Background: an optimization exercise with open tools, aiming at small area. Do not read the settings as production practice. At most, simulation tests tie the RTL to the original design; equivalence was not proved. Some runs may be left out. An edit can pass the tests and still lose a function that they never use. No functional check of the RTL was part of runs 2, 4, 5 and 8. In runs 5 to 11 the design's own scripts or RTL, not TritonCTS, make the clock network. The clock input has no modelled driver; a real chip could not lean on it and would need a root buffer or a full tree. Power is estimated from default activity; no workload was simulated.

--- design/flow/config.mk ---
export PLATFORM = sky130hd
export DESIGN_NAME = TopModule
export DESIGN_NICKNAME = TopModule
export VERILOG_FILES = /design/flow/design.v
export SDC_FILE = /design/flow/constraint.sdc
export NUM_CORES = 4
export LEC_CHECK = 0
export CAP_MARGIN = 20
export CORE_MARGIN = 2
export CORE_UTILIZATION = 40
export SLEW_MARGIN = 20
--- design/flow/constraint.sdc ---
create_clock -name core_clock -period 10.0 [get_ports {clk}]
set_input_delay 2.0000 -clock core_clock [delete_from_list [all_inputs] [get_ports {clk}]]
set_output_delay 2.0000 -clock core_clock [all_outputs]
set_load 0.01 [all_outputs]
--- design/flow/design.v ---
`timescale 1ns / 1ps
module debouncer(clk, rst, trigger, PB_down);
    input clk, rst, trigger;
    output PB_down;
     reg PB_state;
    reg PB_sync_0;  always @(posedge clk) PB_sync_0 <= rst ? 1'b0 : ~trigger;   
    reg PB_sync_1;  always @(posedge clk) PB_sync_1 <= rst ? 1'b0 : PB_sync_0;
    reg [15:0] PB_cnt;
    wire PB_idle = (PB_state==PB_sync_1);
    wire PB_cnt_max = &PB_cnt;   
    always @(posedge clk)
    if(rst) begin
         PB_cnt <= 0;
         PB_state <= 1'b0;
    end
    else if(PB_idle)
         PB_cnt <= 0;   
    else
    begin
         PB_cnt <= PB_cnt + 16'd1;   
         if(PB_cnt_max) PB_state <= ~PB_state;   
    end
    assign PB_down = ~PB_idle & PB_cnt_max & ~PB_state;
endmodule
`timescale 1ns / 1ps
module clkdiv(clk_100MHz,rst,clk_1kHz,tick_1kHz,clk_1Hz);
	input clk_100MHz;
	input rst;
	output reg clk_1kHz;
	output tick_1kHz;  
   output reg clk_1Hz;
reg [25:0]counter1;  
reg [25:0]counter2;  
assign tick_1kHz = (counter1==49999) & ~clk_1kHz;
always @(posedge clk_100MHz)
if (rst) begin
	counter1 <= 0;
	counter2 <= 0;
	clk_1kHz <= 1'b0;
	clk_1Hz <= 1'b0;
end
else begin
		counter1 <= counter1 + 1'd1;
	  counter2 <= counter2 + 1'd1;
if (counter1==49999)  
		begin
		counter1 <=0;
		clk_1kHz <= ~clk_1kHz;
		end
if(counter2 == 49999999) begin
			counter2 <=0;
			clk_1Hz <= ~clk_1Hz;
			end		
end
endmodule
`timescale 1ns / 1ps
module fsm(
	input [5:0] in,   
	input rst,
	input clk,  
	output reg [1:0] floor,  
	output reg [1:0] dir, output reg busy
    );
	 parameter F1 = 1, F2=2, F3=3,up=1,down=2,hold=3;
	 reg [1:0] dest_floor;
	 reg [1:0] next_floor;
	 reg [31:0]counter;
	reg reset;  
	 always @ (posedge clk) begin  
		if(rst) begin  
		dest_floor <= F1;
		next_floor <= F1;
		reset <= 1'b1;
		floor <= F1;
		dir <= hold;
		busy <= 1'b0;
		counter <= 0;
		end
		else if (reset) begin
			counter <= counter + 1'd1;
			dir <= down;
			if(counter ==  50000) begin  
				floor <= next_floor;  
				counter <= 0;
				reset<=0;
				dir <= hold;
			end
		end
		else begin
			if(floor == dest_floor) begin
				busy <= 1'b0;
			end
			if(busy==1'b0) begin
			case(in)
				1 : begin dest_floor <= F1; busy <= 1'b1; end  
				2 : begin dest_floor <= F2; busy <= 1'b1; end  
				4 : begin dest_floor <= F3; busy <= 1'b1; end  
				8 : begin dest_floor <= F1; busy <= 1'b1; end  
				16 : begin dest_floor <= F2; busy <= 1'b1; end  
				32 : begin dest_floor <= F3; busy <= 1'b1; end  
			endcase
			end
			else begin  
			case(dest_floor)  
			F1 : next_floor <= (floor==F3) ?  (F2) : (F1);  
			F2 : next_floor <= F2;
			F3 : next_floor <= (floor==F1) ? (F2) : (F3);  
			endcase
			case(next_floor)  
			F1 : dir <= (floor > F1) ? (down) : hold;
			F2 : dir <= (floor > F2) ? (down) : (floor < F2) ? (up) : hold;
			F3 : dir <= (floor < F3) ? (up) : hold;
			default : dir <= hold;
			endcase
			counter <= counter + 1'd1;
			if(counter ==  50000) begin  
				floor <= next_floor;  
				counter <= 0;
			end
			end
		end
	end
endmodule
module binary_to_segment(bin,seven);
input [3:0] bin;  
output reg [6:0] seven;  
always @ (*)
	case(bin)	 
		1:	 seven = 7'b1001111;	
		2:	 seven = 7'b0010010;
		3:	 seven = 7'b0000110;
		8:	 seven = 7'b0001001;  
		4:	 seven = 7'b1000001;  
		12:	 seven = 7'b1111110;  
		default: seven = 7'b0000000;	
	endcase
endmodule			
module seven_alternate (floor, dir, small_bin, AN, clk, rst, en);   
    input[1:0] floor;         
	 input[1:0] dir;				 
    output reg [3:0] small_bin;  
    output reg [3:0] AN;         
    input clk;                   
    input rst;
    input en;                    
    reg  count;             
	always @ (posedge clk) if (rst) begin
		AN = 0;
		small_bin = 0;
		count = 0;
	end
	else if (en) begin	
		count= count+ 1'b1;
		case (count)	
			0: begin  
				AN = 4'b1110;	
				small_bin = {2'b00, floor};
			end	
			1: begin  
				AN = 4'b0111;	
				small_bin = {dir, 2'b00};
			end	
			default:begin
				AN = 4'b1110;	
				small_bin = 4'b0000;
			end  
		endcase
	end
endmodule
`timescale 1ns / 1ps
module LED_display(floor,dir, hex, AN, clk, rst, en);
	input[1:0] dir;  
	input[1:0] floor;
	output[6:0] hex;  
	output[3:0] AN;  
	input clk;
	input rst;
	input en;  
	wire [3:0] small_bin;
	seven_alternate s1 (floor, dir, small_bin, AN, clk, rst, en);
	binary_to_segment b1 (small_bin, hex);
endmodule
`timescale 1ns / 1ps
module TopModule(
    input [5:0] in,
    input clk,
	 input reset,
    output [6:0] NUM,
    output [3:0] AN, output busy, output wire [5:0] in2
    );
	 wire clk_1kHz;
	 wire tick_1kHz;  
	 wire clk_1Hz;
	 wire [1:0] floor;
	 wire [1:0] dir;
	debouncer d1(.clk(clk),.rst(reset),.trigger(in[0]),.PB_down(in2[0]));  
	debouncer d2(.clk(clk),.rst(reset),.trigger(in[1]),.PB_down(in2[1])); 
	debouncer d3(.clk(clk),.rst(reset),.trigger(in[2]),.PB_down(in2[2])); 
	debouncer d4(.clk(clk),.rst(reset),.trigger(in[3]),.PB_down(in2[3])); 
	debouncer d5(.clk(clk),.rst(reset),.trigger(in[4]),.PB_down(in2[4])); 
	debouncer d6(.clk(clk),.rst(reset),.trigger(in[5]),.PB_down(in2[5])); 
	 clkdiv clgfat(.clk_100MHz(clk),.rst(reset),.clk_1kHz(clk_1kHz),.tick_1kHz(tick_1kHz),.clk_1Hz(clk_1Hz));
	 fsm f1(.in(in2),.rst(reset),.clk(clk),.floor(floor),.dir(dir),.busy(busy));  
	 LED_display randall(.dir(dir),.floor(floor),.hex(NUM),.AN(AN),.clk(clk),.rst(reset),.en(tick_1kHz));  
endmodule
--- design/flow/run.sh ---
#!/bin/bash
# synth_recipe.tcl (not shown) runs the flow's synth.tcl, then flattens the netlist and writes it again
# the make line also repeats each setting of config.mk as NAME=value (left out here)
make -C /OpenROAD-flow-scripts/flow DESIGN_CONFIG=/design/flow/config.mk WORK_HOME=/design/flow/orfs CLKGATE_MAP_FILE= SYNTH_SCRIPT=/design/flow/synth_recipe.tcl finish
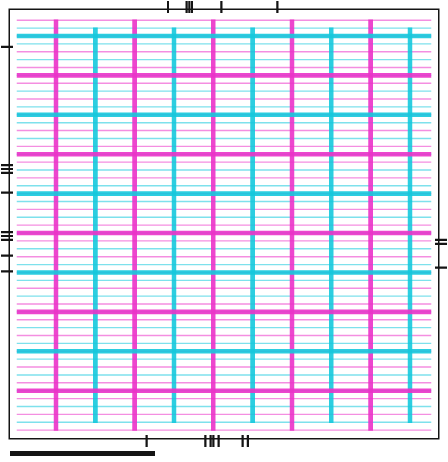
Run 1: supply network
Scale bar: 50 microns. Pins as bars on the die edge.
VDD: shown in cyan. VSS: shown in magenta.
The core has 52 rows. 53 met1 rails follow the rows.
Die Ht: 148 microns
core area: 0.0202 sq mm

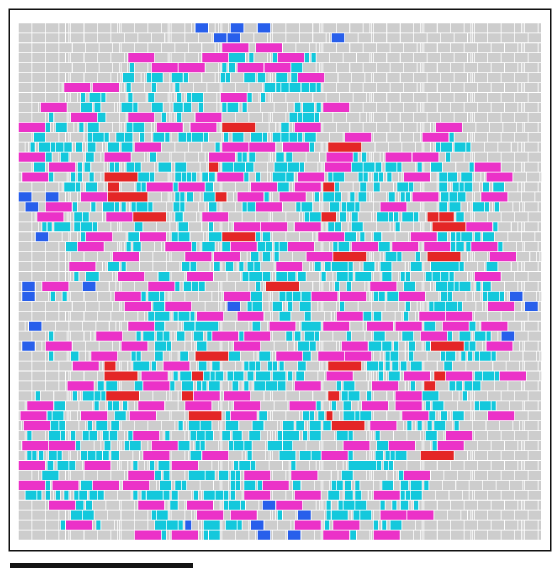
Run 1: placed cells, one colour a class
Scale bar: 50 microns. Fill, decap, tap and diode cells in grey.
all other logic: shown in cyan, cells 719, share of their area 48%. flops: shown in magenta, cells 190, share of their area 43%. other buffers and delay cells: shown in blue, cells 25, share of their area 2.8%. clock drivers and dummy loads: shown in red, cells 32, share of their area 6.5%.
row cnt: 52
final instance area: 0.00922 sq mm

==> flow_summary.ini, run 1 <==
[cells_and_area]
multi_input_area_share_pct = 45.0
n_fill_cell = 1950
largest_register_ffs = 32
antennaDiodeCount = 0
drive_above_1_share_pct = 5.90
final-nonclk-buf-share_pct = 2.66
final_cell_mix = nor2_1 (207), dfxtp_1 (190), xor2_1 (81)
multi_input_area_sq_mm = 0.00415
nMultiInputCombCells = 692
areaGrowthSynthToFinish_pct = 11.6
seq_cells = 190
seq_area_sq_mm = 0.00380
nClkBuffers = 17
reg.largest.list = f1.counter: 32 flops, clgfat.counter1: 26 flops
layout_commonest_cell = nor2_1
top_register = f1.counter
buffers = 25
largest_class = multi-input gates

[clocking]
clockRootBuffer = clkbuf_16
cts.reportedPaths.clkPinSlew_ns = 0.07
cts_sinks = 190
numCtsBuffers = 17
hold_buffers = 0
post_cts_buffers = 0
cts.path.max_buffers = 2
htreeDepth = 4
cts_tree = yes

[route]
antenna_left = 0
drt_iter0_markers = 256
drcViolationCount = 0
dr_total_vias = 5847
dr.pass1.iters = 4
viasPerCell = 4.73

[synth]
syn_area_per_cell_sq_um = 8.72
post-synth-top-area-cell = dfxtp_1
synthDistinctLibCells = 54
synthFlopType = dfxtp_1
synth.cell_area_sq_mm = 0.00826
synth-xor-area-share_pct = 15.6
synth_nets = 964
netlist_top_cells_area = dfxtp_1 (46%), nor2_1 (9.4%), xor2_1 (8.6%)
yosys.area_share.simple_pct = 28.7
synth_top_family_by_area = simple AND/OR/NAND/NOR gates
yosysSeqAreaShare_pct = 46.1
synth-async-reset-ratio_pct = 0
ys_top_cells_by_count = nor2_1 (207), dfxtp_1 (190), xor2_1 (81)
synth-edff-count = 0
ys_ff_latch = 190
yosys_warnings = 5
synthAdderAreaFrac_pct = 1.36
synth.top_cell.area_share_pct = 46.1

[worst_setup_path]
crit_buf_inv = 2
cp_max_fo = 5
crit_required_ns = 8.00
cpPeakStageDelay_ns = 0.56
criticalPathCategory = register to primary output
worstPathArrival_ns = 2.62
cp.depth = 6
cp-startpoint = d2.PB_cnt[0]
cpMaxStageDelayCell = clkdlybuf4s50_1
cp_top_family = simple AND/OR/NAND/NOR gates
endpoint_kind = primary output
reg2reg_slack_ns = 7.44
r2r_cells = 6
rr_startpoint = clgfat.counter1[5]
crit_chain = ha_1, and3_1, nand3_4, or4_4, inv_1, clkdlybuf4s50_1
crit_path_end = in2[1]
start_kind = register
r2r_end = randall.s1.small_bin[3]

[placed_design]
place_congestion = 0.737
dp.final_hpwl_microns = 9580
port_buffers = 25

[worst_hold_path]
min_to = d1.PB_sync_1
hold_path_class = register to register
hold_depth = 1

[timing]
tightest_slew_ns = 0.806
finalHoldViolCount = 0
slew_viol_final = 0
finalSetupViolations = 0
min_period_ns = 4.62
hold_ws_ns = 0.431
finalCritPeriodShare_pct = 46.2
max_freq_mhz = 216
setup_tns_ns = 0

[grt]
grt_pass1_vias = 5532
grt_usage_pct = 13.7
overflow = 0
grt_pass1_wl_microns = 24600
antenna_found_initial = 0

[power_and_ir_drop]
ir_drop_v = 0.000121
p_leak_nw = 3.14
cellPowerDensity_mw_per_mm2 = 157

[die]
pin_count = 26
dieWidth_microns = 148
die_area_sq_mm = 0.0218
n_tap_cell = 270
start_util_pct = 40.8

[outcome]
status = finished clean

[flow_run]
maxCapViolations = 0
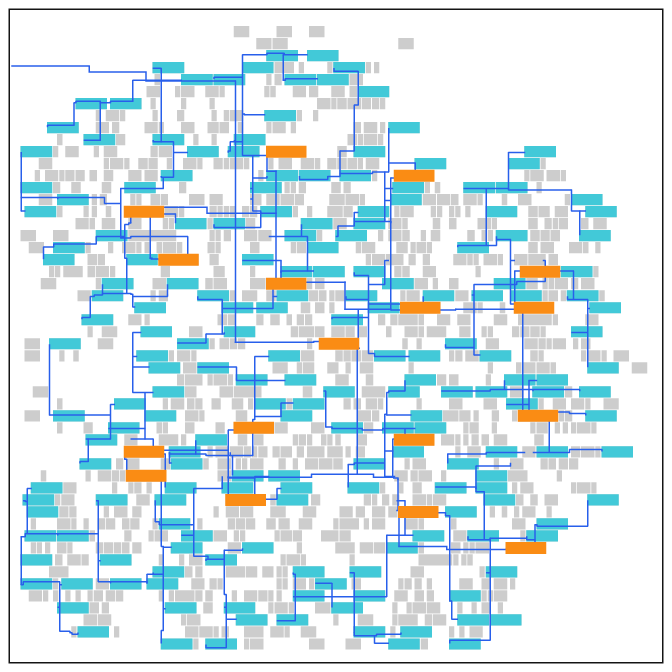
Run 1: routed clock nets over the placement
cells driving clock nets: shown in orange, count 17. clock wires: shown in blue, length 2250 microns. flip-flops: shown in cyan, count 190.
Position of the flops: widely spread.
clock-net power: 662 uW
clk latency of the worst-skew pair: 0.44 ns
worst-case clock skew: 0.0117 ns
Clock Power Share: 45.7%

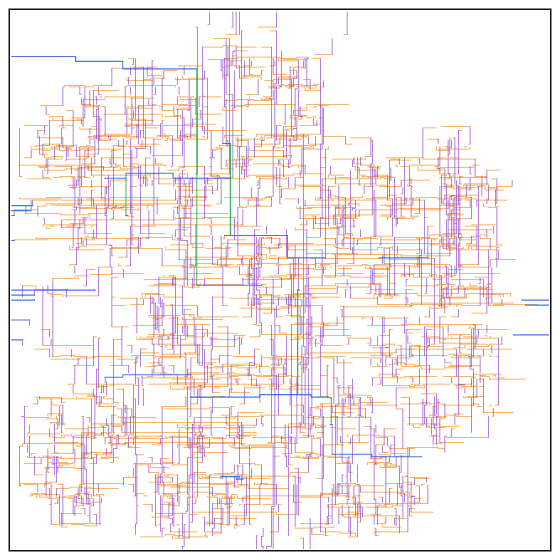
Run 1: metal layers overlaid
met4: shown in green, wire length 136 microns. met1: shown in orange, wire length 7450 microns. met3: shown in blue, wire length 327 microns. met2: shown in purple, wire length 6220 microns.
wire length per cell: 11.4 microns
final wirelength: 14100 microns

==> run 1: stage by stage <==
| stage | setup WS (ns) | utilization, % | total power, mW | instances |
|---|---|---|---|---|
| final | 5.38 | 45.5 | 1.45 | 1236 |
| after global routing | 5.16 | 45.5 | 1.50 | 1236 |
| after CTS | 5.33 | 45.5 | 1.47 | 1236 |
| after detailed placement | 5.83 | 42.7 | 0.805 | 1204 |
| after global placement | 5.84 | 42.7 | 0.805 | 1204 |
| after floorplan | 6.37 | - | 0.799 | 947 |
==> run 1: metal layers <==
metal,track usage (%),vias to the layer above,part of all wire (%)
met5,0,-,0
met4,4.62,0,0.96
met3,3.55,13,2.3
met2,22.0,33,44
met1,17.9,2651,53
li1,-,3150,-
==> run 1: power by group <==
group / internal [mW] / leakage (nW) / switching [mW] / total, mW
logic: 0.00766 / 1.33 / 0.0133 / 0.0210
clock network: 0.352 / 0.283 / 0.310 / 0.662
registers: 0.761 / 1.53 / 0.00398 / 0.765
total: 1.12 / 3.14 / 0.327 / 1.45
==> run 1: worst reg2reg max path, cell delays in order (launching register included) <==
cell and delay, ns:
dfxtp_1 0.35, or4b_2 0.67, nor3_1 0.19, and4_1 0.27, nor2b_1 0.62, mux2i_1 0.26, nor2_1 0.05
Run 1, supply voltage drop heat map:
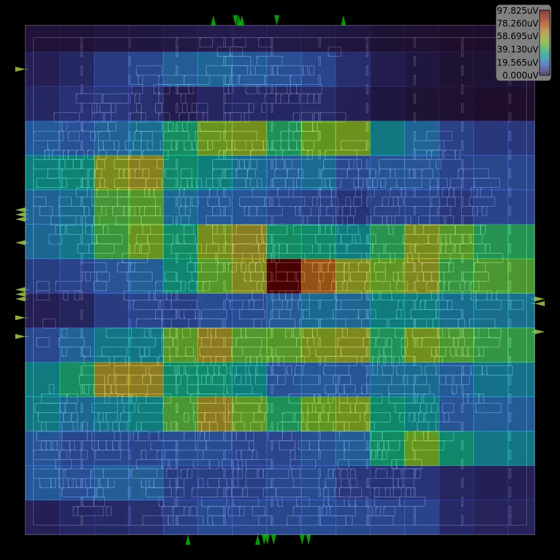

## Run 2: files that changed since run 1, shown whole
==> design/flow/design.v <==
module debouncer(clk, rst, trigger, PB_down);
    input clk, rst, trigger;
    output PB_down;
    localparam [15:0] INV = 16'hAAAA;
    reg PB_sync_0, PB_sync_1_n, PB_state;
    reg [15:0] PB_cnt_q;
    wire [15:0] PB_cnt = PB_cnt_q ^ INV;
    wire PB_sync_1 = ~PB_sync_1_n;
    wire PB_idle = (PB_state == PB_sync_1);
    wire low_zero = ~|PB_cnt[14:0];
    wire PB_cnt_max = PB_cnt[15] & low_zero;
    wire fb = PB_cnt[15] ^ PB_cnt[14] ^ PB_cnt[12] ^ PB_cnt[3] ^ low_zero;
    always @(posedge clk) begin
        PB_sync_0 <= ~rst & ~trigger;
        PB_sync_1_n <= rst | ~PB_sync_0;
        PB_cnt_q <= PB_idle ? INV : ({PB_cnt[14:0], fb} ^ INV);
        PB_state <= ~rst & (PB_cnt_max ? PB_sync_1 : PB_state);
    end
    assign PB_down = PB_cnt_max & PB_sync_1 & ~PB_state;
endmodule
module clkdiv(clk_100MHz, rst, tick_1kHz);
    input clk_100MHz;
    input rst;
    output tick_1kHz;
    localparam [15:0] INV = 16'hAAAA;
    reg [15:0] counter1_q;
    wire [15:0] counter1 = counter1_q ^ INV;
    reg clk_1kHz;
    wire wrap = (counter1 == 16'h9487);
    wire fb = ~(counter1[15] ^ counter1[14] ^ counter1[12] ^ counter1[3]);
    assign tick_1kHz = wrap & ~clk_1kHz;
    always @(posedge clk_100MHz) begin
        counter1_q <= (rst | wrap) ? INV : ({counter1[14:0], fb} ^ INV);
        clk_1kHz <= ~rst & (clk_1kHz ^ wrap);
    end
endmodule
module fsm(
    input [5:0] in,
    input rst,
    input clk,
    output reg [1:0] floor,
    output reg [1:0] dir,
    output reg busy
    );
    localparam F1 = 2'd1, F2 = 2'd2, F3 = 2'd3, up = 2'd1, down = 2'd2, hold = 2'd3;
    reg [1:0] dest_floor;
    reg [1:0] next_floor;
    reg [15:0] counter;
    reg reset;
    wire run = reset | busy;
    wire hit = (counter == 16'h290f);
    wire fb = ~(counter[15] ^ counter[14] ^ counter[12] ^ counter[3]);
    wire [2:0] lo = in[2:0], hi = in[5:3];
    wire lo_one = (lo == 3'b001) | (lo == 3'b010) | (lo == 3'b100);
    wire hi_one = (hi == 3'b001) | (hi == 3'b010) | (hi == 3'b100);
    wire lo_zero = ~|lo, hi_zero = ~|hi;
    wire req = (lo_one & hi_zero) | (hi_one & lo_zero);
    wire [2:0] sel = lo | hi;
    wire [1:0] req_floor = sel[0] ? F1 : sel[1] ? F2 : F3;
    reg [1:0] nf;
    reg [1:0] nd;
    always @(*) begin
        case (dest_floor)
            F1: nf = (floor == F3) ? F2 : F1;
            F2: nf = F2;
            default: nf = (floor == F1) ? F2 : F3;
        endcase
        case (next_floor)
            F1: nd = (floor > F1) ? down : hold;
            F2: nd = (floor > F2) ? down : (floor < F2) ? up : hold;
            F3: nd = (floor < F3) ? up : hold;
            default: nd = hold;
        endcase
    end
    always @(posedge clk) begin
        if (rst | (run & hit)) counter <= 16'd0;
        else if (run) counter <= {counter[14:0], fb};
        if (rst) begin
            next_floor <= F1;
            reset <= 1'b1;
            floor <= F1;
            dir <= hold;
            busy <= 1'b0;
        end else if (reset) begin
            dir <= hit ? hold : down;
            if (hit) reset <= 1'b0;
        end else if (!busy) begin
            if (req) begin
                dest_floor <= req_floor;
                busy <= 1'b1;
            end
        end else begin
            if (floor == dest_floor) busy <= 1'b0;
            next_floor <= nf;
            dir <= nd;
            if (hit) floor <= next_floor;
        end
    end
endmodule
module binary_to_segment(show_dir, show_floor, code, seven);
    input show_dir, show_floor;
    input [1:0] code;
    output reg [6:0] seven;
    always @(*)
        if (show_floor)
            case (code)
                2'd1: seven = 7'b1001111;
                2'd2: seven = 7'b0010010;
                2'd3: seven = 7'b0000110;
                default: seven = 7'b0000000;
            endcase
        else if (show_dir)
            case (code)
                2'd1: seven = 7'b1000001;  
                2'd2: seven = 7'b0001001;  
                2'd3: seven = 7'b1111110;  
                default: seven = 7'b0000000;
            endcase
        else
            seven = 7'b0000000;
endmodule
module seven_alternate (floor, dir, show_dir, show_floor, code, clk, rst, en);
    input [1:0] floor;
    input [1:0] dir;
    output reg show_dir;
    output reg show_floor;
    output reg [1:0] code;
    input clk;
    input rst;
    input en;
    always @(posedge clk)
        if (rst) begin
            show_dir <= 1'b0;
            show_floor <= 1'b0;
        end else if (en) begin
            show_dir <= ~show_dir;
            show_floor <= show_dir;
        end
    always @(posedge clk)
        if (en) code <= show_dir ? floor : dir;
endmodule
module LED_display(floor, dir, hex, AN, clk, rst, en);
    input [1:0] dir;
    input [1:0] floor;
    output [6:0] hex;
    output [3:0] AN;
    input clk;
    input rst;
    input en;
    wire show_dir, show_floor;
    wire [1:0] code;
    seven_alternate s1 (floor, dir, show_dir, show_floor, code, clk, rst, en);
    binary_to_segment b1 (show_dir, show_floor, code, hex);
    assign AN = {show_floor, show_dir | show_floor, show_dir | show_floor, show_dir};
endmodule
module TopModule(
    input [5:0] in,
    input clk,
    input reset,
    output [6:0] NUM,
    output [3:0] AN,
    output busy,
    output wire [5:0] in2
    );
    wire tick_1kHz;
    wire [1:0] floor;
    wire [1:0] dir;
    debouncer d1(.clk(clk), .rst(reset), .trigger(in[0]), .PB_down(in2[0]));
    debouncer d2(.clk(clk), .rst(reset), .trigger(in[1]), .PB_down(in2[1]));
    debouncer d3(.clk(clk), .rst(reset), .trigger(in[2]), .PB_down(in2[2]));
    debouncer d4(.clk(clk), .rst(reset), .trigger(in[3]), .PB_down(in2[3]));
    debouncer d5(.clk(clk), .rst(reset), .trigger(in[4]), .PB_down(in2[4]));
    debouncer d6(.clk(clk), .rst(reset), .trigger(in[5]), .PB_down(in2[5]));
    clkdiv clgfat(.clk_100MHz(clk), .rst(reset), .tick_1kHz(tick_1kHz));
    fsm f1(.in(in2), .rst(reset), .clk(clk), .floor(floor), .dir(dir), .busy(busy));
    LED_display randall(.dir(dir), .floor(floor), .hex(NUM), .AN(AN), .clk(clk), .rst(reset), .en(tick_1kHz));
endmodule
==> design/flow/config.mk <==
export PLATFORM = sky130hd
export DESIGN_NAME = TopModule
export DESIGN_NICKNAME = TopModule
export VERILOG_FILES = /design/flow/design.v
export SDC_FILE = /design/flow/constraint.sdc
export NUM_CORES = 4
export LEC_CHECK = 0
export CAP_MARGIN = 20
export CORE_MARGIN = 2
export CORE_UTILIZATION = 60
export CTS_BUF_LIST = sky130_fd_sc_hd__clkbuf_8
export CTS_CLUSTER_DIAMETER = 100
export CTS_CLUSTER_SIZE = 40
export SLEW_MARGIN = 20
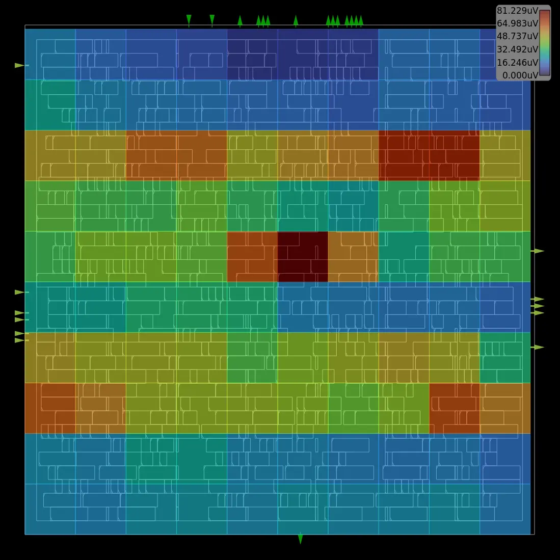
Run 2: supply voltage drop heat map
Power Dens Cells: 181 mW/mm^2
P_int: 900 uW
total power: 1.14 mW
Psw: 243 uW

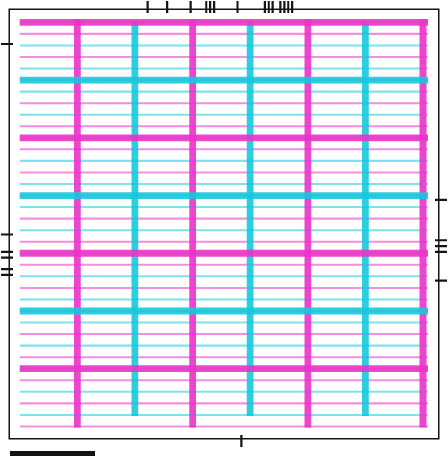
Run 2: supply network
Scale bar: 20 microns. Pins as bars on the die edge.
VDD: shown in cyan. VSS: shown in magenta.
7 straps on met5. 7 straps on met4. The core has 35 rows. 26 signal pins sit on the boundary. 36 met1 rails follow the rows.
core area: 0.00915 sq mm
chip width: 101 microns
VDD IR max: 0.000135 V
Die Ht: 101 microns

==> flow_summary.ini, run 2 <==
[outcome]
status = finished clean

[power_and_ir_drop]
comb-power_uw = 22.6
seq_power_share_pct = 57.0
seq-power_uw = 652
powerClk_uw = 468
top_power_group = registers
p_clk_share_pct = 41.0
p_leak_nw = 2.32
swShare_pct = 21.3
p_comb_share_pct = 2.0

[worst_setup_path]
cp_max_fo = 6
r2r_end = f1.dest_floor[1]
crit_required_ns = 8.00
rr_startpoint = d5.PB_cnt_q[4]
criticalPathCategory = register to primary output
r2r_cells = 6
crit_buf_inv = 1
cpPeakStageDelay_ns = 0.56
cp_top_family = simple AND/OR/NAND/NOR gates
endpoint_kind = primary output
cp-startpoint = d5.PB_cnt_q[4]
crit_path_end = in2[4]
worstPathArrival_ns = 2.49
reg2reg_slack_ns = 7.76
cpMaxStageDelayCell = clkdlybuf4s50_1
crit_chain = or4b_4, nor4_4, and2_2, clkdlybuf4s50_1
cp.depth = 4
start_kind = register

[timing]
slew_viol_final = 0
setup_tns_ns = 0
rsz0062_at_grt = no
finalHoldViolCount = 0
max_freq_mhz = 223
slew_headroom_pct = 55.6
min_period_ns = 4.49
finalCritPeriodShare_pct = 44.9
finClkSkew_ns = 0.0105
hold_ws_ns = 0.379
tightest_slew_ns = 0.661
finalSetupViolations = 0

[cells_and_area]
n_fill_cell = 738
final_cells = 717
final_util_pct = 69.0
drive_above_1_share_pct = 9.08
antennaDiodeCount = 0
layout_commonest_cell = dfxtp_1
final_cell_mix = dfxtp_1 (157), nand2_1 (99), nor2_1 (81)
nets = 610
areaGrowthSynthToFinish_pct = 12.2

[placed_design]
dp.final_hpwl_microns = 6620
place_inst = 685
place_congestion = 0.784
port_buffers = 25

[clocking]
cts_tree = yes
clockRootBuffer = clkbuf_8
cts_resized = 0
cts_sinks = 161
numCtsBuffers = 17
clock_latency_ns = 0.43
htreeDepth = 4
hold_buffers = 0
cts.reportedPaths.clkPinSlew_ns = 0.08
post_cts_buffers = 0
cts.path.max_buffers = 2

[synth]
synth.cell_area_sq_mm = 0.00563
synthFlopType = dfxtp_1
synthDistinctLibCells = 56
synth.top_cell.area_share_pct = 55.9
yosysSeqAreaShare_pct = 58.0
yosys_warnings = 5
yosysMostFrequentCell = dfxtp_1
netlist_top_cells_area = dfxtp_1 (56%), nand2_1 (6.6%), nor2_1 (5.4%)
post-synth-top-area-cell = dfxtp_1
synthCells = 567
synth_nets = 584
ys_top_cells_by_count = dfxtp_1 (157), nand2_1 (99), nor2_1 (81)
ys_ff_latch = 161
synth-async-reset-ratio_pct = 0
syn_area_per_cell_sq_um = 9.92
synth-edff-count = 4

[route]
antenna_left = 0
viasPerCell = 5.19
drcViolationCount = 0
dr.pass1.iters = 4
drt_iter0_markers = 109

[worst_hold_path]
min_to = d1.PB_sync_1_n
hold_depth = 1
hold_path_class = register to register
min-delay-start = d1.PB_sync_0

[grt]
overflow = 0
grt_pass1_vias = 3573
antenna_found_initial = 0
grt_pass1_wl_microns = 15900
grt_max_degree = 39

[die]
die_area_sq_mm = 0.0102
row_count = 35
start_util_pct = 61.5
pin_count = 26

[flow_run]
maxCapViolations = 0
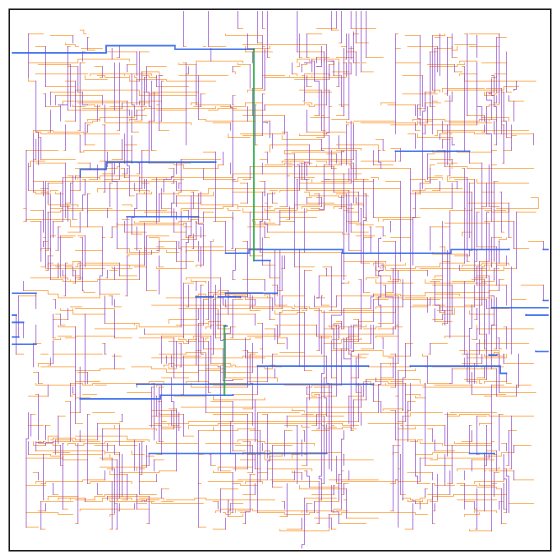
Run 2: metal layers overlaid
met3: shown in blue, wire length 361 microns. met2: shown in purple, wire length 4260 microns. met4: shown in green, wire length 52.4 microns. met1: shown in orange, wire length 4730 microns.
wire length per cell: 13.1 microns
Vias: 3721
total track usage: 20.0%
final wirelength: 9400 microns

run 2: logic make-up after synthesis:
family	synth area share (%)
xor gates and xnor gates	6.23
muxes	0.578
buffers and inverters	3.27
DFF	58.0
and+or+nand+nor	23.4
AOI/OAI and AO/OA	6.50
adders and majority gates	2.00
run 2: per-stage QoR:
| stage | total power [mW] | worst slack, ns | instance area (sq um) |
|---|---|---|---|
| final | 1.14 | 5.51 | 6310 |
| after global placement | 0.690 | 6.01 | 5900 |
| after floorplan | 0.683 | 6.50 | 5630 |
| after detailed placement | 0.690 | 5.97 | 5900 |
| after global routing | 1.19 | 5.42 | 6310 |
| after CTS | 1.16 | 5.48 | 6310 |
run 2: final cells by class:
cell class / instances / area [sq um] / share of cell area [%]
clock buffer: 20 / 275 / 4.36
clock inverter: 12 / 130 / 2.06
inverter: 15 / 56.3 / 0.892
multi-input combinational: 371 / 2180 / 34.6
sequential: 161 / 3260 / 51.7
tap: 111 / 139 / 2.20
timing repair buffer: 27 / 265 / 4.20
run 2: routing by layer:
metal	vias up	share of wire [%]	track usage, %
met1	1730	50	26.1
met2	47	45	31.2
li1	1940	-	-
met3	4	3.8	7.49
met4	0	0.55	5.37
met5	-	0	0
Run 2, placed cells, one colour a class:
Scale bar: 20 microns. Fill, decap, tap and diode cells in grey.
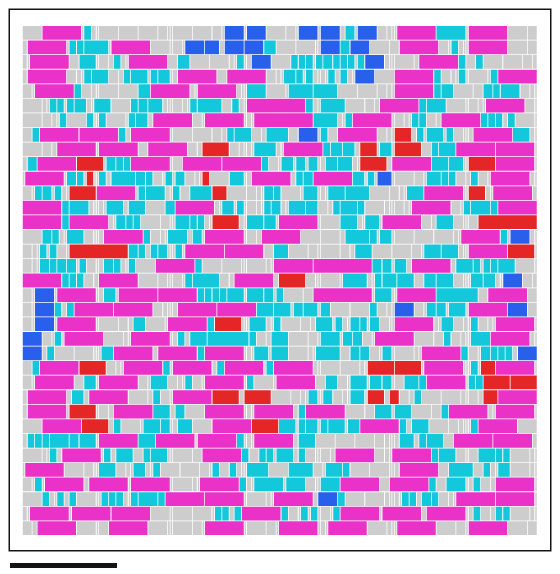

--- run 3 (diff from run 2) ---
--- a/design/flow/design.v
+++ b/design/flow/design.v
@@ -3,7 +3,4 @@
     output PB_down;
-    localparam [15:0] INV = 16'hAAAA;
-    reg PB_sync_0, PB_sync_1_n, PB_state;
-    reg [15:0] PB_cnt_q;
-    wire [15:0] PB_cnt = PB_cnt_q ^ INV;
-    wire PB_sync_1 = ~PB_sync_1_n;
+    reg PB_sync_0, PB_sync_1, PB_state;
+    reg [15:0] PB_cnt;
     wire PB_idle = (PB_state == PB_sync_1);
@@ -14,7 +11,9 @@
         PB_sync_0 <= ~rst & ~trigger;
-        PB_sync_1_n <= rst | ~PB_sync_0;
-        PB_cnt_q <= PB_idle ? INV : ({PB_cnt[14:0], fb} ^ INV);
-        PB_state <= ~rst & (PB_cnt_max ? PB_sync_1 : PB_state);
+        PB_sync_1 <= ~rst & PB_sync_0;
+        if (rst | PB_idle) PB_cnt <= 16'd0;
+        else PB_cnt <= {PB_cnt[14:0], fb};
+        if (rst) PB_state <= 1'b0;
+        else if (~PB_idle & PB_cnt_max) PB_state <= ~PB_state;
     end
-    assign PB_down = PB_cnt_max & PB_sync_1 & ~PB_state;
+    assign PB_down = ~PB_idle & PB_cnt_max & ~PB_state;
 endmodule
@@ -24,5 +23,3 @@
     output tick_1kHz;
-    localparam [15:0] INV = 16'hAAAA;
-    reg [15:0] counter1_q;
-    wire [15:0] counter1 = counter1_q ^ INV;
+    reg [15:0] counter1;
     reg clk_1kHz;
@@ -32,3 +29,4 @@
     always @(posedge clk_100MHz) begin
-        counter1_q <= (rst | wrap) ? INV : ({counter1[14:0], fb} ^ INV);
+        if (rst | wrap) counter1 <= 16'd0;
+        else counter1 <= {counter1[14:0], fb};
         clk_1kHz <= ~rst & (clk_1kHz ^ wrap);
@@ -134,2 +132,3 @@
             show_floor <= 1'b0;
+            code <= 2'd0;
         end else if (en) begin
@@ -137,5 +136,4 @@
             show_floor <= show_dir;
+            code <= show_dir ? floor : dir;
         end
-    always @(posedge clk)
-        if (en) code <= show_dir ? floor : dir;
 endmodule
--- a/design/flow/config.mk
+++ b/design/flow/config.mk
@@ -9,6 +9,3 @@
 export CORE_MARGIN = 2
-export CORE_UTILIZATION = 60
-export CTS_BUF_LIST = sky130_fd_sc_hd__clkbuf_8
-export CTS_CLUSTER_DIAMETER = 100
-export CTS_CLUSTER_SIZE = 40
+export CORE_UTILIZATION = 40
 export SLEW_MARGIN = 20
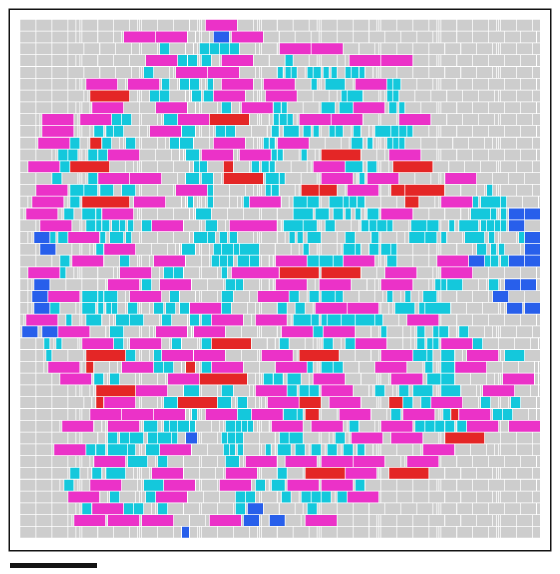
Run 3: placed cells, one colour a class
Scale bar: 20 microns. Fill, decap, tap and diode cells in grey.
other buffers and delay cells: shown in blue, cells 26, share of their area 3.9%. all other logic: shown in cyan, cells 393, share of their area 37%. flops: shown in magenta, cells 161, share of their area 50%. clock drivers and dummy loads: shown in red, cells 32, share of their area 9.1%.
Seq area share: 48.0%
row cnt: 44
core area: 0.0144 sq mm

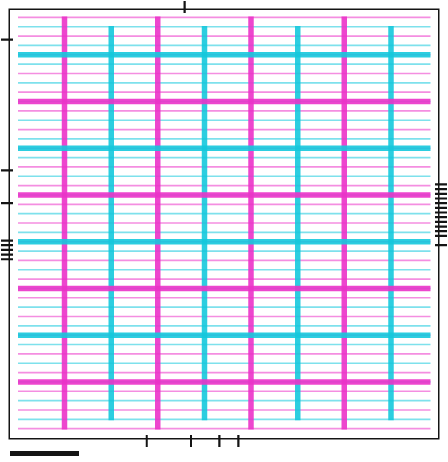
Run 3: supply network
Scale bar: 20 microns. Pins as bars on the die edge.
VSS: shown in magenta. VDD: shown in cyan.
26 signal pins sit on the boundary. 45 met1 rails follow the rows. 8 straps on met5. The core has 44 rows.
VDD IR max: 0.000143 V
Die Ht: 125 microns
chip width: 125 microns

==> flow_summary.ini, run 3 <==
[outcome]
status = finished clean

[clocking]
cts.path.max_buffers = 2
cts_resized = 0
clockRootBuffer = clkbuf_16
clock_latency_ns = 0.41
post_cts_buffers = 0
hold_buffers = 0
cts_sinks = 161
numCtsBuffers = 17
cts.reportedPaths.clkPinSlew_ns = 0.06
htreeDepth = 4

[power_and_ir_drop]
seq-power_uw = 650
powerClk_uw = 642
p_leak_nw = 2.57
power.switching_uw = 276
swShare_pct = 21.1
power_mw = 1.31
p_comb_share_pct = 1.3
comb-power_uw = 17.1
p_clk_share_pct = 49.0
top_power_group = registers

[grt]
antenna_found_initial = 0
grt_max_degree = 51
gr-max-usage-layer = met2
grt_pass1_vias = 3751
overflow = 0
groute.layer.met1.usage_pct = 16.4
grt_pass1_wl_microns = 16700
grtUsageMet3_pct = 4.34
use_met2_pct = 20.8

[placed_design]
place_inst = 764
place_congestion = 0.743
postPlaceCellArea_sq_mm = 0.00616
dp.final_hpwl_microns = 6440
port_buffers = 25
pre_cts_ws_ns = 6.08

[worst_setup_path]
rr_startpoint = d2.PB_cnt[8]
endpoint_kind = primary output
cp_max_fo = 4
cpPeakStageDelay_ns = 0.62
crit_chain = nor4_1, nand4_1, nor3_1, clkdlybuf4s50_1
cpMaxStageDelayCell = clkdlybuf4s50_1
crit_buf_inv = 1
cp-startpoint = d5.PB_cnt[5]
start_kind = register
criticalPathCategory = register to primary output

[cells_and_area]
final_cells = 796
final_util_pct = 47.0
drive_above_1_share_pct = 8.01
layout_commonest_cell = dfxtp_1
nets = 616
areaGrowthSynthToFinish_pct = 16.1
antennaDiodeCount = 0
final_area_sq_mm = 0.00675
n_fill_cell = 1337

[synth]
yosys_warnings = 5
yosysSeqAreaShare_pct = 55.8
synth-async-reset-ratio_pct = 0
synth.top_cell.area_share_pct = 54.8
post-synth-top-area-cell = dfxtp_1
netlist_top_cells_area = dfxtp_1 (55%), and2_1 (11%), xnor2_1 (4.7%)
yosysMostFrequentCell = dfxtp_1
synthFlopType = dfxtp_1
syn_area_per_cell_sq_um = 10.0
synth-edff-count = 2
ys_top_cells_by_count = dfxtp_1 (159), and2_1 (99), nand2_1 (52)
synthCells = 581
ys_ff_latch = 161
synthDistinctLibCells = 51
synth_nets = 598

[timing]
finalHoldViolCount = 0
finalSetupViolations = 0
tightest_slew_ns = 0.773
setup_tns_ns = 0
rsz0062_at_grt = no
slew_headroom_pct = 48.4
timing.final.ws_setup_ns = 5.63
finalCritPeriodShare_pct = 43.7
max_freq_mhz = 229
finClkSkew_ns = 0.00638
slew_viol_final = 0

[die]
pin_count = 26
start_util_pct = 40.5
die_area_sq_mm = 0.0155

[worst_hold_path]
hold_path_class = register to register
min-delay-start = d5.PB_sync_0

[route]
dr_wl_met3_microns = 344
drt_iter0_markers = 148
wl_met2_microns = 4360
drcViolationCount = 0
wl_met1_microns = 4610
dr.pass1.iters = 4

[flow_run]
maxCapViolations = 0
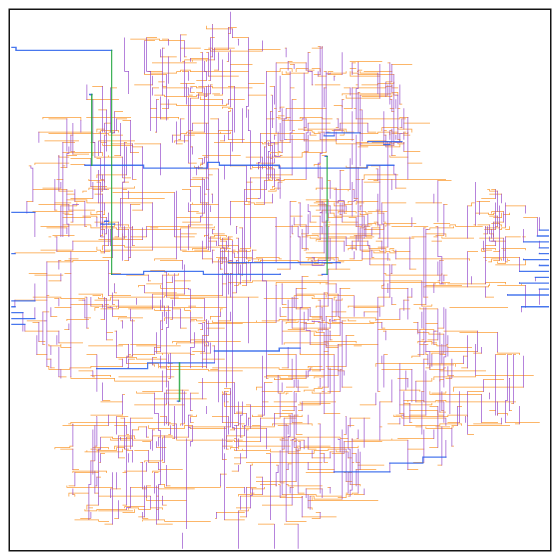
Run 3: metal layers overlaid
met3: shown in blue, wire length 345 microns. met1: shown in orange, wire length 4610 microns. met2: shown in purple, wire length 4360 microns. met4: shown in green, wire length 104 microns.
final wirelength: 9430 microns
Vias: 3770
wire length per cell: 11.8 microns
total track usage: 13.1%

[run 3: cell types whose count changed in the layout (fill, tap and decap cells not counted), sizes merged, moves of 9 or more]
cell    delta
and4b      -9
nor2b     +12
nand2     -47
nor4      +14
nand2b     -9
nor2      -40
and2      +98
[run 3: area by class of cell]
cell class	instances	area (sq um)	area share [%]
Multi-Input combinational cell	378	2380	35.2
Timing Repair Buffer	26	253	3.74
Tap cell	184	230	3.41
Sequential cell	161	3240	48.0
Clock buffer	18	439	6.50
Clock inverter	14	153	2.26
Inverter	15	56.3	0.834
[run 3: cells by family (layout without fill, tap and decap cells)]
group | Yosys count | after routing | synth area share (%)
muxes | 6 | 6 | 1.03
adders and majority gates | 9 | 9 | 1.94
DFF | 161 | 161 | 55.8
and+or+nand+nor | 270 | 270 | 26.5
xor gates and xnor gates | 35 | 35 | 5.27
AOI/OAI and AO/OA | 58 | 58 | 6.18
buffers and inverters | 42 | 73 | 3.31
[run 3: worst paths after layout]
kind | to | slack [ns] | cells past startpoint
min | d5.PB_sync_1 | 0.44 | 1
max | in2[4] | 5.63 | 4
max reg2reg | f1.dest_floor[1] | 7.88 | 6
min reg2reg | d5.PB_sync_1 | 0.44 | 1
Run 3, supply voltage drop heat map:
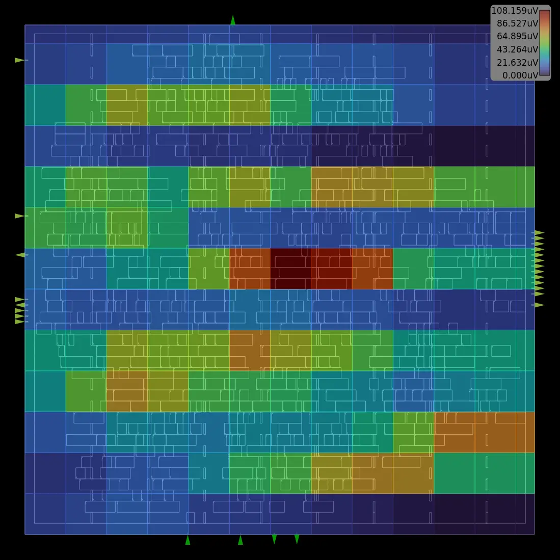

## Run 4: files that changed since run 3, shown whole
removed: design/flow/run.sh
==> design/flow/design.v <==
module debouncer(clk, rst, trigger, PB_down);
    input clk, rst, trigger;
    output PB_down;
    localparam [15:0] INV = 16'hAAAA;
    reg PB_sync_0, PB_sync_1_n, PB_state;
    reg [15:0] PB_cnt_q;
    wire [15:0] PB_cnt = PB_cnt_q ^ INV;
    wire PB_sync_1 = ~PB_sync_1_n;
    wire PB_idle = (PB_state == PB_sync_1);
    wire low_zero = ~|PB_cnt[14:0];
    wire PB_cnt_max = PB_cnt[15] & low_zero;
    wire fb = PB_cnt[15] ^ PB_cnt[14] ^ PB_cnt[12] ^ PB_cnt[3] ^ low_zero;
    always @(posedge clk) begin
        PB_sync_0 <= ~rst & ~trigger;
        PB_sync_1_n <= rst | ~PB_sync_0;
        PB_cnt_q <= PB_idle ? INV : ({PB_cnt[14:0], fb} ^ INV);
        PB_state <= ~rst & (PB_cnt_max ? PB_sync_1 : PB_state);
    end
    assign PB_down = PB_cnt_max & PB_sync_1 & ~PB_state;
endmodule
module clkdiv(clk_100MHz, rst, tick_1kHz);
    input clk_100MHz;
    input rst;
    output tick_1kHz;
    localparam [15:0] INV = 16'hAAAA;
    reg [15:0] counter1_q;
    wire [15:0] counter1 = counter1_q ^ INV;
    reg clk_1kHz;
    wire wrap = (counter1 == 16'h9487);
    wire fb = ~(counter1[15] ^ counter1[14] ^ counter1[12] ^ counter1[3]);
    assign tick_1kHz = wrap & ~clk_1kHz;
    always @(posedge clk_100MHz) begin
        counter1_q <= (rst | wrap) ? INV : ({counter1[14:0], fb} ^ INV);
        clk_1kHz <= ~rst & (clk_1kHz ^ wrap);
    end
endmodule
module fsm(
    input [5:0] in,
    input rst,
    input clk,
    output reg [1:0] floor,
    output reg [1:0] dir,
    output reg busy
    );
    reg [1:0] dest_floor;
    reg [1:0] next_floor;
    reg [15:0] counter;
    reg reset;
    wire run = reset | busy;
    wire hit = (counter == 16'h290f);
    wire fb = ~(counter[15] ^ counter[14] ^ counter[12] ^ counter[3]);
    wire [2:0] lo = in[2:0], hi = in[5:3];
    wire lo_one = (lo == 3'b001) | (lo == 3'b010) | (lo == 3'b100);
    wire hi_one = (hi == 3'b001) | (hi == 3'b010) | (hi == 3'b100);
    wire req = (lo_one & ~|hi) | (hi_one & ~|lo);
    wire [2:0] sel = lo | hi;
    wire [1:0] req_floor = {sel[1] | sel[2], sel[2]};
    wire [1:0] nf = {floor[0] | dest_floor[1], floor[1] & dest_floor[0]};
    wire nd_up = (next_floor[1] & ~floor[1]) | (next_floor[0] & ~floor[0]);
    wire nd_down = (~next_floor[1] & floor[1]) | (~next_floor[0] & floor[0]);
    always @(posedge clk) begin
        if (rst | (run & hit)) counter <= 16'd0;
        else if (run) counter <= {counter[14:0], fb};
        if (rst) begin
            next_floor <= 2'b00;
            reset <= 1'b1;
            floor <= 2'b00;
            dir <= 2'b00;
            busy <= 1'b0;
        end else if (reset) begin
            dir <= {1'b0, ~hit};
            if (hit) reset <= 1'b0;
        end else if (!busy) begin
            if (req) begin
                dest_floor <= req_floor;
                busy <= 1'b1;
            end
        end else begin
            if (floor == dest_floor) busy <= 1'b0;
            next_floor <= nf;
            dir <= {nd_up, nd_down};
            if (hit) floor <= next_floor;
        end
    end
endmodule
module binary_to_segment(show_dir, show_floor, code, seven);
    input show_dir, show_floor;
    input [1:0] code;
    output [6:0] seven;
    wire a = code[1], b = code[0];
    wire idle_dir = show_dir & ~a & ~b;
    assign seven[6] = (show_floor & ~a) | (show_dir & ~b);
    assign seven[5] = idle_dir;
    assign seven[4] = (show_floor & a & ~b) | idle_dir;
    assign seven[3] = (show_floor | show_dir) & ~a;
    assign seven[2] = (show_floor & (~a | b)) | idle_dir;
    assign seven[1] = show_floor | idle_dir;
    assign seven[0] = (show_floor & ~a) | (show_dir & (a | b));
endmodule
module seven_alternate (floor, dir, show_dir, show_floor, code, clk, rst, en);
    input [1:0] floor;
    input [1:0] dir;
    output reg show_dir;
    output reg show_floor;
    output reg [1:0] code;
    input clk;
    input rst;
    input en;
    always @(posedge clk)
        if (rst) begin
            show_dir <= 1'b0;
            show_floor <= 1'b0;
        end else if (en) begin
            show_dir <= ~show_dir;
            show_floor <= show_dir;
        end
    always @(posedge clk)
        if (en) code <= show_dir ? floor : dir;
endmodule
module LED_display(floor, dir, hex, AN, clk, rst, en);
    input [1:0] dir;
    input [1:0] floor;
    output [6:0] hex;
    output [3:0] AN;
    input clk;
    input rst;
    input en;
    wire show_dir, show_floor;
    wire [1:0] code;
    seven_alternate s1 (floor, dir, show_dir, show_floor, code, clk, rst, en);
    binary_to_segment b1 (show_dir, show_floor, code, hex);
    assign AN = {show_floor, show_dir | show_floor, show_dir | show_floor, show_dir};
endmodule
module TopModule(
    input [5:0] in,
    input clk,
    input reset,
    output [6:0] NUM,
    output [3:0] AN,
    output busy,
    output wire [5:0] in2
    );
    wire tick_1kHz;
    wire [1:0] floor;
    wire [1:0] dir;
    debouncer d1(.clk(clk), .rst(reset), .trigger(in[0]), .PB_down(in2[0]));
    debouncer d2(.clk(clk), .rst(reset), .trigger(in[1]), .PB_down(in2[1]));
    debouncer d3(.clk(clk), .rst(reset), .trigger(in[2]), .PB_down(in2[2]));
    debouncer d4(.clk(clk), .rst(reset), .trigger(in[3]), .PB_down(in2[3]));
    debouncer d5(.clk(clk), .rst(reset), .trigger(in[4]), .PB_down(in2[4]));
    debouncer d6(.clk(clk), .rst(reset), .trigger(in[5]), .PB_down(in2[5]));
    clkdiv clgfat(.clk_100MHz(clk), .rst(reset), .tick_1kHz(tick_1kHz));
    fsm f1(.in(in2), .rst(reset), .clk(clk), .floor(floor), .dir(dir), .busy(busy));
    LED_display randall(.dir(dir), .floor(floor), .hex(NUM), .AN(AN), .clk(clk), .rst(reset), .en(tick_1kHz));
endmodule
==> design/flow/flow/run.sh <==
#!/bin/bash
set -euo pipefail
bash standard.sh \
  "BUFFER_PORTS_ARGS=-buffer_cell sky130_fd_sc_hd__buf_1" \
  "CTS_ARGS=-sink_clustering_enable -repair_clock_nets -dont_use_dummy_load -buf_list sky130_fd_sc_hd__clkbuf_8" \
  finish > standard_make.log 2>&1
==> design/flow/standard.sh <==
#!/bin/bash
# synth_recipe.tcl (not shown) runs the flow's synth.tcl, then flattens the netlist and writes it again
# the make line also repeats each setting of config.mk as NAME=value (left out here)
make -C /OpenROAD-flow-scripts/flow DESIGN_CONFIG=/design/flow/config.mk WORK_HOME=/design/flow/orfs CLKGATE_MAP_FILE= SYNTH_SCRIPT=/design/flow/synth_recipe.tcl "${@:-finish}"
==> design/flow/config.mk <==
export PLATFORM = sky130hd
export DESIGN_NAME = TopModule
export DESIGN_NICKNAME = TopModule
export VERILOG_FILES = /design/flow/design.v
export SDC_FILE = /design/flow/constraint.sdc
export NUM_CORES = 4
export LEC_CHECK = 0
export CAP_MARGIN = 20
export CORE_MARGIN = 2
export CORE_UTILIZATION = 60
export SLEW_MARGIN = 20
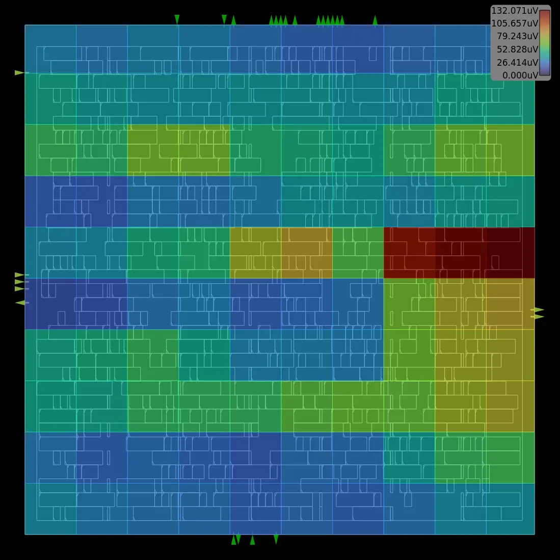
Run 4: supply voltage drop heat map
Psw: 206 uW
total power: 1.01 mW

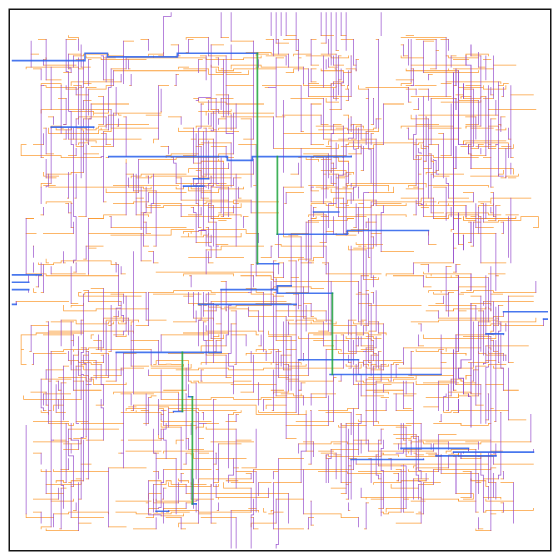
Run 4: metal layers overlaid
met3: shown in blue, wire length 319 microns. met4: shown in green, wire length 98.6 microns. met1: shown in orange, wire length 4430 microns. met2: shown in purple, wire length 4250 microns.
final wirelength: 9100 microns
wire length per cell: 13.2 microns
Vias: 3700
total track usage: 20.1%

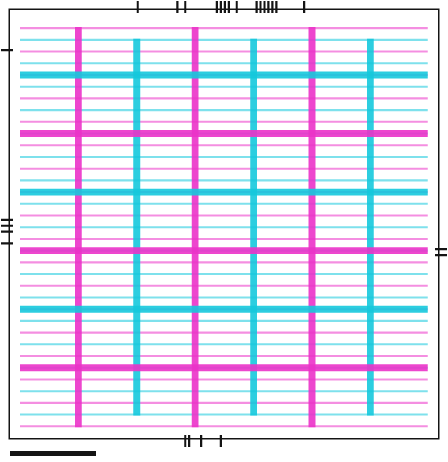
Run 4: supply network
Scale bar: 20 microns. Pins as bars on the die edge.
VSS: shown in magenta. VDD: shown in cyan.
6 straps on met5. 6 straps on met4. 26 signal pins sit on the boundary. 35 met1 rails follow the rows. The core has 34 rows.
VDD IR max: 0.0000958 V
core area: 0.00876 sq mm

==> flow_summary.ini, run 4 <==
[route]
drt_iter0_markers = 71
dr.pass1.iters = 4
dr_wl_met3_microns = 318
drcViolationCount = 0
wl_met1_microns = 4430
top_layer = met4
antenna_left = 0
viasPerCell = 5.37
wl_met2_microns = 4250

[timing]
hold_ws_ns = 0.369
finalHoldViolCount = 0
finalSetupViolations = 0
max_freq_mhz = 245
finClkSkew_ns = 0.0457
finalCritPeriodShare_pct = 40.8
slew_headroom_pct = 32.0
min_period_ns = 4.08
rsz0062_at_grt = no
setup_tns_ns = 0
timing.final.ws_setup_ns = 5.92
tightest_slew_ns = 1.02
slew_viol_final = 0

[placed_design]
place_congestion = 0.832
pre_cts_ws_ns = 6.38
place_inst = 672
dp.final_hpwl_microns = 6360
postPlaceCellArea_sq_mm = 0.00558
port_buffers = 25

[synth]
syn_area_per_cell_sq_um = 9.75
synthFlopType = dfxtp_1
post-synth-top-area-cell = dfxtp_1
yosys.area_share.simple_pct = 24.0
yosysSeqAreaShare_pct = 59.7
synth_mux_area_share_pct = 0.779
synth-compound-area-share_pct = 5.96
synth-async-reset-ratio_pct = 0
synth-edff-count = 4
synthDistinctLibCells = 43
synth.top_cell.area_share_pct = 57.5
synthAdderAreaFrac_pct = 0.687
netlist_top_cells_area = dfxtp_1 (58%), nand2_1 (6.5%), nor2_1 (5.7%)
yosys_warnings = 4
synth_top_family_by_area = simple AND/OR/NAND/NOR gates
ys_top_cells_by_count = dfxtp_1 (157), nand2_1 (95), nor2_1 (83)
synth.cell_area_sq_mm = 0.00546
ys_ff_latch = 161
yosysMostFrequentCell = dfxtp_1
synth-xor-area-share_pct = 6.09
synth_nets = 571
synthCells = 560

[grt]
overflow = 0
grtUsageMet3_pct = 6.11
grt_max_degree = 39
antenna_found_initial = 0
gr-max-usage-layer = met2
grt_pass1_vias = 3650
groute.layer.met1.usage_pct = 26.0
grt_pass1_wl_microns = 16200
use_met2_pct = 33.0

[worst_setup_path]
criticalPathCategory = register to primary output
cp_max_fo = 9
r2r_cells = 6
crit_required_ns = 8.00
worstPathArrival_ns = 2.08
start_kind = register
endpoint_kind = primary output

[cells_and_area]
final_util_pct = 66.3
final_area_sq_mm = 0.00581
final_cell_mix = dfxtp_1 (157), nand2_1 (95), nor2_1 (83)
antennaDiodeCount = 0
areaGrowthSynthToFinish_pct = 6.44
nets = 594
n_fill_cell = 750
final_cells = 689
layout_commonest_cell = dfxtp_1
drive_above_1_share_pct = 4.82

[clocking]
numCtsBuffers = 17
cts.reportedPaths.clkPinSlew_ns = 0.07
cts.path.max_buffers = 2
hold_buffers = 0
cts_sinks = 161
cts_tree = yes
clockRootBuffer = clkbuf_8
cts_resized = 0
htreeDepth = 4
clock_latency_ns = 0.44
post_cts_buffers = 0

[die]
die-height_microns = 99.4
dieWidth_microns = 99.4
die_area_sq_mm = 0.00988
row_count = 34
start_util_pct = 62.3
pin_count = 26

[flow_run]
maxCapViolations = 0

[worst_hold_path]
hold_path_class = register to register
hold_depth = 1

[power_and_ir_drop]
p_leak_nw = 2.07
cellPowerDensity_mw_per_mm2 = 174

[outcome]
status = finished clean
[run 4: layout make-up]
cell class              count  area [sq um]  area share, %
clock buffers              17           234           4.02
inverters                   9          33.8          0.581
multi-input cells         369          2050           35.3
flip-flops and latches    161          3260           56.1
well taps                 108           135           2.32
repair buffers             25          95.1           1.64
[run 4: path summary, 6_finish.rpt]
check / startpoint / endpoint / slack [ns]
max: d6.PB_cnt_q[0] / in2[5] / 5.92
min: d4.PB_cnt_q[4] / d4.PB_cnt_q[5] / 0.37
max reg2reg: d6.PB_cnt_q[0] / f1.dest_floor[1] / 7.57
min reg2reg: d4.PB_cnt_q[4] / d4.PB_cnt_q[5] / 0.37
[run 4: worst max-delay path, cell delays in order, from the launching register on]
cell	delay [ns]
dfxtp_1	0.33
nor4_1	0.28
nand3_1	0.12
nor4_2	0.70
buf_1	0.24
[run 4: power by group]
part | switching, mW | internal [mW] | total (mW)
Sequential | 0.00372 | 0.649 | 0.653
Combinational | 0.0128 | 0.00705 | 0.0198
Clock | 0.190 | 0.150 | 0.340
Total | 0.206 | 0.806 | 1.01
Run 4, placed cells, one colour a class:
Scale bar: 20 microns. Fill, decap, tap and diode cells in grey.
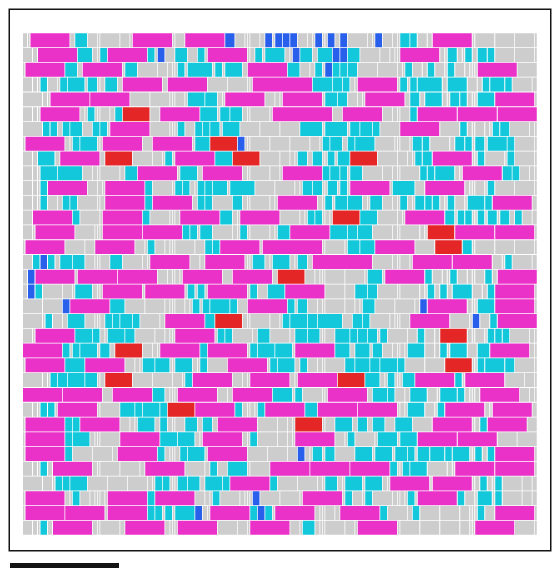

--- run 5 (diff from run 4) ---
==> design/flow/flow/run.sh (replaced) <==
#!/bin/bash
# Own flow: the standard layout (standard.sh) with two changes: port
# buffers use the smallest buffer cell, and the clock tree is built by
# flow/cts_pre.tcl (a few large clock buffers) instead of TritonCTS.
set -euo pipefail
here=$(pwd)
bash standard.sh \
  "BUFFER_PORTS_ARGS=-buffer_cell sky130_fd_sc_hd__buf_1" \
  "PRE_CTS_TCL=$here/flow/cts_pre.tcl" \
  CTS_LEAVES=8 CTS_LEAF_CELL=sky130_fd_sc_hd__clkbuf_8 CTS_ROOT_CELL=sky130_fd_sc_hd__clkbuf_16 \
  finish > standard_make.log 2>&1
==> design/flow/flow/cts_pre.tcl (new file) <==
set leaves $::env(CTS_LEAVES)
set leaf_cell $::env(CTS_LEAF_CELL)
set block [ord::get_db_block]
set db [ord::get_db]
set clk [$block findNet clk]

set pts {}
foreach it [$clk getITerms] {
  lassign [$it getAvgXY] ok x y
  lappend pts [list $it $x $y]
}

proc bisect {pts n} {
  if {$n <= 1} { return [list $pts] }
  set xs [lsort -integer [lmap p $pts {lindex $p 1}]]
  set ys [lsort -integer [lmap p $pts {lindex $p 2}]]
  set axis [expr {([lindex $xs end] - [lindex $xs 0]) >= ([lindex $ys end] - [lindex $ys 0]) ? 1 : 2}]
  set sorted [lsort -integer -index $axis $pts]
  set n1 [expr {$n / 2}]
  set k [expr {int(round([llength $sorted] * double($n1) / $n))}]
  set a [lrange $sorted 0 [expr {$k - 1}]]
  set b [lrange $sorted $k end]
  return [concat [bisect $a $n1] [bisect $b [expr {$n - $n1}]]]
}

proc centre {pts} {
  set sx 0; set sy 0
  foreach p $pts { set sx [expr {$sx + [lindex $p 1]}]; set sy [expr {$sy + [lindex $p 2]}] }
  set n [llength $pts]
  return [list [expr {$sx / $n}] [expr {$sy / $n}]]
}

proc add_buf {block db cell name in_net x y} {
  set master [$db findMaster $cell]
  set inst [odb::dbInst_create $block $master $name]
  set out [odb::dbNet_create $block "${name}_net"]
  $out setSigType CLOCK
  [$inst findITerm A] connect $in_net
  [$inst findITerm X] connect $out
  $inst setLocation [expr {int($x)}] [expr {int($y)}]
  $inst setPlacementStatus PLACED
  return $out
}

set groups [bisect $pts $leaves]
set drive $clk
if {$leaves > 4} {
  lassign [centre $pts] cx cy
  set drive [add_buf $block $db $::env(CTS_ROOT_CELL) clkroot $clk $cx $cy]
}
set i 0
foreach g $groups {
  lassign [centre $g] cx cy
  set out [add_buf $block $db $leaf_cell clkleaf_$i $drive $cx $cy]
  foreach p $g {
    set it [lindex $p 0]
    $it disconnect
    $it connect $out
  }
  puts "clock leaf $i: [llength $g] flip-flops"
  incr i
}

rename clock_tree_synthesis orfs_clock_tree_synthesis
proc clock_tree_synthesis {args} {
  puts "clock tree built by cts_pre.tcl"
  set_propagated_clock [all_clocks]
}
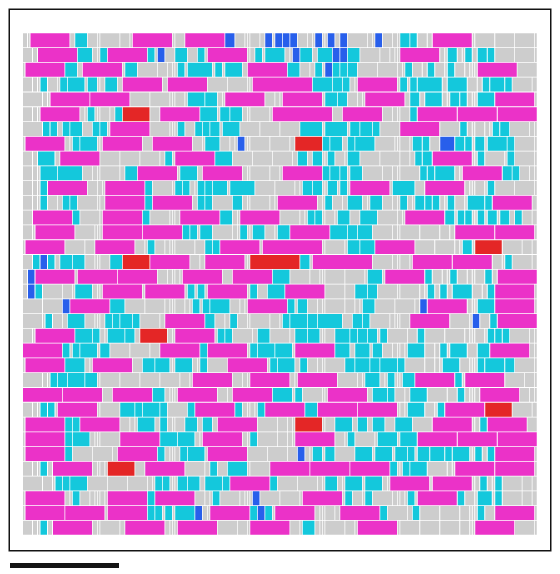
Run 5: placed cells, one colour a class
Scale bar: 20 microns. Fill, decap, tap and diode cells in grey.
all other logic: shown in cyan, cells 378, share of their area 37%. cells driving clock nets: shown in red, cells 9, share of their area 2.4%. flops: shown in magenta, cells 161, share of their area 58%. other buffers and delay cells: shown in blue, cells 26, share of their area 1.8%.
Seq area share: 57.0%
row cnt: 34
fin util: 65.3%

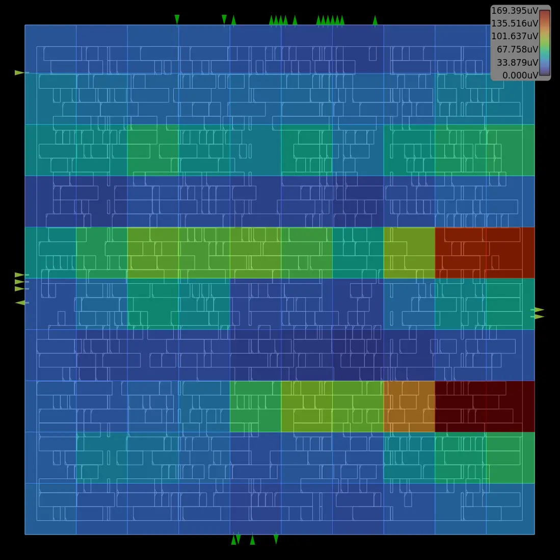
Run 5: supply voltage drop heat map
total power: 937 uW
P_int: 748 uW
Psw: 189 uW
Power Dens Cells: 164 mW/mm^2

==> flow_summary.ini, run 5 <==
[outcome]
status = finished clean

[grt]
antenna_found_initial = 0
overflow = 0
grtUsageMet3_pct = 1.48
grt_max_degree = 39
grt_pass1_vias = 3599
gr-max-usage-layer = met2
groute.layer.met1.usage_pct = 25.7
grt_pass1_wl_microns = 15900
use_met2_pct = 32.5
grt_usage_pct = 18.5

[timing]
rsz0062_at_grt = no
finalHoldViolCount = 0
min_period_ns = 3.99
finalSetupViolations = 0
max_freq_mhz = 250
slew_viol_final = 0
finalCritPeriodShare_pct = 39.9
setup_tns_ns = 0
hold_ws_ns = 0.384
tightest_slew_ns = 0.754
slew_headroom_pct = 49.3

[worst_setup_path]
cp-startpoint = d6.PB_cnt_q[0]
crit_chain = nor4_1, nand3_1, nor4_2, buf_1
cp_max_fo = 9
cpMaxStageDelayCell = nor4_2
endpoint_kind = primary output
worstPathArrival_ns = 1.99
rr_startpoint = d6.PB_cnt_q[0]
start_kind = register
crit_required_ns = 8.00
cpPeakStageDelay_ns = 0.68
crit_buf_inv = 1
cp_top_family = simple AND/OR/NAND/NOR gates
criticalPathCategory = register to primary output

[placed_design]
dp.final_hpwl_microns = 6360
place_congestion = 0.832
postPlaceCellArea_sq_mm = 0.00558
port_buffers = 25

[route]
dr_total_vias = 3658
viasPerCell = 5.36
dr.pass1.iters = 4
drcViolationCount = 0
top_layer = met4
wl_microns = 8890
dr_wl_met3_microns = 221
wl_met1_microns = 4370
drt_iter0_markers = 98
wl_met2_microns = 4160
avgRoutedWirePerCell_microns = 13.0
antenna_left = 0

[cells_and_area]
areaGrowthSynthToFinish_pct = 4.76
final_cell_mix = dfxtp_1 (157), nand2_1 (95), nor2_1 (83)
layout_commonest_cell = dfxtp_1
nets = 587
drive_above_1_share_pct = 3.66
n_fill_cell = 756
antennaDiodeCount = 0
final_area_sq_mm = 0.00572

[synth]
ys_ff_latch = 161
ys_top_cells_by_count = dfxtp_1 (157), nand2_1 (95), nor2_1 (83)
synth_top_family_by_area = simple AND/OR/NAND/NOR gates
synth-async-reset-ratio_pct = 0
synth_nets = 571
synthDistinctLibCells = 43
synthAdderAreaFrac_pct = 0.687
yosys.area_share.simple_pct = 24.0
synthCells = 560
yosys_warnings = 4
synth-compound-area-share_pct = 5.96
synthFlopType = dfxtp_1
syn_area_per_cell_sq_um = 9.75
synth.top_cell.area_share_pct = 57.5
yosysSeqAreaShare_pct = 59.7
post-synth-top-area-cell = dfxtp_1
synth-edff-count = 4
netlist_top_cells_area = dfxtp_1 (58%), nand2_1 (6.5%), nor2_1 (5.7%)
synth.cell_area_sq_mm = 0.00546
synth_mux_area_share_pct = 0.779
synth-xor-area-share_pct = 6.09
yosysMostFrequentCell = dfxtp_1

[die]
pin_count = 26
core_sq_mm = 0.00876
start_util_pct = 62.3
dieWidth_microns = 99.4
die-height_microns = 99.4
die_area_sq_mm = 0.00988

[clocking]
post_cts_buffers = 0
cts.reportedPaths.clkPinSlew_ns = 0.11
cts_resized = 0
hold_buffers = 0

[power_and_ir_drop]
ir_drop_v = 0.000112
p_leak_nw = 2.02

[worst_hold_path]
min-delay-start = d3.PB_sync_0
hold_path_class = register to register

[flow_run]
maxCapViolations = 0
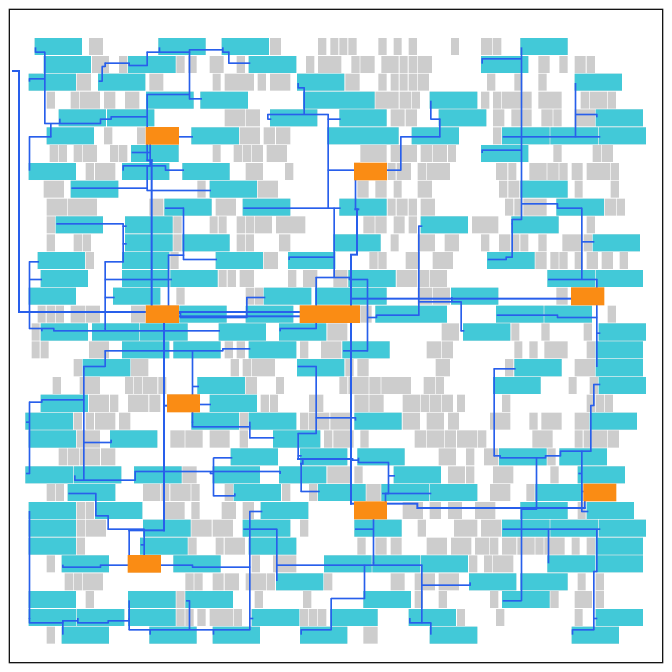
Run 5: routed clock nets over the placement
cells driving clock nets: shown in orange, count 9. flip-flops: shown in cyan, count 161. clock wires: shown in blue, length 1450 microns.
There are 10 routed clock nets.
clk latency of the worst-skew pair: 0.35 ns
worst-case clock skew: 0.00845 ns
Clock Power Share: 28.2%
clock-net power: 265 uW

==> run 5: stage by stage <==
stage               util (%)  worst slack [ns]  std cells  power, mW
CTS                     65.2              5.97        681      0.948
global placement        63.6              6.41        672      0.687
global route            65.3              5.82        682      0.975
finish                  65.3              6.01        682      0.937
detailed placement      63.6              6.38        672      0.687
floorplan                  -              6.64        560      0.681
==> run 5: final timing paths <==
check / endpoint / slack [ns] / depth (start not counted)
worst max-delay path: in2[5] / 6.01 / 4
worst min-delay path: d3.PB_sync_1_n / 0.38 / 1
worst max register to register: f1.dest_floor[0] / 7.63 / 6
worst min register to register: d3.PB_sync_1_n / 0.38 / 1
==> run 5: layout make-up <==
| class | count | area, sq um | area share, % |
|---|---|---|---|
| Sequential cell | 161 | 3260 | 57.0 |
| Multi-Input combinational cell | 369 | 2050 | 35.9 |
| Inverter | 9 | 33.8 | 0.590 |
| Buffer | 9 | 135 | 2.36 |
| Tap cell | 108 | 135 | 2.36 |
| Timing Repair Buffer | 26 | 103 | 1.79 |
==> run 5: power breakdown <==
part	internal, mW	switching [mW]
sequential	0.649	0.00371
combinational	0.00705	0.0127
clock	0.0917	0.173
Run 5, metal layers overlaid:
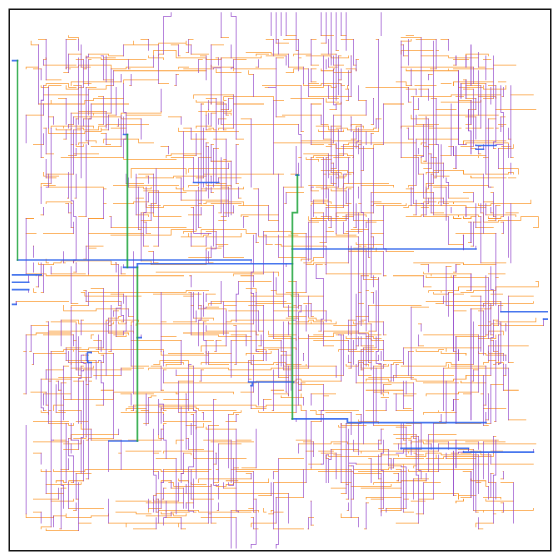

--- run 6 (diff from run 5) ---
--- a/design/flow/design.v
+++ b/design/flow/design.v
@@ -51,2 +51,4 @@
     wire fb = ~(counter[15] ^ counter[14] ^ counter[12] ^ counter[3]);
+    wire step = ~rst & run & ~hit;
+    wire keep = ~rst & ~run;
     wire [2:0] lo = in[2:0], hi = in[5:3];
@@ -61,4 +63,3 @@
     always @(posedge clk) begin
-        if (rst | (run & hit)) counter <= 16'd0;
-        else if (run) counter <= {counter[14:0], fb};
+        counter <= ({16{step}} & {counter[14:0], fb}) | ({16{keep}} & counter);
         if (rst) begin
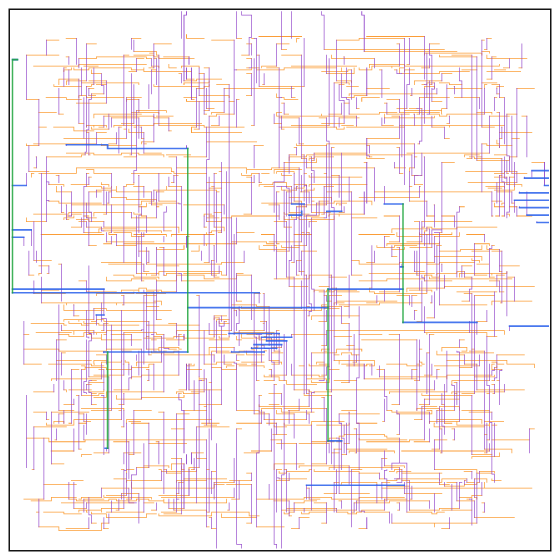
Run 6: metal layers overlaid
met2: shown in purple, wire length 3910 microns. met4: shown in green, wire length 149 microns. met1: shown in orange, wire length 4530 microns. met3: shown in blue, wire length 268 microns.
Vias: 3476
final wirelength: 8860 microns
wire length per cell: 13.8 microns

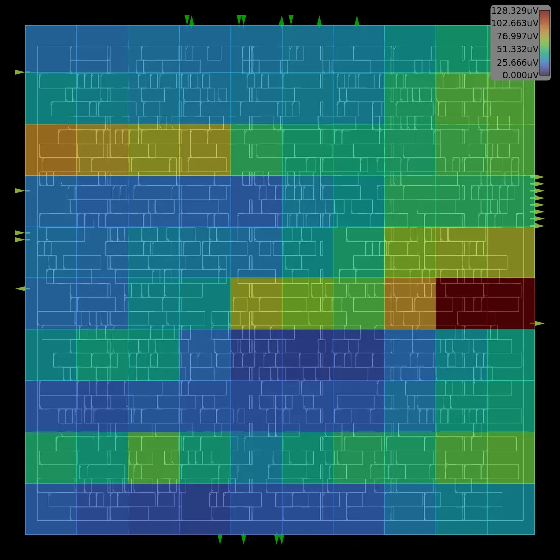
Run 6: supply voltage drop heat map
total power: 937 uW
P_int: 748 uW
Psw: 190 uW

==> flow_summary.ini, run 6 <==
[route]
dr_wl_met3_microns = 268
drt_iter0_markers = 121
wl_met2_microns = 3910
antenna_left = 0
top_layer = met4
dr.pass1.iters = 4
viasPerCell = 5.43
wl_met1_microns = 4530
drcViolationCount = 0

[synth]
synth_nets = 528
synth.cell_area_sq_mm = 0.00544
yosysSeqAreaShare_pct = 60.0
netlist_top_cells_area = dfxtp_1 (58%), nor2_1 (5.3%), nand2_1 (5.0%)
synthFlopType = dfxtp_1
ys_ff_latch = 161
ys_top_cells_by_count = dfxtp_1 (157), nor2_1 (77), nand2_1 (73)
synthDistinctLibCells = 58
synth-async-reset-ratio_pct = 0
synthCells = 517
synth.top_cell.area_share_pct = 57.8
synth-edff-count = 4
yosys_warnings = 4
syn_area_per_cell_sq_um = 10.5
post-synth-top-area-cell = dfxtp_1
yosysMostFrequentCell = dfxtp_1

[grt]
use_met2_pct = 28.6
groute.layer.met1.usage_pct = 27.4
grt_pass1_wl_microns = 15100
grt_pass1_vias = 3185
grt_usage_pct = 17.9
overflow = 0
grtUsageMet3_pct = 1.55
gr-max-usage-layer = met2
antenna_found_initial = 0
grt_max_degree = 29

[die]
row_count = 34
start_util_pct = 62.1
die_area_sq_mm = 0.00984
core_sq_mm = 0.00876
pin_count = 26
dieWidth_microns = 99.2
die-height_microns = 99.2

[cells_and_area]
final_cell_mix = dfxtp_1 (157), nor2_1 (77), nand2_1 (73)
nets = 545
drive_above_1_share_pct = 6.02
final_util_pct = 64.8
n_fill_cell = 749
layout_commonest_cell = dfxtp_1
areaGrowthSynthToFinish_pct = 4.39
final_area_sq_mm = 0.00568
antennaDiodeCount = 0
final_cells = 640

[placed_design]
place_congestion = 0.799
postPlaceCellArea_sq_mm = 0.00554
pre_cts_ws_ns = 6.27
dp.final_hpwl_microns = 6340
port_buffers = 25
place_inst = 631

[timing]
finalCritPeriodShare_pct = 41.2
finalHoldViolCount = 0
slew_viol_final = 0
tightest_slew_ns = 0.667
hold_ws_ns = 0.381
finalSetupViolations = 0
rsz0062_at_grt = no
timing.final.ws_setup_ns = 5.88
setup_tns_ns = 0
min_period_ns = 4.12
max_freq_mhz = 243
slew_headroom_pct = 55.2

[worst_setup_path]
crit_required_ns = 8.00
endpoint_kind = primary output
worstPathArrival_ns = 2.12
crit_path_end = in2[1]
crit_buf_inv = 1
cp_top_family = simple AND/OR/NAND/NOR gates
cp_max_fo = 6
crit_chain = or4b_4, nor4_4, and2_1, buf_1
cp-startpoint = d2.PB_cnt_q[4]
cpPeakStageDelay_ns = 0.54
criticalPathCategory = register to primary output
r2r_cells = 6
reg2reg_slack_ns = 7.67
cp.depth = 4
r2r_end = f1.dest_floor[0]
cpMaxStageDelayCell = or4b_4
rr_startpoint = d1.PB_cnt_q[4]
start_kind = register

[worst_hold_path]
hold_depth = 1
min-delay-start = d3.PB_sync_0
hold_path_class = register to register
min_to = d3.PB_sync_1_n

[clocking]
post_cts_buffers = 0
clock_latency_ns = 0.35
hold_buffers = 0
cts_resized = 0
cts.reportedPaths.clkPinSlew_ns = 0.11

[power_and_ir_drop]
cellPowerDensity_mw_per_mm2 = 165
ir_drop_v = 0.000169
p_leak_nw = 2.02

[flow_run]
maxCapViolations = 0

[outcome]
status = finished clean
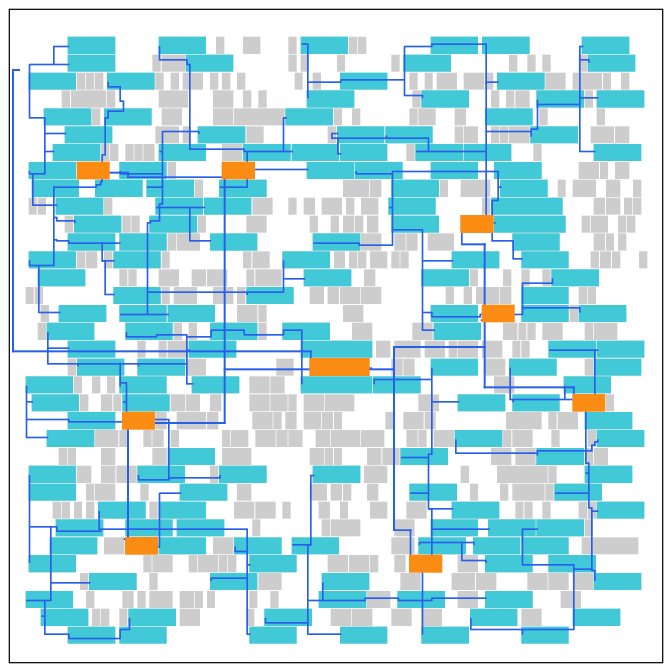
Run 6: routed clock nets over the placement
cells driving clock nets: shown in orange, count 9. flip-flops: shown in cyan, count 161. clock wires: shown in blue, length 1460 microns.
There are 10 routed clock nets. Position of the flops: widely spread.
worst-case clock skew: 0.00962 ns
clock-net power: 264 uW

-- run 6: cell count changes after synthesis, moves of 6 or more --
cell / before / now
a21oi_1: 24 / 9
a22o_1: 0 / 14
clkbuf_1: 10 / 4
nand2_1: 95 / 73
nand2b_1: 14 / 2
nor2_1: 83 / 77
-- run 6: cells by family after synthesis --
| group | share of synthesized area (%) |
|---|---|
| buffers and inverters | 3.47 |
| xor gates and xnor gates | 6.12 |
| adders and majority gates | 0.690 |
| DFF | 60.0 |
| muxes | 0.782 |
| and+or+nand+nor | 22.2 |
| AOI/OAI and AO/OA | 6.72 |
-- run 6: final cells by class --
| class | instances | area [sq um] | share of cell area [%] |
|---|---|---|---|
| sequential | 161 | 3260 | 57.5 |
| multi-input combinational | 322 | 1990 | 35.0 |
| buffer | 9 | 135 | 2.38 |
| tap | 108 | 135 | 2.38 |
| timing repair buffer | 27 | 109 | 1.92 |
| inverter | 13 | 48.8 | 0.859 |
-- run 6: power breakdown --
part	internal, mW	leakage [nW]	switching (mW)	total, mW
Combinational	0.00714	0.644	0.0134	0.0206
Sequential	0.649	1.31	0.00386	0.653
Clock	0.0917	0.0698	0.172	0.264
Total	0.748	2.02	0.190	0.937
Run 6, supply network:
Scale bar: 20 microns. Pins as bars on the die edge.
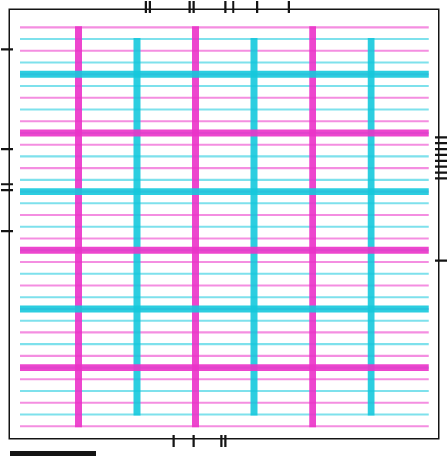

--- run 7 (diff from run 6) ---
==> design/flow/flow/run.sh (replaced) <==
#!/bin/bash
# Own flow: the standard layout (standard.sh) with three changes:
#  - synthesis maps logic with flow/abc_area.script (area-oriented ABC mapping)
#    in place of ORFS's speed script; everything else in synthesis is ORFS's
#    own scripts, copied unchanged into scripts/ here;
#  - port buffers use the smallest buffer cell;
#  - the clock tree is built by flow/cts_pre.tcl (a few large clock buffers)
#    instead of TritonCTS.
# All tool output goes to standard_make.log and ORFS's own logs.
set -euo pipefail
here=$(pwd)
rm -rf "$here/scripts"
cp -r "$FLOW_HOME/scripts" "$here/scripts"
cp "$here/flow/abc_area.script" "$here/scripts/abc_speed.script"
bash standard.sh \
  "SCRIPTS_DIR=$here/scripts" \
  "BUFFER_PORTS_ARGS=-buffer_cell sky130_fd_sc_hd__buf_1" \
  "PRE_CTS_TCL=$here/flow/cts_pre.tcl" \
  CTS_LEAVES=8 CTS_LEAF_CELL=sky130_fd_sc_hd__clkbuf_8 CTS_ROOT_CELL=sky130_fd_sc_hd__clkbuf_16 \
  finish > standard_make.log 2>&1
==> design/flow/flow/abc_area.script (new file) <==
&get -n
&st
&dch
&nf -a
&st
&dch
&nf -a
&st
&dch
&nf -a
&put
topo
stime -c
dnsize -c
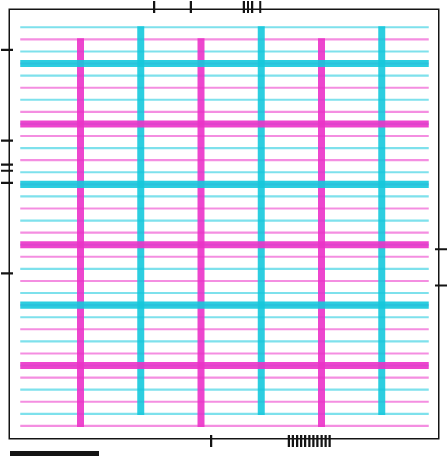
Run 7: supply network
Scale bar: 20 microns. Pins as bars on the die edge.
VDD: shown in cyan. VSS: shown in magenta.
34 met1 rails follow the rows. 6 straps on met4.
core area: 0.00826 sq mm
chip width: 96.4 microns

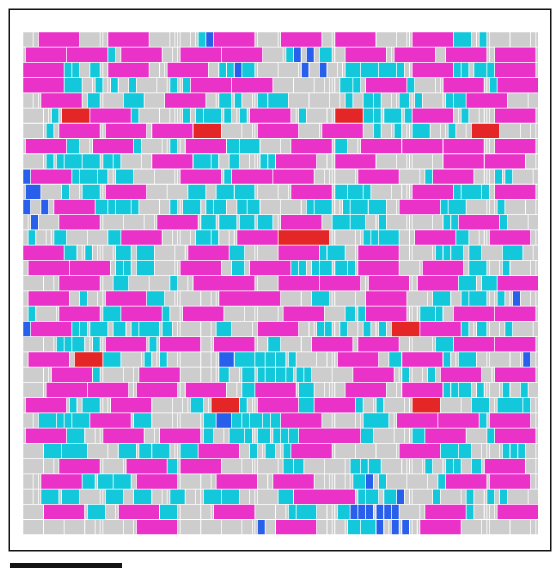
Run 7: placed cells, one colour a class
Scale bar: 20 microns. Fill, decap, tap and diode cells in grey.
flops: shown in magenta, cells 161, share of their area 62%. all other logic: shown in cyan, cells 316, share of their area 34%. cells driving clock nets: shown in red, cells 9, share of their area 2.6%. other buffers and delay cells: shown in blue, cells 28, share of their area 2.2%.
final instance area: 0.00543 sq mm
Seq area share: 60.1%
row cnt: 33
fin util: 65.7%

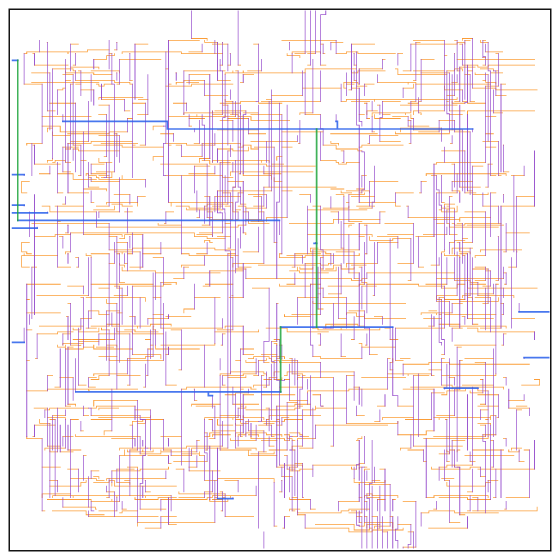
Run 7: metal layers overlaid
met1: shown in orange, wire length 3880 microns. met4: shown in green, wire length 75.5 microns. met3: shown in blue, wire length 217 microns. met2: shown in purple, wire length 3900 microns.
final wirelength: 8070 microns
total track usage: 17.8%
wire length per cell: 13.0 microns

==> flow_summary.ini, run 7 <==
[power_and_ir_drop]
seq-power_uw = 652
swShare_pct = 19.7
seq_power_share_pct = 70.2
top_power_group = registers
comb-power_uw = 18.0
cellPowerDensity_mw_per_mm2 = 171
power.switching_uw = 183
power_uw = 930
powerClk_uw = 259
ir_drop_v = 0.000165
p_leak_nw = 1.92
p_clk_share_pct = 27.9
p_comb_share_pct = 1.9
p_int_uw = 747

[worst_setup_path]
crit_required_ns = 8.00
cp_top_family = simple AND/OR/NAND/NOR gates
start_kind = register
criticalPathCategory = register to primary output
endpoint_kind = primary output
r2r_end = f1.busy
crit_buf_inv = 1
r2r_cells = 7
cpMostUsedCell = nor4_1
worstPathArrival_ns = 2.16
reg2reg_slack_ns = 7.49
cpMaxStageDelayCell = nor4_1
cp_max_fo = 4
crit_chain = nor4_1, nand4_1, nor4_1, buf_1
rr_startpoint = d5.PB_cnt_q[4]
cpPeakStageDelay_ns = 0.82

[grt]
grt_pass1_wl_microns = 13700
grt_max_degree = 34
antenna_found_initial = 0
grt_pass1_vias = 3085
overflow = 0

[synth]
synth-xor-area-share_pct = 5.65
synthAdderAreaFrac_pct = 1.12
ys_ff_latch = 161
yosys_warnings = 4
yosysMostFrequentCell = dfxtp_1
yosysSeqAreaShare_pct = 63.7
synth-edff-count = 4
synth_mux_area_share_pct = 0.196
yosys.area_share.simple_pct = 20.2
synth.top_cell.area_share_pct = 61.4
synthCells = 487
post-synth-top-area-cell = dfxtp_1
syn_area_per_cell_sq_um = 10.5
synthFlopType = dfxtp_1
synth-async-reset-ratio_pct = 0
synth_nets = 498
netlist_top_cells_area = dfxtp_1 (61%), nor2_1 (6.0%), nand2_1 (4.6%)
synthDistinctLibCells = 35
synth.cell_area_sq_mm = 0.00512
synth_top_family_by_area = simple AND/OR/NAND/NOR gates
ys_top_cells_by_count = dfxtp_1 (157), nor2_1 (82), nand2_1 (63)
synth-compound-area-share_pct = 7.06

[worst_hold_path]
hold_path_class = register to register
min-delay-start = d2.PB_sync_0
hold_depth = 1
min_to = d2.PB_sync_1_n

[cells_and_area]
final_cells = 619
areaGrowthSynthToFinish_pct = 6.01
antennaDiodeCount = 0
layout_commonest_cell = dfxtp_1
final_cell_mix = dfxtp_1 (157), nor2_1 (82), nand2_1 (63)
nets = 527
drive_above_1_share_pct = 2.33

[timing]
finClkSkew_ns = 0.00557
finalCritPeriodShare_pct = 41.6
finalSetupViolations = 0
max_freq_mhz = 240
setup_tns_ns = 0
finalHoldViolCount = 0
slew_headroom_pct = 30.1
hold_ws_ns = 0.385
slew_viol_final = 0
timing.final.ws_setup_ns = 5.84
tightest_slew_ns = 1.04
rsz0062_at_grt = no
min_period_ns = 4.16

[placed_design]
pre_cts_ws_ns = 6.24
place_inst = 610
place_congestion = 0.779
dp.final_hpwl_microns = 5680
postPlaceCellArea_sq_mm = 0.00529
port_buffers = 25

[route]
viasPerCell = 5.36
drcViolationCount = 0
dr.pass1.iters = 5
antenna_left = 0
dr_total_vias = 3317
drt_iter0_markers = 114

[clocking]
clock_latency_ns = 0.34
cts_resized = 0
post_cts_buffers = 0
cts.reportedPaths.clkPinSlew_ns = 0.11
hold_buffers = 0

[outcome]
status = finished clean

[die]
start_util_pct = 62.0
die_area_sq_mm = 0.00929
pin_count = 26

[flow_run]
maxCapViolations = 0
run 7: layout make-up:
| class | count | area, sq um |
|---|---|---|
| plain buffers | 9 | 135 |
| fillers | 683 | 2830 |
| inverters | 8 | 30.0 |
| multi-input cells | 308 | 1750 |
| flip-flops and latches | 161 | 3260 |
| well taps | 105 | 131 |
| repair buffers | 28 | 116 |
run 7: worst max-delay path by stage:
| stage | depth (start not counted) | end | from | slack [ns] |
|---|---|---|---|---|
| final | 4 | in2[4] | d5.PB_cnt_q[4] | 5.84 |
| after global routing | 4 | in2[4] | d5.PB_cnt_q[12] | 5.71 |
| after CTS | 4 | in2[4] | d5.PB_cnt_q[4] | 5.82 |
| after detailed placement | 4 | in2[4] | d5.PB_cnt_q[4] | 6.24 |
| after global placement | 4 | in2[4] | d5.PB_cnt_q[4] | 6.32 |
| after floorplan | 2 | f1.dest_floor[0] | reset | 6.52 |
run 7: metal layers:
layer / vias up / global-route usage [%] / wire, microns
met5: - / 0 / 0
met4: 0 / 1.76 / 75
met3: 7 / 1.94 / 217
met2: 20 / 31.6 / 3900
met1: 1592 / 24.5 / 3880
li1: 1698 / - / -
Run 7, supply voltage drop heat map:
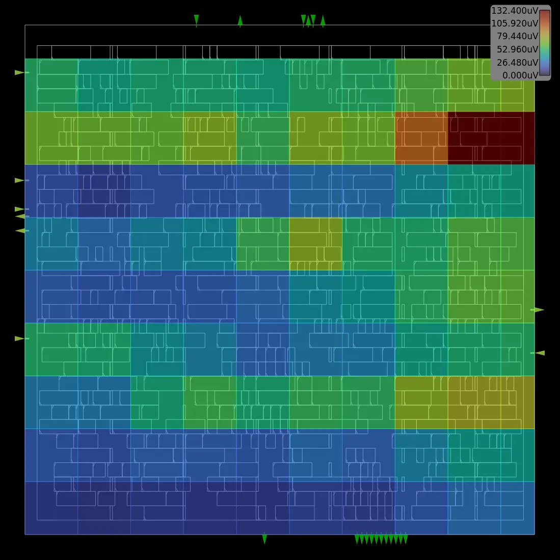

--- run 8 (diff from run 7) ---
--- a/design/flow/design.v
+++ b/design/flow/design.v
@@ -45,3 +45,3 @@
     reg [1:0] dest_floor;
-    reg [1:0] next_floor;
+    reg fresh;
     reg [15:0] counter;
@@ -60,26 +60,14 @@
     wire [1:0] nf = {floor[0] | dest_floor[1], floor[1] & dest_floor[0]};
-    wire nd_up = (next_floor[1] & ~floor[1]) | (next_floor[0] & ~floor[0]);
-    wire nd_down = (~next_floor[1] & floor[1]) | (~next_floor[0] & floor[0]);
+    wire go_up = (dest_floor[1] & ~floor[1]) | (dest_floor[0] & ~floor[0]);
+    wire go_down = (~dest_floor[1] & floor[1]) | (~dest_floor[0] & floor[0]);
+    wire moving = busy & ~fresh;
     always @(posedge clk) begin
         counter <= ({16{step}} & {counter[14:0], fb}) | ({16{keep}} & counter);
-        if (rst) begin
-            next_floor <= 2'b00;
-            reset <= 1'b1;
-            floor <= 2'b00;
-            dir <= 2'b00;
-            busy <= 1'b0;
-        end else if (reset) begin
-            dir <= {1'b0, ~hit};
-            if (hit) reset <= 1'b0;
-        end else if (!busy) begin
-            if (req) begin
-                dest_floor <= req_floor;
-                busy <= 1'b1;
-            end
-        end else begin
-            if (floor == dest_floor) busy <= 1'b0;
-            next_floor <= nf;
-            dir <= {nd_up, nd_down};
-            if (hit) floor <= next_floor;
-        end
+        reset <= rst | (reset & ~hit);
+        busy <= ~rst & (busy ? (floor != dest_floor) : (req & ~reset));
+        fresh <= rst | ~busy | (hit & ~fresh);
+        dir <= {~rst & moving & go_up, ~rst & ((reset & ~hit) | (moving & go_down))};
+        if (rst) floor <= 2'b00;
+        else if (moving & hit) floor <= nf;
+        if (!busy) dest_floor <= req_floor;
     end
--- a/design/flow/flow/run.sh
+++ b/design/flow/flow/run.sh
@@ -18,3 +18,3 @@
   "PRE_CTS_TCL=$here/flow/cts_pre.tcl" \
-  CTS_LEAVES=8 CTS_LEAF_CELL=sky130_fd_sc_hd__clkbuf_8 CTS_ROOT_CELL=sky130_fd_sc_hd__clkbuf_16 \
+  CTS_LEAVES=8 CTS_LEAF_CELL=sky130_fd_sc_hd__clkbuf_8 CTS_ROOT_CELL=sky130_fd_sc_hd__clkbuf_8 \
   finish > standard_make.log 2>&1
--- a/design/flow/config.mk
+++ b/design/flow/config.mk
@@ -7,5 +7,5 @@
 export LEC_CHECK = 0
-export CAP_MARGIN = 20
+export CAP_MARGIN = 0
 export CORE_MARGIN = 2
 export CORE_UTILIZATION = 60
-export SLEW_MARGIN = 20
+export SLEW_MARGIN = 0
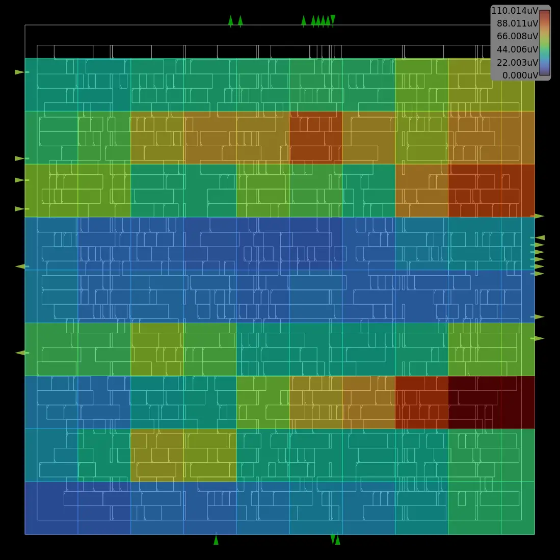
Run 8: supply voltage drop heat map
P_int: 734 uW
total power: 918 uW
Power Dens Cells: 170 mW/mm^2
Psw: 184 uW

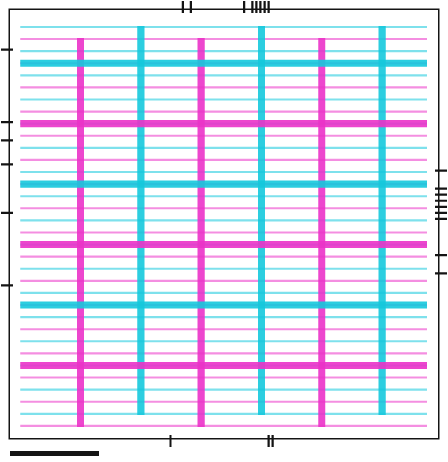
Run 8: supply network
Scale bar: 20 microns. Pins as bars on the die edge.
VSS: shown in magenta. VDD: shown in cyan.
34 met1 rails follow the rows. The core has 33 rows. 26 signal pins sit on the boundary. 6 straps on met5.
VDD IR max: 0.000157 V
core area: 0.00822 sq mm

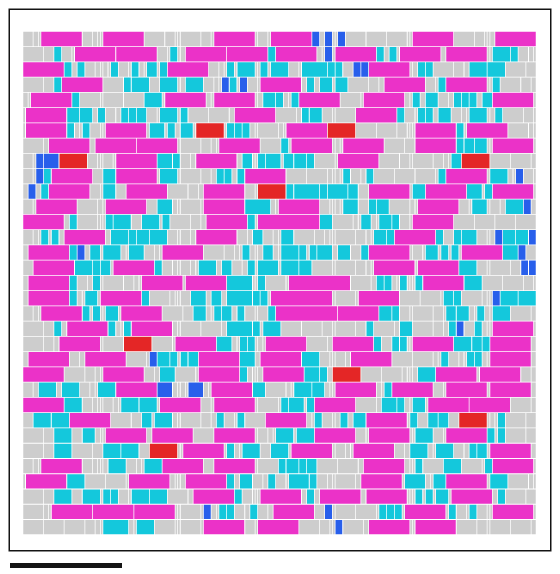
Run 8: placed cells, one colour a class
Scale bar: 20 microns. Fill, decap, tap and diode cells in grey.
other buffers and delay cells: shown in blue, cells 28, share of their area 2.2%. all other logic: shown in cyan, cells 317, share of their area 34%. cells driving clock nets: shown in red, cells 9, share of their area 2.3%. flops: shown in magenta, cells 160, share of their area 61%.
Seq area share: 60.0%
final instance area: 0.00541 sq mm
fin util: 65.8%

==> flow_summary.ini, run 8 <==
[flow_run]
maxCapViolations = 0

[grt]
use_met2_pct = 29.9
groute.layer.met1.usage_pct = 24.4
grt_usage_pct = 17.4
grt_pass1_vias = 2944
gr-max-usage-layer = met2
overflow = 0

[power_and_ir_drop]
powerClk_uw = 252
top_power_group = registers
p_comb_share_pct = 1.9
p_leak_nw = 1.97
swShare_pct = 20.1
seq-power_uw = 648
comb-power_uw = 17.6
p_clk_share_pct = 27.4

[synth]
synth.cell_area_sq_mm = 0.00511
synth.top_cell.area_share_pct = 61.1
synth-edff-count = 4
post-synth-top-area-cell = dfxtp_1
synth_nets = 502
yosys_warnings = 4
syn_area_per_cell_sq_um = 10.5
netlist_top_cells_area = dfxtp_1 (61%), nor2_1 (6.2%), nand2_1 (4.6%)
ys_ff_latch = 160
synthDistinctLibCells = 36
yosysMostFrequentCell = dfxtp_1
ys_top_cells_by_count = dfxtp_1 (156), nor2_1 (85), nand2_1 (63)
synthFlopType = dfxtp_1
synthCells = 487

[die]
pin_count = 26
start_util_pct = 62.2
die_area_sq_mm = 0.00927
dieWidth_microns = 96.3
row_count = 33

[placed_design]
dp.final_hpwl_microns = 5760
postPlaceCellArea_sq_mm = 0.00528
pre_cts_ws_ns = 6.06

[worst_setup_path]
crit_buf_inv = 1
cpPeakStageDelay_ns = 0.63
cpMaxStageDelayCell = nor3b_1
worstPathArrival_ns = 2.39
cp-startpoint = d3.PB_cnt_q[4]
cp_top_family = simple AND/OR/NAND/NOR gates
cp_max_fo = 5
criticalPathCategory = register to primary output
cp.depth = 5
crit_required_ns = 8.00

[timing]
finalSetupViolations = 0
setup_tns_ns = 0
finClkSkew_ns = 0.00977
max_freq_mhz = 228
min_period_ns = 4.39
slew_viol_final = 0
slew_headroom_pct = 44.6
hold_ws_ns = 0.380
rsz0062_at_grt = no
tightest_slew_ns = 0.823
timing.final.ws_setup_ns = 5.61
finalCritPeriodShare_pct = 43.9

[cells_and_area]
areaGrowthSynthToFinish_pct = 5.80
layout_commonest_cell = dfxtp_1
final_cell_mix = dfxtp_1 (156), nor2_1 (85), nand2_1 (63)
drive_above_1_share_pct = 2.33
nets = 531
antennaDiodeCount = 0

[route]
drcViolationCount = 0
antenna_left = 0
viasPerCell = 5.28
avgRoutedWirePerCell_microns = 13.0
dr_total_vias = 3269

[clocking]
post_cts_buffers = 0
cts_resized = 0
clock_latency_ns = 0.38
cts.reportedPaths.clkPinSlew_ns = 0.11

[worst_hold_path]
hold_path_class = register to register
min-delay-start = d1.PB_sync_0

[outcome]
status = finished clean
-- run 8: cell count changes after synthesis, sizes merged, moves of 3 or more --
cell    before  now
and4b        6    2
nand4b       1    5
nor2        82   85
ha           3    7
and4         6    3
clkinv       8   11
a21oi        9    5
xor2        14   17
-- run 8: area by class of cell --
cell class,instances,area (sq um)
fill,688,2810
timing repair buffer,28,116
sequential,160,3240
inverter,11,41.3
multi-input combinational,306,1750
tap,105,131
buffer,9,124
-- run 8: final timing paths --
kind,end,slack [ns]
max,in2[2],5.61
min,d1.PB_sync_1_n,0.38
max reg2reg,f1.busy,7.53
min reg2reg,d1.PB_sync_1_n,0.38
-- run 8: cells by family (layout without fill, tap and decap cells) --
group                    after synthesis  after routing  synth area share (%)
AND/OR/NAND/NOR                      221            221                  20.0
XOR/XNOR                              34             34                  5.83
adder cells (fa/ha/maj)                8              8                  1.91
buffers and inverters                 21             48                  2.28
flip-flops                           160            160                  63.5
AO/OA/AOI/OAI                         42             42                  6.32
multiplexers                           1              1                 0.196
-- run 8: layer usage --
layer  vias to the layer above  routed length (microns)
li1                       1684                        -
met1                      1548                     4060
met2                        28                     3650
met3                         9                      249
met4                         0                      110
met5                         -                        0
Run 8, metal layers overlaid:
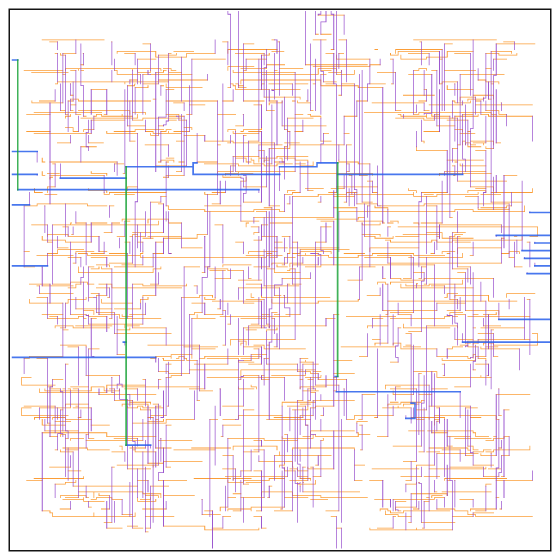

--- run 9 (diff from run 8) ---
--- a/design/flow/design.v
+++ b/design/flow/design.v
@@ -45,6 +45,7 @@
     reg [1:0] dest_floor;
-    reg fresh;
+    reg mode;
     reg [15:0] counter;
-    reg reset;
-    wire run = reset | busy;
+    wire reset = mode & ~busy;
+    wire moving = mode & busy;
+    wire run = mode | busy;
     wire hit = (counter == 16'h290f);
@@ -62,8 +63,6 @@
     wire go_down = (~dest_floor[1] & floor[1]) | (~dest_floor[0] & floor[0]);
-    wire moving = busy & ~fresh;
     always @(posedge clk) begin
         counter <= ({16{step}} & {counter[14:0], fb}) | ({16{keep}} & counter);
-        reset <= rst | (reset & ~hit);
-        busy <= ~rst & (busy ? (floor != dest_floor) : (req & ~reset));
-        fresh <= rst | ~busy | (hit & ~fresh);
+        mode <= rst | (reset & ~hit) | (busy & (floor != dest_floor) & (~mode | ~hit));
+        busy <= ~rst & (busy ? (floor != dest_floor) : (req & ~mode));
         dir <= {~rst & moving & go_up, ~rst & ((reset & ~hit) | (moving & go_down))};
==> design/flow/flow/abc_area.script (replaced) <==
&get -n
&st
&dch
&nf -a -A 6 -F 8 -R 1000 -C 32 -p
&st
&dch
&nf -a -A 6 -F 8 -R 1000 -C 32 -p
&st
&dch
&nf -a -A 6 -F 8 -R 1000 -C 32 -p
&put
topo
stime -c
dnsize -c
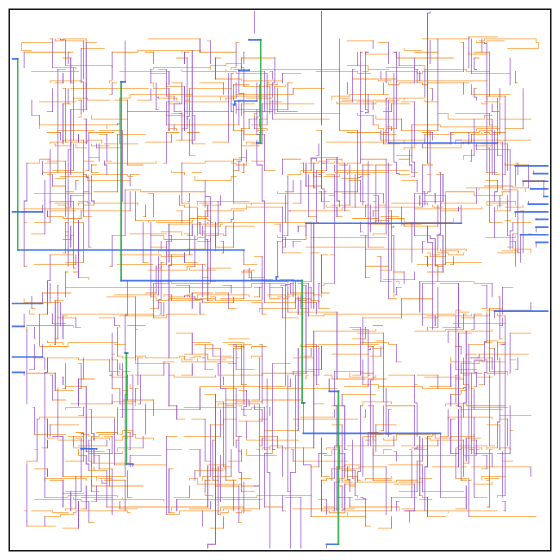
Run 9: metal layers overlaid
met4: shown in green, wire length 156 microns. met3: shown in blue, wire length 230 microns. met2: shown in purple, wire length 3700 microns. met1: shown in orange, wire length 3820 microns.
final wirelength: 7910 microns
wire length per cell: 12.8 microns

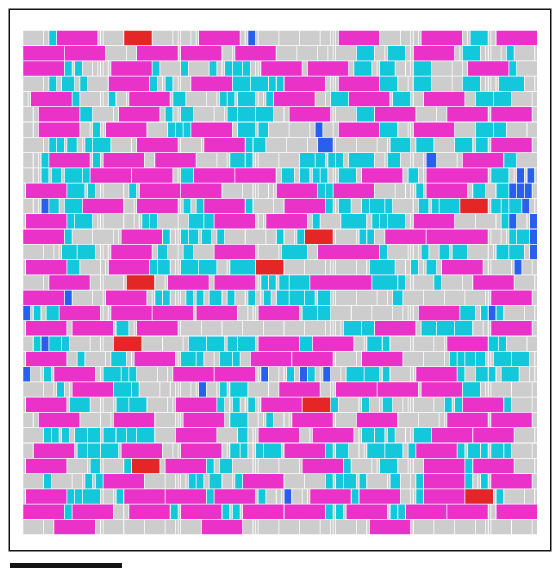
Run 9: placed cells, one colour a class
Scale bar: 20 microns. Fill, decap, tap and diode cells in grey.
all other logic: shown in cyan, cells 320, share of their area 34%. cells driving clock nets: shown in red, cells 9, share of their area 2.4%. flops: shown in magenta, cells 159, share of their area 62%. other buffers and delay cells: shown in blue, cells 26, share of their area 2.0%.
fin util: 65.4%
final instance area: 0.00537 sq mm
Seq area share: 60.0%

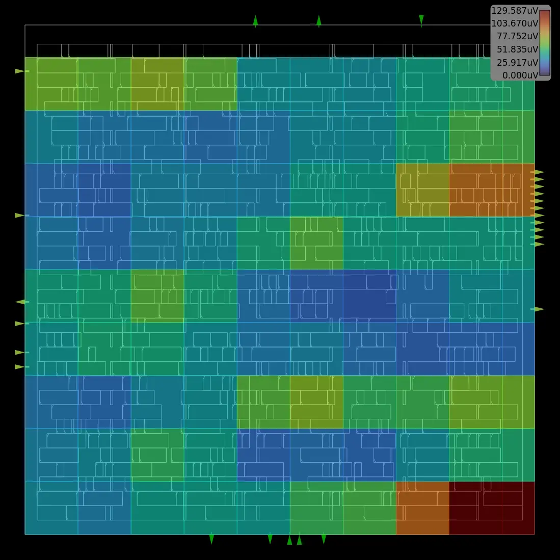
Run 9: supply voltage drop heat map
Psw: 183 uW
Power Dens Cells: 170 mW/mm^2
P_int: 729 uW

==> flow_summary.ini, run 9 <==
[grt]
grt_max_degree = 39
overflow = 0
grt_pass1_vias = 3060
grt_usage_pct = 17.3
antenna_found_initial = 0
grt_pass1_wl_microns = 13300

[synth]
yosys_warnings = 4
synth-edff-count = 4
syn_area_per_cell_sq_um = 10.4
synth-async-reset-ratio_pct = 0
synthCells = 489
synth_nets = 504
ys_ff_latch = 159
synth.cell_area_sq_mm = 0.00509
synthDistinctLibCells = 36
yosysSeqAreaShare_pct = 63.3
synthFlopType = dfxtp_1
synth.top_cell.area_share_pct = 61.0
ys_top_cells_by_count = dfxtp_1 (155), nor2_1 (82), nand2_1 (66)
netlist_top_cells_area = dfxtp_1 (61%), nor2_1 (6.0%), nand2_1 (4.9%)
post-synth-top-area-cell = dfxtp_1
yosysMostFrequentCell = dfxtp_1

[cells_and_area]
areaGrowthSynthToFinish_pct = 5.56
seq_area_sq_mm = 0.00322
multi_input_area_sq_mm = 0.00175
final_cell_mix = dfxtp_1 (155), nor2_1 (82), nand2_1 (66)
final_cells = 619
drive_above_1_share_pct = 2.14
antennaDiodeCount = 0
layout_commonest_cell = dfxtp_1
n_fill_cell = 665
nets = 531

[power_and_ir_drop]
power_uw = 912
powerClk_uw = 250
comb-power_uw = 17.2
seq-power_uw = 645
swShare_pct = 20.0
p_leak_nw = 1.96
p_comb_share_pct = 1.9
ir_drop_v = 0.000114
seq_power_share_pct = 70.7
top_power_group = registers
p_clk_share_pct = 27.4

[placed_design]
place_inst = 610
postPlaceCellArea_sq_mm = 0.00525
place_congestion = 0.771
dp.final_hpwl_microns = 5670
port_buffers = 25

[timing]
finalCritPeriodShare_pct = 43.3
min_period_ns = 4.33
finalSetupViolations = 0
finClkSkew_ns = 0.00637
slew_headroom_pct = 31.6
tightest_slew_ns = 1.02
rsz0062_at_grt = no
setup_tns_ns = 0
finalHoldViolCount = 0
max_freq_mhz = 231
slew_viol_final = 0

[worst_hold_path]
hold_depth = 1
hold_path_class = register to register
min_to = d2.PB_sync_1_n
min-delay-start = d2.PB_sync_0

[route]
drt_iter0_markers = 84
antenna_left = 0
drcViolationCount = 0
dr_total_vias = 3288
dr.pass1.iters = 4
viasPerCell = 5.31

[worst_setup_path]
worstPathArrival_ns = 2.33
cp_max_fo = 4
r2r_cells = 8
r2r_end = f1.busy
cp-startpoint = d6.PB_cnt_q[4]
start_kind = register
crit_path_end = in2[5]
crit_required_ns = 8.00
reg2reg_slack_ns = 7.53
endpoint_kind = primary output
rr_startpoint = d6.PB_cnt_q[4]
criticalPathCategory = register to primary output

[die]
pin_count = 26
core_sq_mm = 0.00822
start_util_pct = 61.9
die_area_sq_mm = 0.00923
dieWidth_microns = 96.1
row_count = 33
die-height_microns = 96.1

[clocking]
cts.reportedPaths.clkPinSlew_ns = 0.11
cts_resized = 0
clock_latency_ns = 0.39
hold_buffers = 0
post_cts_buffers = 0

[flow_run]
maxCapViolations = 0

[outcome]
status = finished clean
run 9: critical path: stages (launching register included):
cell and delay (ns):
dfxtp_1 0.33, nor4_1 0.30, nand2_1 0.11, nor4_1 0.49
nor3b_1 0.51, buf_1 0.21
run 9: metal layers:
metal	track usage [%]	vias to the layer above	wire length [microns]
li1	-	1701	-
met1	24.0	1534	3820
met2	29.6	41	3700
met3	1.57	12	229
met4	3.57	0	156
met5	0	-	0
run 9: stage by stage:
step | hold WS, ns | setup slack, ns
after floorplan | 0.353 | 6.48
after global routing | 0.400 | 5.38
after CTS | 0.389 | 5.57
final | 0.387 | 5.67
after global placement | 0.358 | 6.15
after detailed placement | 0.362 | 6.07
run 9: cell type report:
class | instances | share of cell area, %
multi-input cells | 310 | 32.6
inverters | 10 | 0.699
repair buffers | 26 | 1.91
plain buffers | 9 | 2.31
well taps | 105 | 2.45
flip-flops and latches | 159 | 60.0
run 9: cells by family (layout without fill, tap and decap cells):
group           Yosys count  in the layout  share of synthesized area (%)
simple gates            224            224                           20.3
fa+ha+maj                 8              8                           1.92
buf+inv                  20             45                           2.21
compound gates           46             46                           6.66
mux                       1              1                          0.197
flops                   159            159                           63.3
xor+xnor                 31             31                           5.34
Run 9, routed clock nets over the placement:
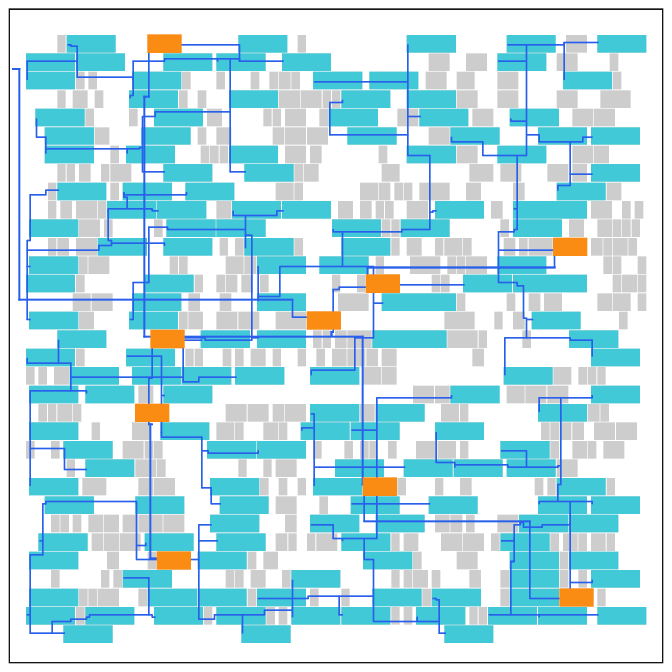

--- run 10 (diff from run 9) ---
--- a/design/flow/flow/run.sh
+++ b/design/flow/flow/run.sh
@@ -18,3 +18,3 @@
   "PRE_CTS_TCL=$here/flow/cts_pre.tcl" \
-  CTS_LEAVES=8 CTS_LEAF_CELL=sky130_fd_sc_hd__clkbuf_8 CTS_ROOT_CELL=sky130_fd_sc_hd__clkbuf_8 \
+  CTS_LEAVES=4 CTS_ROOT=1 CTS_LEAF_CELL=sky130_fd_sc_hd__inv_16 CTS_ROOT_CELL=sky130_fd_sc_hd__clkinv_8 \
   finish > standard_make.log 2>&1
--- a/design/flow/flow/cts_pre.tcl
+++ b/design/flow/flow/cts_pre.tcl
@@ -37,4 +37,6 @@
   $out setSigType CLOCK
-  [$inst findITerm A] connect $in_net
-  [$inst findITerm X] connect $out
+  foreach it [$inst getITerms] {
+    if {[$it isInputSignal]} { $it connect $in_net }
+    if {[$it isOutputSignal]} { $it connect $out }
+  }
   $inst setLocation [expr {int($x)}] [expr {int($y)}]
@@ -46,3 +48,3 @@
 set drive $clk
-if {$leaves > 4} {
+if {$leaves > 4 || $::env(CTS_ROOT) == 1} {
   lassign [centre $pts] cx cy
@@ -63,2 +65,4 @@
 
+rename repair_clock_inverters orfs_repair_clock_inverters
+proc repair_clock_inverters {args} {}
 rename clock_tree_synthesis orfs_clock_tree_synthesis
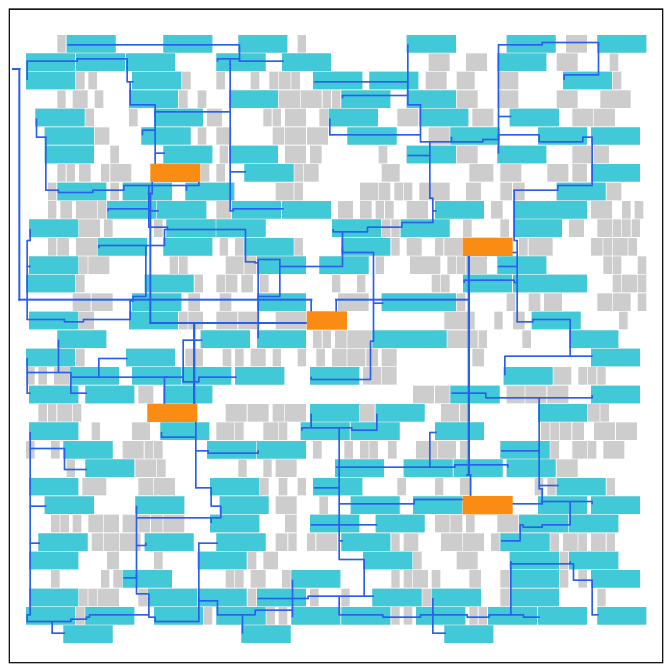
Run 10: routed clock nets over the placement
clock wires: shown in blue, length 1300 microns. cells driving clock nets: shown in orange, count 5. flip-flops: shown in cyan, count 159.
Position of the flops: widely spread. There are 6 routed clock nets.
clk latency of the worst-skew pair: 0.29 ns
worst-case clock skew: 0.0130 ns
clock-net power: 228 uW

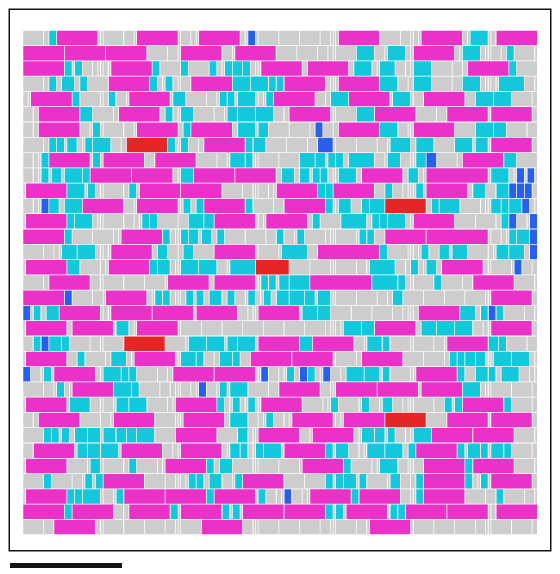
Run 10: placed cells, one colour a class
Scale bar: 20 microns. Fill, decap, tap and diode cells in grey.
flops: shown in magenta, cells 159, share of their area 62%. other buffers and delay cells: shown in blue, cells 26, share of their area 2.0%. all other logic: shown in cyan, cells 320, share of their area 34%. cells driving clock nets: shown in red, cells 5, share of their area 1.8%.
final instance area: 0.00534 sq mm
Seq area share: 60.3%
fin util: 65.0%

==> flow_summary.ini, run 10 <==
[synth]
synth.top_cell.area_share_pct = 61.0
synth_nets = 504
synthCells = 489
syn_area_per_cell_sq_um = 10.4
synth-edff-count = 4
synthFlopType = dfxtp_1
synthDistinctLibCells = 36
yosys_warnings = 4
synth.cell_area_sq_mm = 0.00509
yosysMostFrequentCell = dfxtp_1
post-synth-top-area-cell = dfxtp_1
synth-async-reset-ratio_pct = 0
netlist_top_cells_area = dfxtp_1 (61%), nor2_1 (6.0%), nand2_1 (4.9%)
ys_ff_latch = 159
yosysSeqAreaShare_pct = 63.3
ys_top_cells_by_count = dfxtp_1 (155), nor2_1 (82), nand2_1 (66)

[timing]
max_freq_mhz = 236
setup_tns_ns = 0
finalHoldViolCount = 0
timing.final.ws_setup_ns = 5.77
slew_viol_final = 0
finalSetupViolations = 0
slew_headroom_pct = 31.5
rsz0062_at_grt = no
finalCritPeriodShare_pct = 42.3
min_period_ns = 4.23
tightest_slew_ns = 1.02
hold_ws_ns = 0.388

[clocking]
hold_buffers = 0
post_cts_buffers = 0
cts_resized = 0
cts.reportedPaths.clkPinSlew_ns = 0.12

[route]
dr_total_vias = 3273
wl_microns = 7850
viasPerCell = 5.32
dr.pass1.iters = 6
avgRoutedWirePerCell_microns = 12.8
drcViolationCount = 0
antenna_left = 0
drt_iter0_markers = 94

[die]
row_count = 33
n_tap_cell = 105
core_sq_mm = 0.00822
start_util_pct = 61.9
dieWidth_microns = 96.1
pin_count = 26
die_area_sq_mm = 0.00923
die-height_microns = 96.1

[cells_and_area]
n_fill_cell = 675
multi_input_area_sq_mm = 0.00175
seq_cells = 159
seq_area_sq_mm = 0.00322
antennaDiodeCount = 0
areaGrowthSynthToFinish_pct = 5.02
drive_above_1_share_pct = 1.37
nNonClkInverters = 15
largest_class = flip-flops and latches
final_cell_mix = dfxtp_1 (155), nor2_1 (82), nand2_1 (66)
nMultiInputCombCells = 310
layout_commonest_cell = dfxtp_1
nets = 527
multi_input_area_share_pct = 32.8

[worst_setup_path]
endpoint_kind = primary output
start_kind = register
cpPeakStageDelay_ns = 0.51
cpMaxStageDelayCell = nor3b_1
crit_path_end = in2[5]
reg2reg_slack_ns = 7.54
crit_chain = nor4_1, nand2_1, nor4_1, nor3b_1, buf_1
criticalPathCategory = register to primary output
cpMostUsedCell = nor4_1
cp_max_fo = 4
rr_startpoint = d6.PB_cnt_q[4]
worstPathArrival_ns = 2.23
cp-startpoint = d6.PB_cnt_q[4]
r2r_end = f1.busy
crit_required_ns = 8.00
r2r_cells = 8

[power_and_ir_drop]
ir_drop_v = 0.000121
p_leak_nw = 1.94
cellPowerDensity_mw_per_mm2 = 167

[worst_hold_path]
hold_depth = 1
hold_path_class = register to register
min_to = d2.PB_sync_1_n
min-delay-start = d2.PB_sync_0

[outcome]
status = finished clean

[placed_design]
place_congestion = 0.771
pre_cts_ws_ns = 6.07
dp.final_hpwl_microns = 5670
port_buffers = 25

[grt]
overflow = 0
antenna_found_initial = 0
grt_usage_pct = 17.1
grt_max_degree = 41
grt_pass1_vias = 3011
grt_pass1_wl_microns = 13200

[flow_run]
maxCapViolations = 0
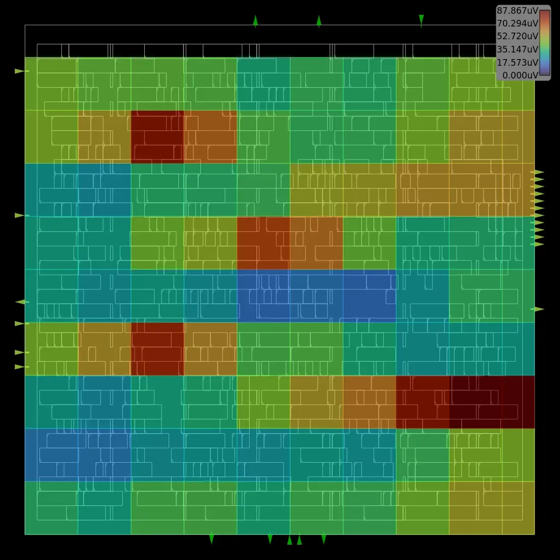
Run 10: supply voltage drop heat map
Psw: 212 uW
P_int: 678 uW

run 10: logic make-up (layout without fill, tap and decap cells):
group | Yosys count | after routing | synth area share, %
simple gates | 224 | 224 | 20.3
flops | 159 | 159 | 63.3
fa+ha+maj | 8 | 8 | 1.92
mux | 1 | 1 | 0.197
compound gates | 46 | 46 | 6.66
buf+inv | 20 | 41 | 2.21
xor+xnor | 31 | 31 | 5.34
run 10: worst max-delay path: cells and delay by family (launching register included):
family | cells | cell delay, ns
buffers and inverters | 1 | 0.21
DFF | 1 | 0.33
and+or+nand+nor | 4 | 1.41
run 10: through the flow:
stage | instances | total power [mW] | area, sq um
detailed placement | 610 | 0.677 | 5250
floorplan | 489 | 0.670 | 5090
CTS | 615 | 0.900 | 5340
global route | 615 | 0.923 | 5340
global placement | 610 | 0.676 | 5250
finish | 615 | 0.890 | 5340
run 10: routing by layer:
layer / vias up / GRT usage, % / share of wire [%]
li1: 1696 / - / -
met1: 1522 / 24.1 / 49
met2: 42 / 29.6 / 47
met3: 13 / 1.02 / 2.4
met4: 0 / 2.62 / 1.8
met5: - / 0 / 0
run 10: power breakdown:
group	switching [mW]	internal (mW)
Clock	0.197	0.0312
Combinational	0.0114	0.00588
Sequential	0.00372	0.641
Run 10, metal layers overlaid:
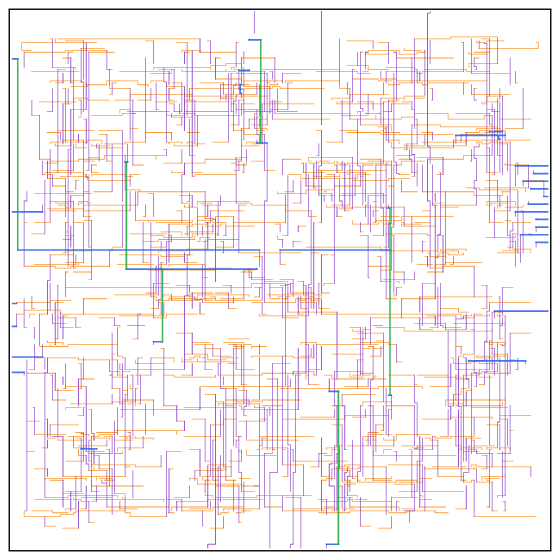

--- run 11 (diff from run 10) ---
--- a/design/flow/flow/run.sh
+++ b/design/flow/flow/run.sh
@@ -18,3 +18,3 @@
   "PRE_CTS_TCL=$here/flow/cts_pre.tcl" \
-  CTS_LEAVES=4 CTS_ROOT=1 CTS_LEAF_CELL=sky130_fd_sc_hd__inv_16 CTS_ROOT_CELL=sky130_fd_sc_hd__clkinv_8 \
+  CTS_LEAVES=4 CTS_ROOT=1 CTS_LEAF_CELL=sky130_fd_sc_hd__inv_16 CTS_ROOT_CELL=sky130_fd_sc_hd__inv_8 \
   finish > standard_make.log 2>&1
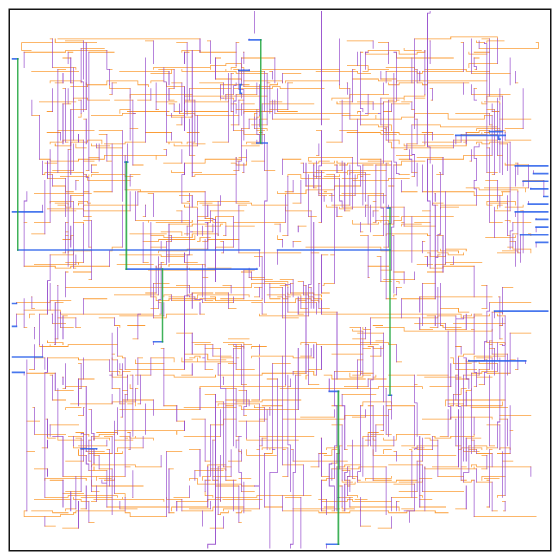
Run 11: metal layers overlaid
met2: shown in purple, wire length 3650 microns. met1: shown in orange, wire length 3860 microns. met4: shown in green, wire length 145 microns. met3: shown in blue, wire length 186 microns.
Vias: 3273
total track usage: 17.1%

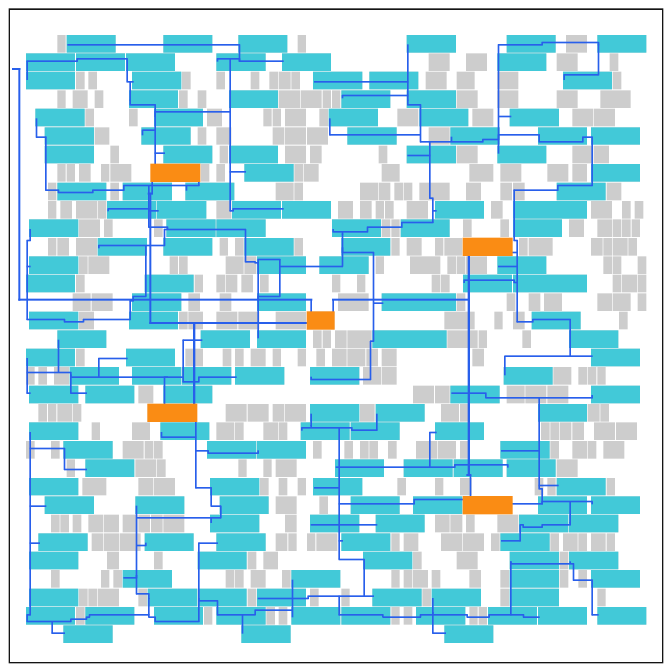
Run 11: routed clock nets over the placement
clock wires: shown in blue, length 1300 microns. flip-flops: shown in cyan, count 159. cells driving clock nets: shown in orange, count 5.
There are 6 routed clock nets.
Clock Power Share: 25.7%
worst-case clock skew: 0.0124 ns
clk latency of the worst-skew pair: 0.21 ns

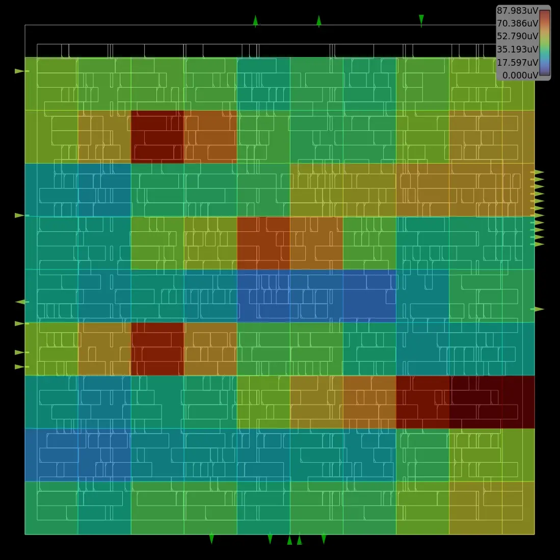
Run 11: supply voltage drop heat map
total power: 891 uW
Psw: 212 uW

==> flow_summary.ini, run 11 <==
[outcome]
status = finished clean

[power_and_ir_drop]
p_leak_nw = 1.94
ir_drop_v = 0.000121
cellPowerDensity_mw_per_mm2 = 167

[synth]
yosysMostFrequentCell = dfxtp_1
netlist_top_cells_area = dfxtp_1 (61%), nor2_1 (6.0%), nand2_1 (4.9%)
synth_nets = 504
synthCells = 489
synth.top_cell.area_share_pct = 61.0
synthDistinctLibCells = 36
synth-edff-count = 4
syn_area_per_cell_sq_um = 10.4
yosys_warnings = 4
synthFlopType = dfxtp_1
synth-async-reset-ratio_pct = 0
post-synth-top-area-cell = dfxtp_1
yosysSeqAreaShare_pct = 63.3

[die]
die_area_sq_mm = 0.00923
n_tap_cell = 105
core_sq_mm = 0.00822
die-height_microns = 96.1
start_util_pct = 61.9
dieWidth_microns = 96.1
row_count = 33

[worst_setup_path]
crit_path_end = in2[5]
reg2reg_slack_ns = 7.54
worstPathArrival_ns = 2.15
r2r_cells = 8
cp-startpoint = d6.PB_cnt_q[4]
rr_startpoint = d6.PB_cnt_q[4]
endpoint_kind = primary output
crit_required_ns = 8.00
start_kind = register
criticalPathCategory = register to primary output

[cells_and_area]
drive_above_1_share_pct = 1.37
seq_cells = 159
n_fill_cell = 676
areaGrowthSynthToFinish_pct = 4.92
seq_share_pct = 60.4
largest_class = flip-flops and latches
nNonClkInverters = 15
antennaDiodeCount = 0
seq_area_sq_mm = 0.00322
final_area_sq_mm = 0.00534
final_cells = 615
final_cell_mix = dfxtp_1 (155), nor2_1 (82), nand2_1 (66)
multi_input_area_share_pct = 32.8
nets = 527
final_util_pct = 65.0
nMultiInputCombCells = 310

[flow_run]
maxCapViolations = 0

[clocking]
cts_resized = 0
post_cts_buffers = 0
cts.reportedPaths.clkPinSlew_ns = 0.11

[worst_hold_path]
min-delay-start = d2.PB_sync_0
min_to = d2.PB_sync_1_n
hold_path_class = register to register
hold_depth = 1

[timing]
hold_ws_ns = 0.387
rsz0062_at_grt = no
slew_viol_final = 0
finalCritPeriodShare_pct = 41.5
min_period_ns = 4.15
slew_headroom_pct = 31.5
tightest_slew_ns = 1.02
max_freq_mhz = 241
finalSetupViolations = 0
setup_tns_ns = 0
timing.final.ws_setup_ns = 5.85

[route]
avgRoutedWirePerCell_microns = 12.8
drt_iter0_markers = 94
viasPerCell = 5.32
antenna_left = 0
drcViolationCount = 0
wl_microns = 7850

[placed_design]
postPlaceCellArea_sq_mm = 0.00525
place_inst = 610
place_congestion = 0.771
dp.final_hpwl_microns = 5670
pre_cts_ws_ns = 6.07
port_buffers = 25

[grt]
overflow = 0
grt_pass1_vias = 3011
antenna_found_initial = 0
grt_pass1_wl_microns = 13200
grt_max_degree = 41
[run 11: changes by cell type in the layout (fill, tap and decap cells not counted), sizes merged]
| cell | delta |
|---|---|
| clkinv | -1 |
| inv | +1 |
[run 11: critical path, stage by stage (launching register included)]
cell and delay (ns):
dfxtp_1 0.33, nor4_1 0.30, nand2_1 0.11, nor4_1 0.49, nor3b_1 0.51, buf_1 0.21
[run 11: routing by layer]
| layer | GRT usage, % | wire length, microns | vias up |
|---|---|---|---|
| li1 | - | - | 1696 |
| met1 | 24.1 | 3860 | 1522 |
| met2 | 29.6 | 3650 | 42 |
| met3 | 1.02 | 185 | 13 |
| met4 | 2.62 | 144 | 0 |
| met5 | 0 | 0 | - |
[run 11: cell families after synthesis]
group                      after synthesis  synth area share, %
AOI/OAI and AO/OA                       46                 6.66
DFF                                    159                 63.3
buffers and inverters                   20                 2.21
muxes                                    1                0.197
and+or+nand+nor                        224                 20.3
xor gates and xnor gates                31                 5.34
adders and majority gates                8                 1.92
[run 11: power by group]
group          switching, mW  internal [mW]
Clock                  0.197         0.0312
Combinational         0.0114        0.00588
Sequential           0.00372          0.641

==> what the ideal ports hide <==
Ports are ideal in the flow. The routed layouts listed here were re-timed in OpenROAD.
Step 1: set_driving_cell puts a clkbuf_16 on clk and a buf_2 on each other input, an assumption about the parent block.
Step 2, shift: input delay + t, output delay - t, t = (earliest + latest rising clock arrival at the registers) / 2. This alone moves slack from input paths to output paths.
Slacks: no drivers / after step 1 / after step 2; pairs: no drivers / after step 1.
run | shift t [ns] | slack for setup (ns) | slew at the worst register clock pin (ns)
run 1 | 0.473 | 5.377 / 5.334 / 5.807 | 0.08 / 0.08
run 2 | 0.459 | 5.512 / 5.479 / 5.938 | 0.08 / 0.08
run 3 | 0.451 | 5.628 / 5.588 / 6.039 | 0.06 / 0.06
run 4 | 0.449 | 5.923 / 5.891 / 6.339 | 0.10 / 0.10
run 5 | 0.377 | 6.006 / 5.972 / 6.349 | 0.12 / 0.12
run 6 | 0.379 | 5.885 / 5.848 / 6.227 | 0.11 / 0.11
run 7 | 0.372 | 5.836 / 5.802 / 6.174 | 0.11 / 0.11
run 8 | 0.404 | 5.611 / 5.585 / 5.989 | 0.11 / 0.11
run 9 | 0.409 | 5.668 / 5.640 / 6.050 | 0.11 / 0.11
run 10 | 0.338 | 5.766 / 5.716 / 6.053 | 0.12 / 0.12
run 11 | 0.252 | 5.850 / 5.803 / 6.055 | 0.11 / 0.11
After both steps setup and hold are still met in every run listed.
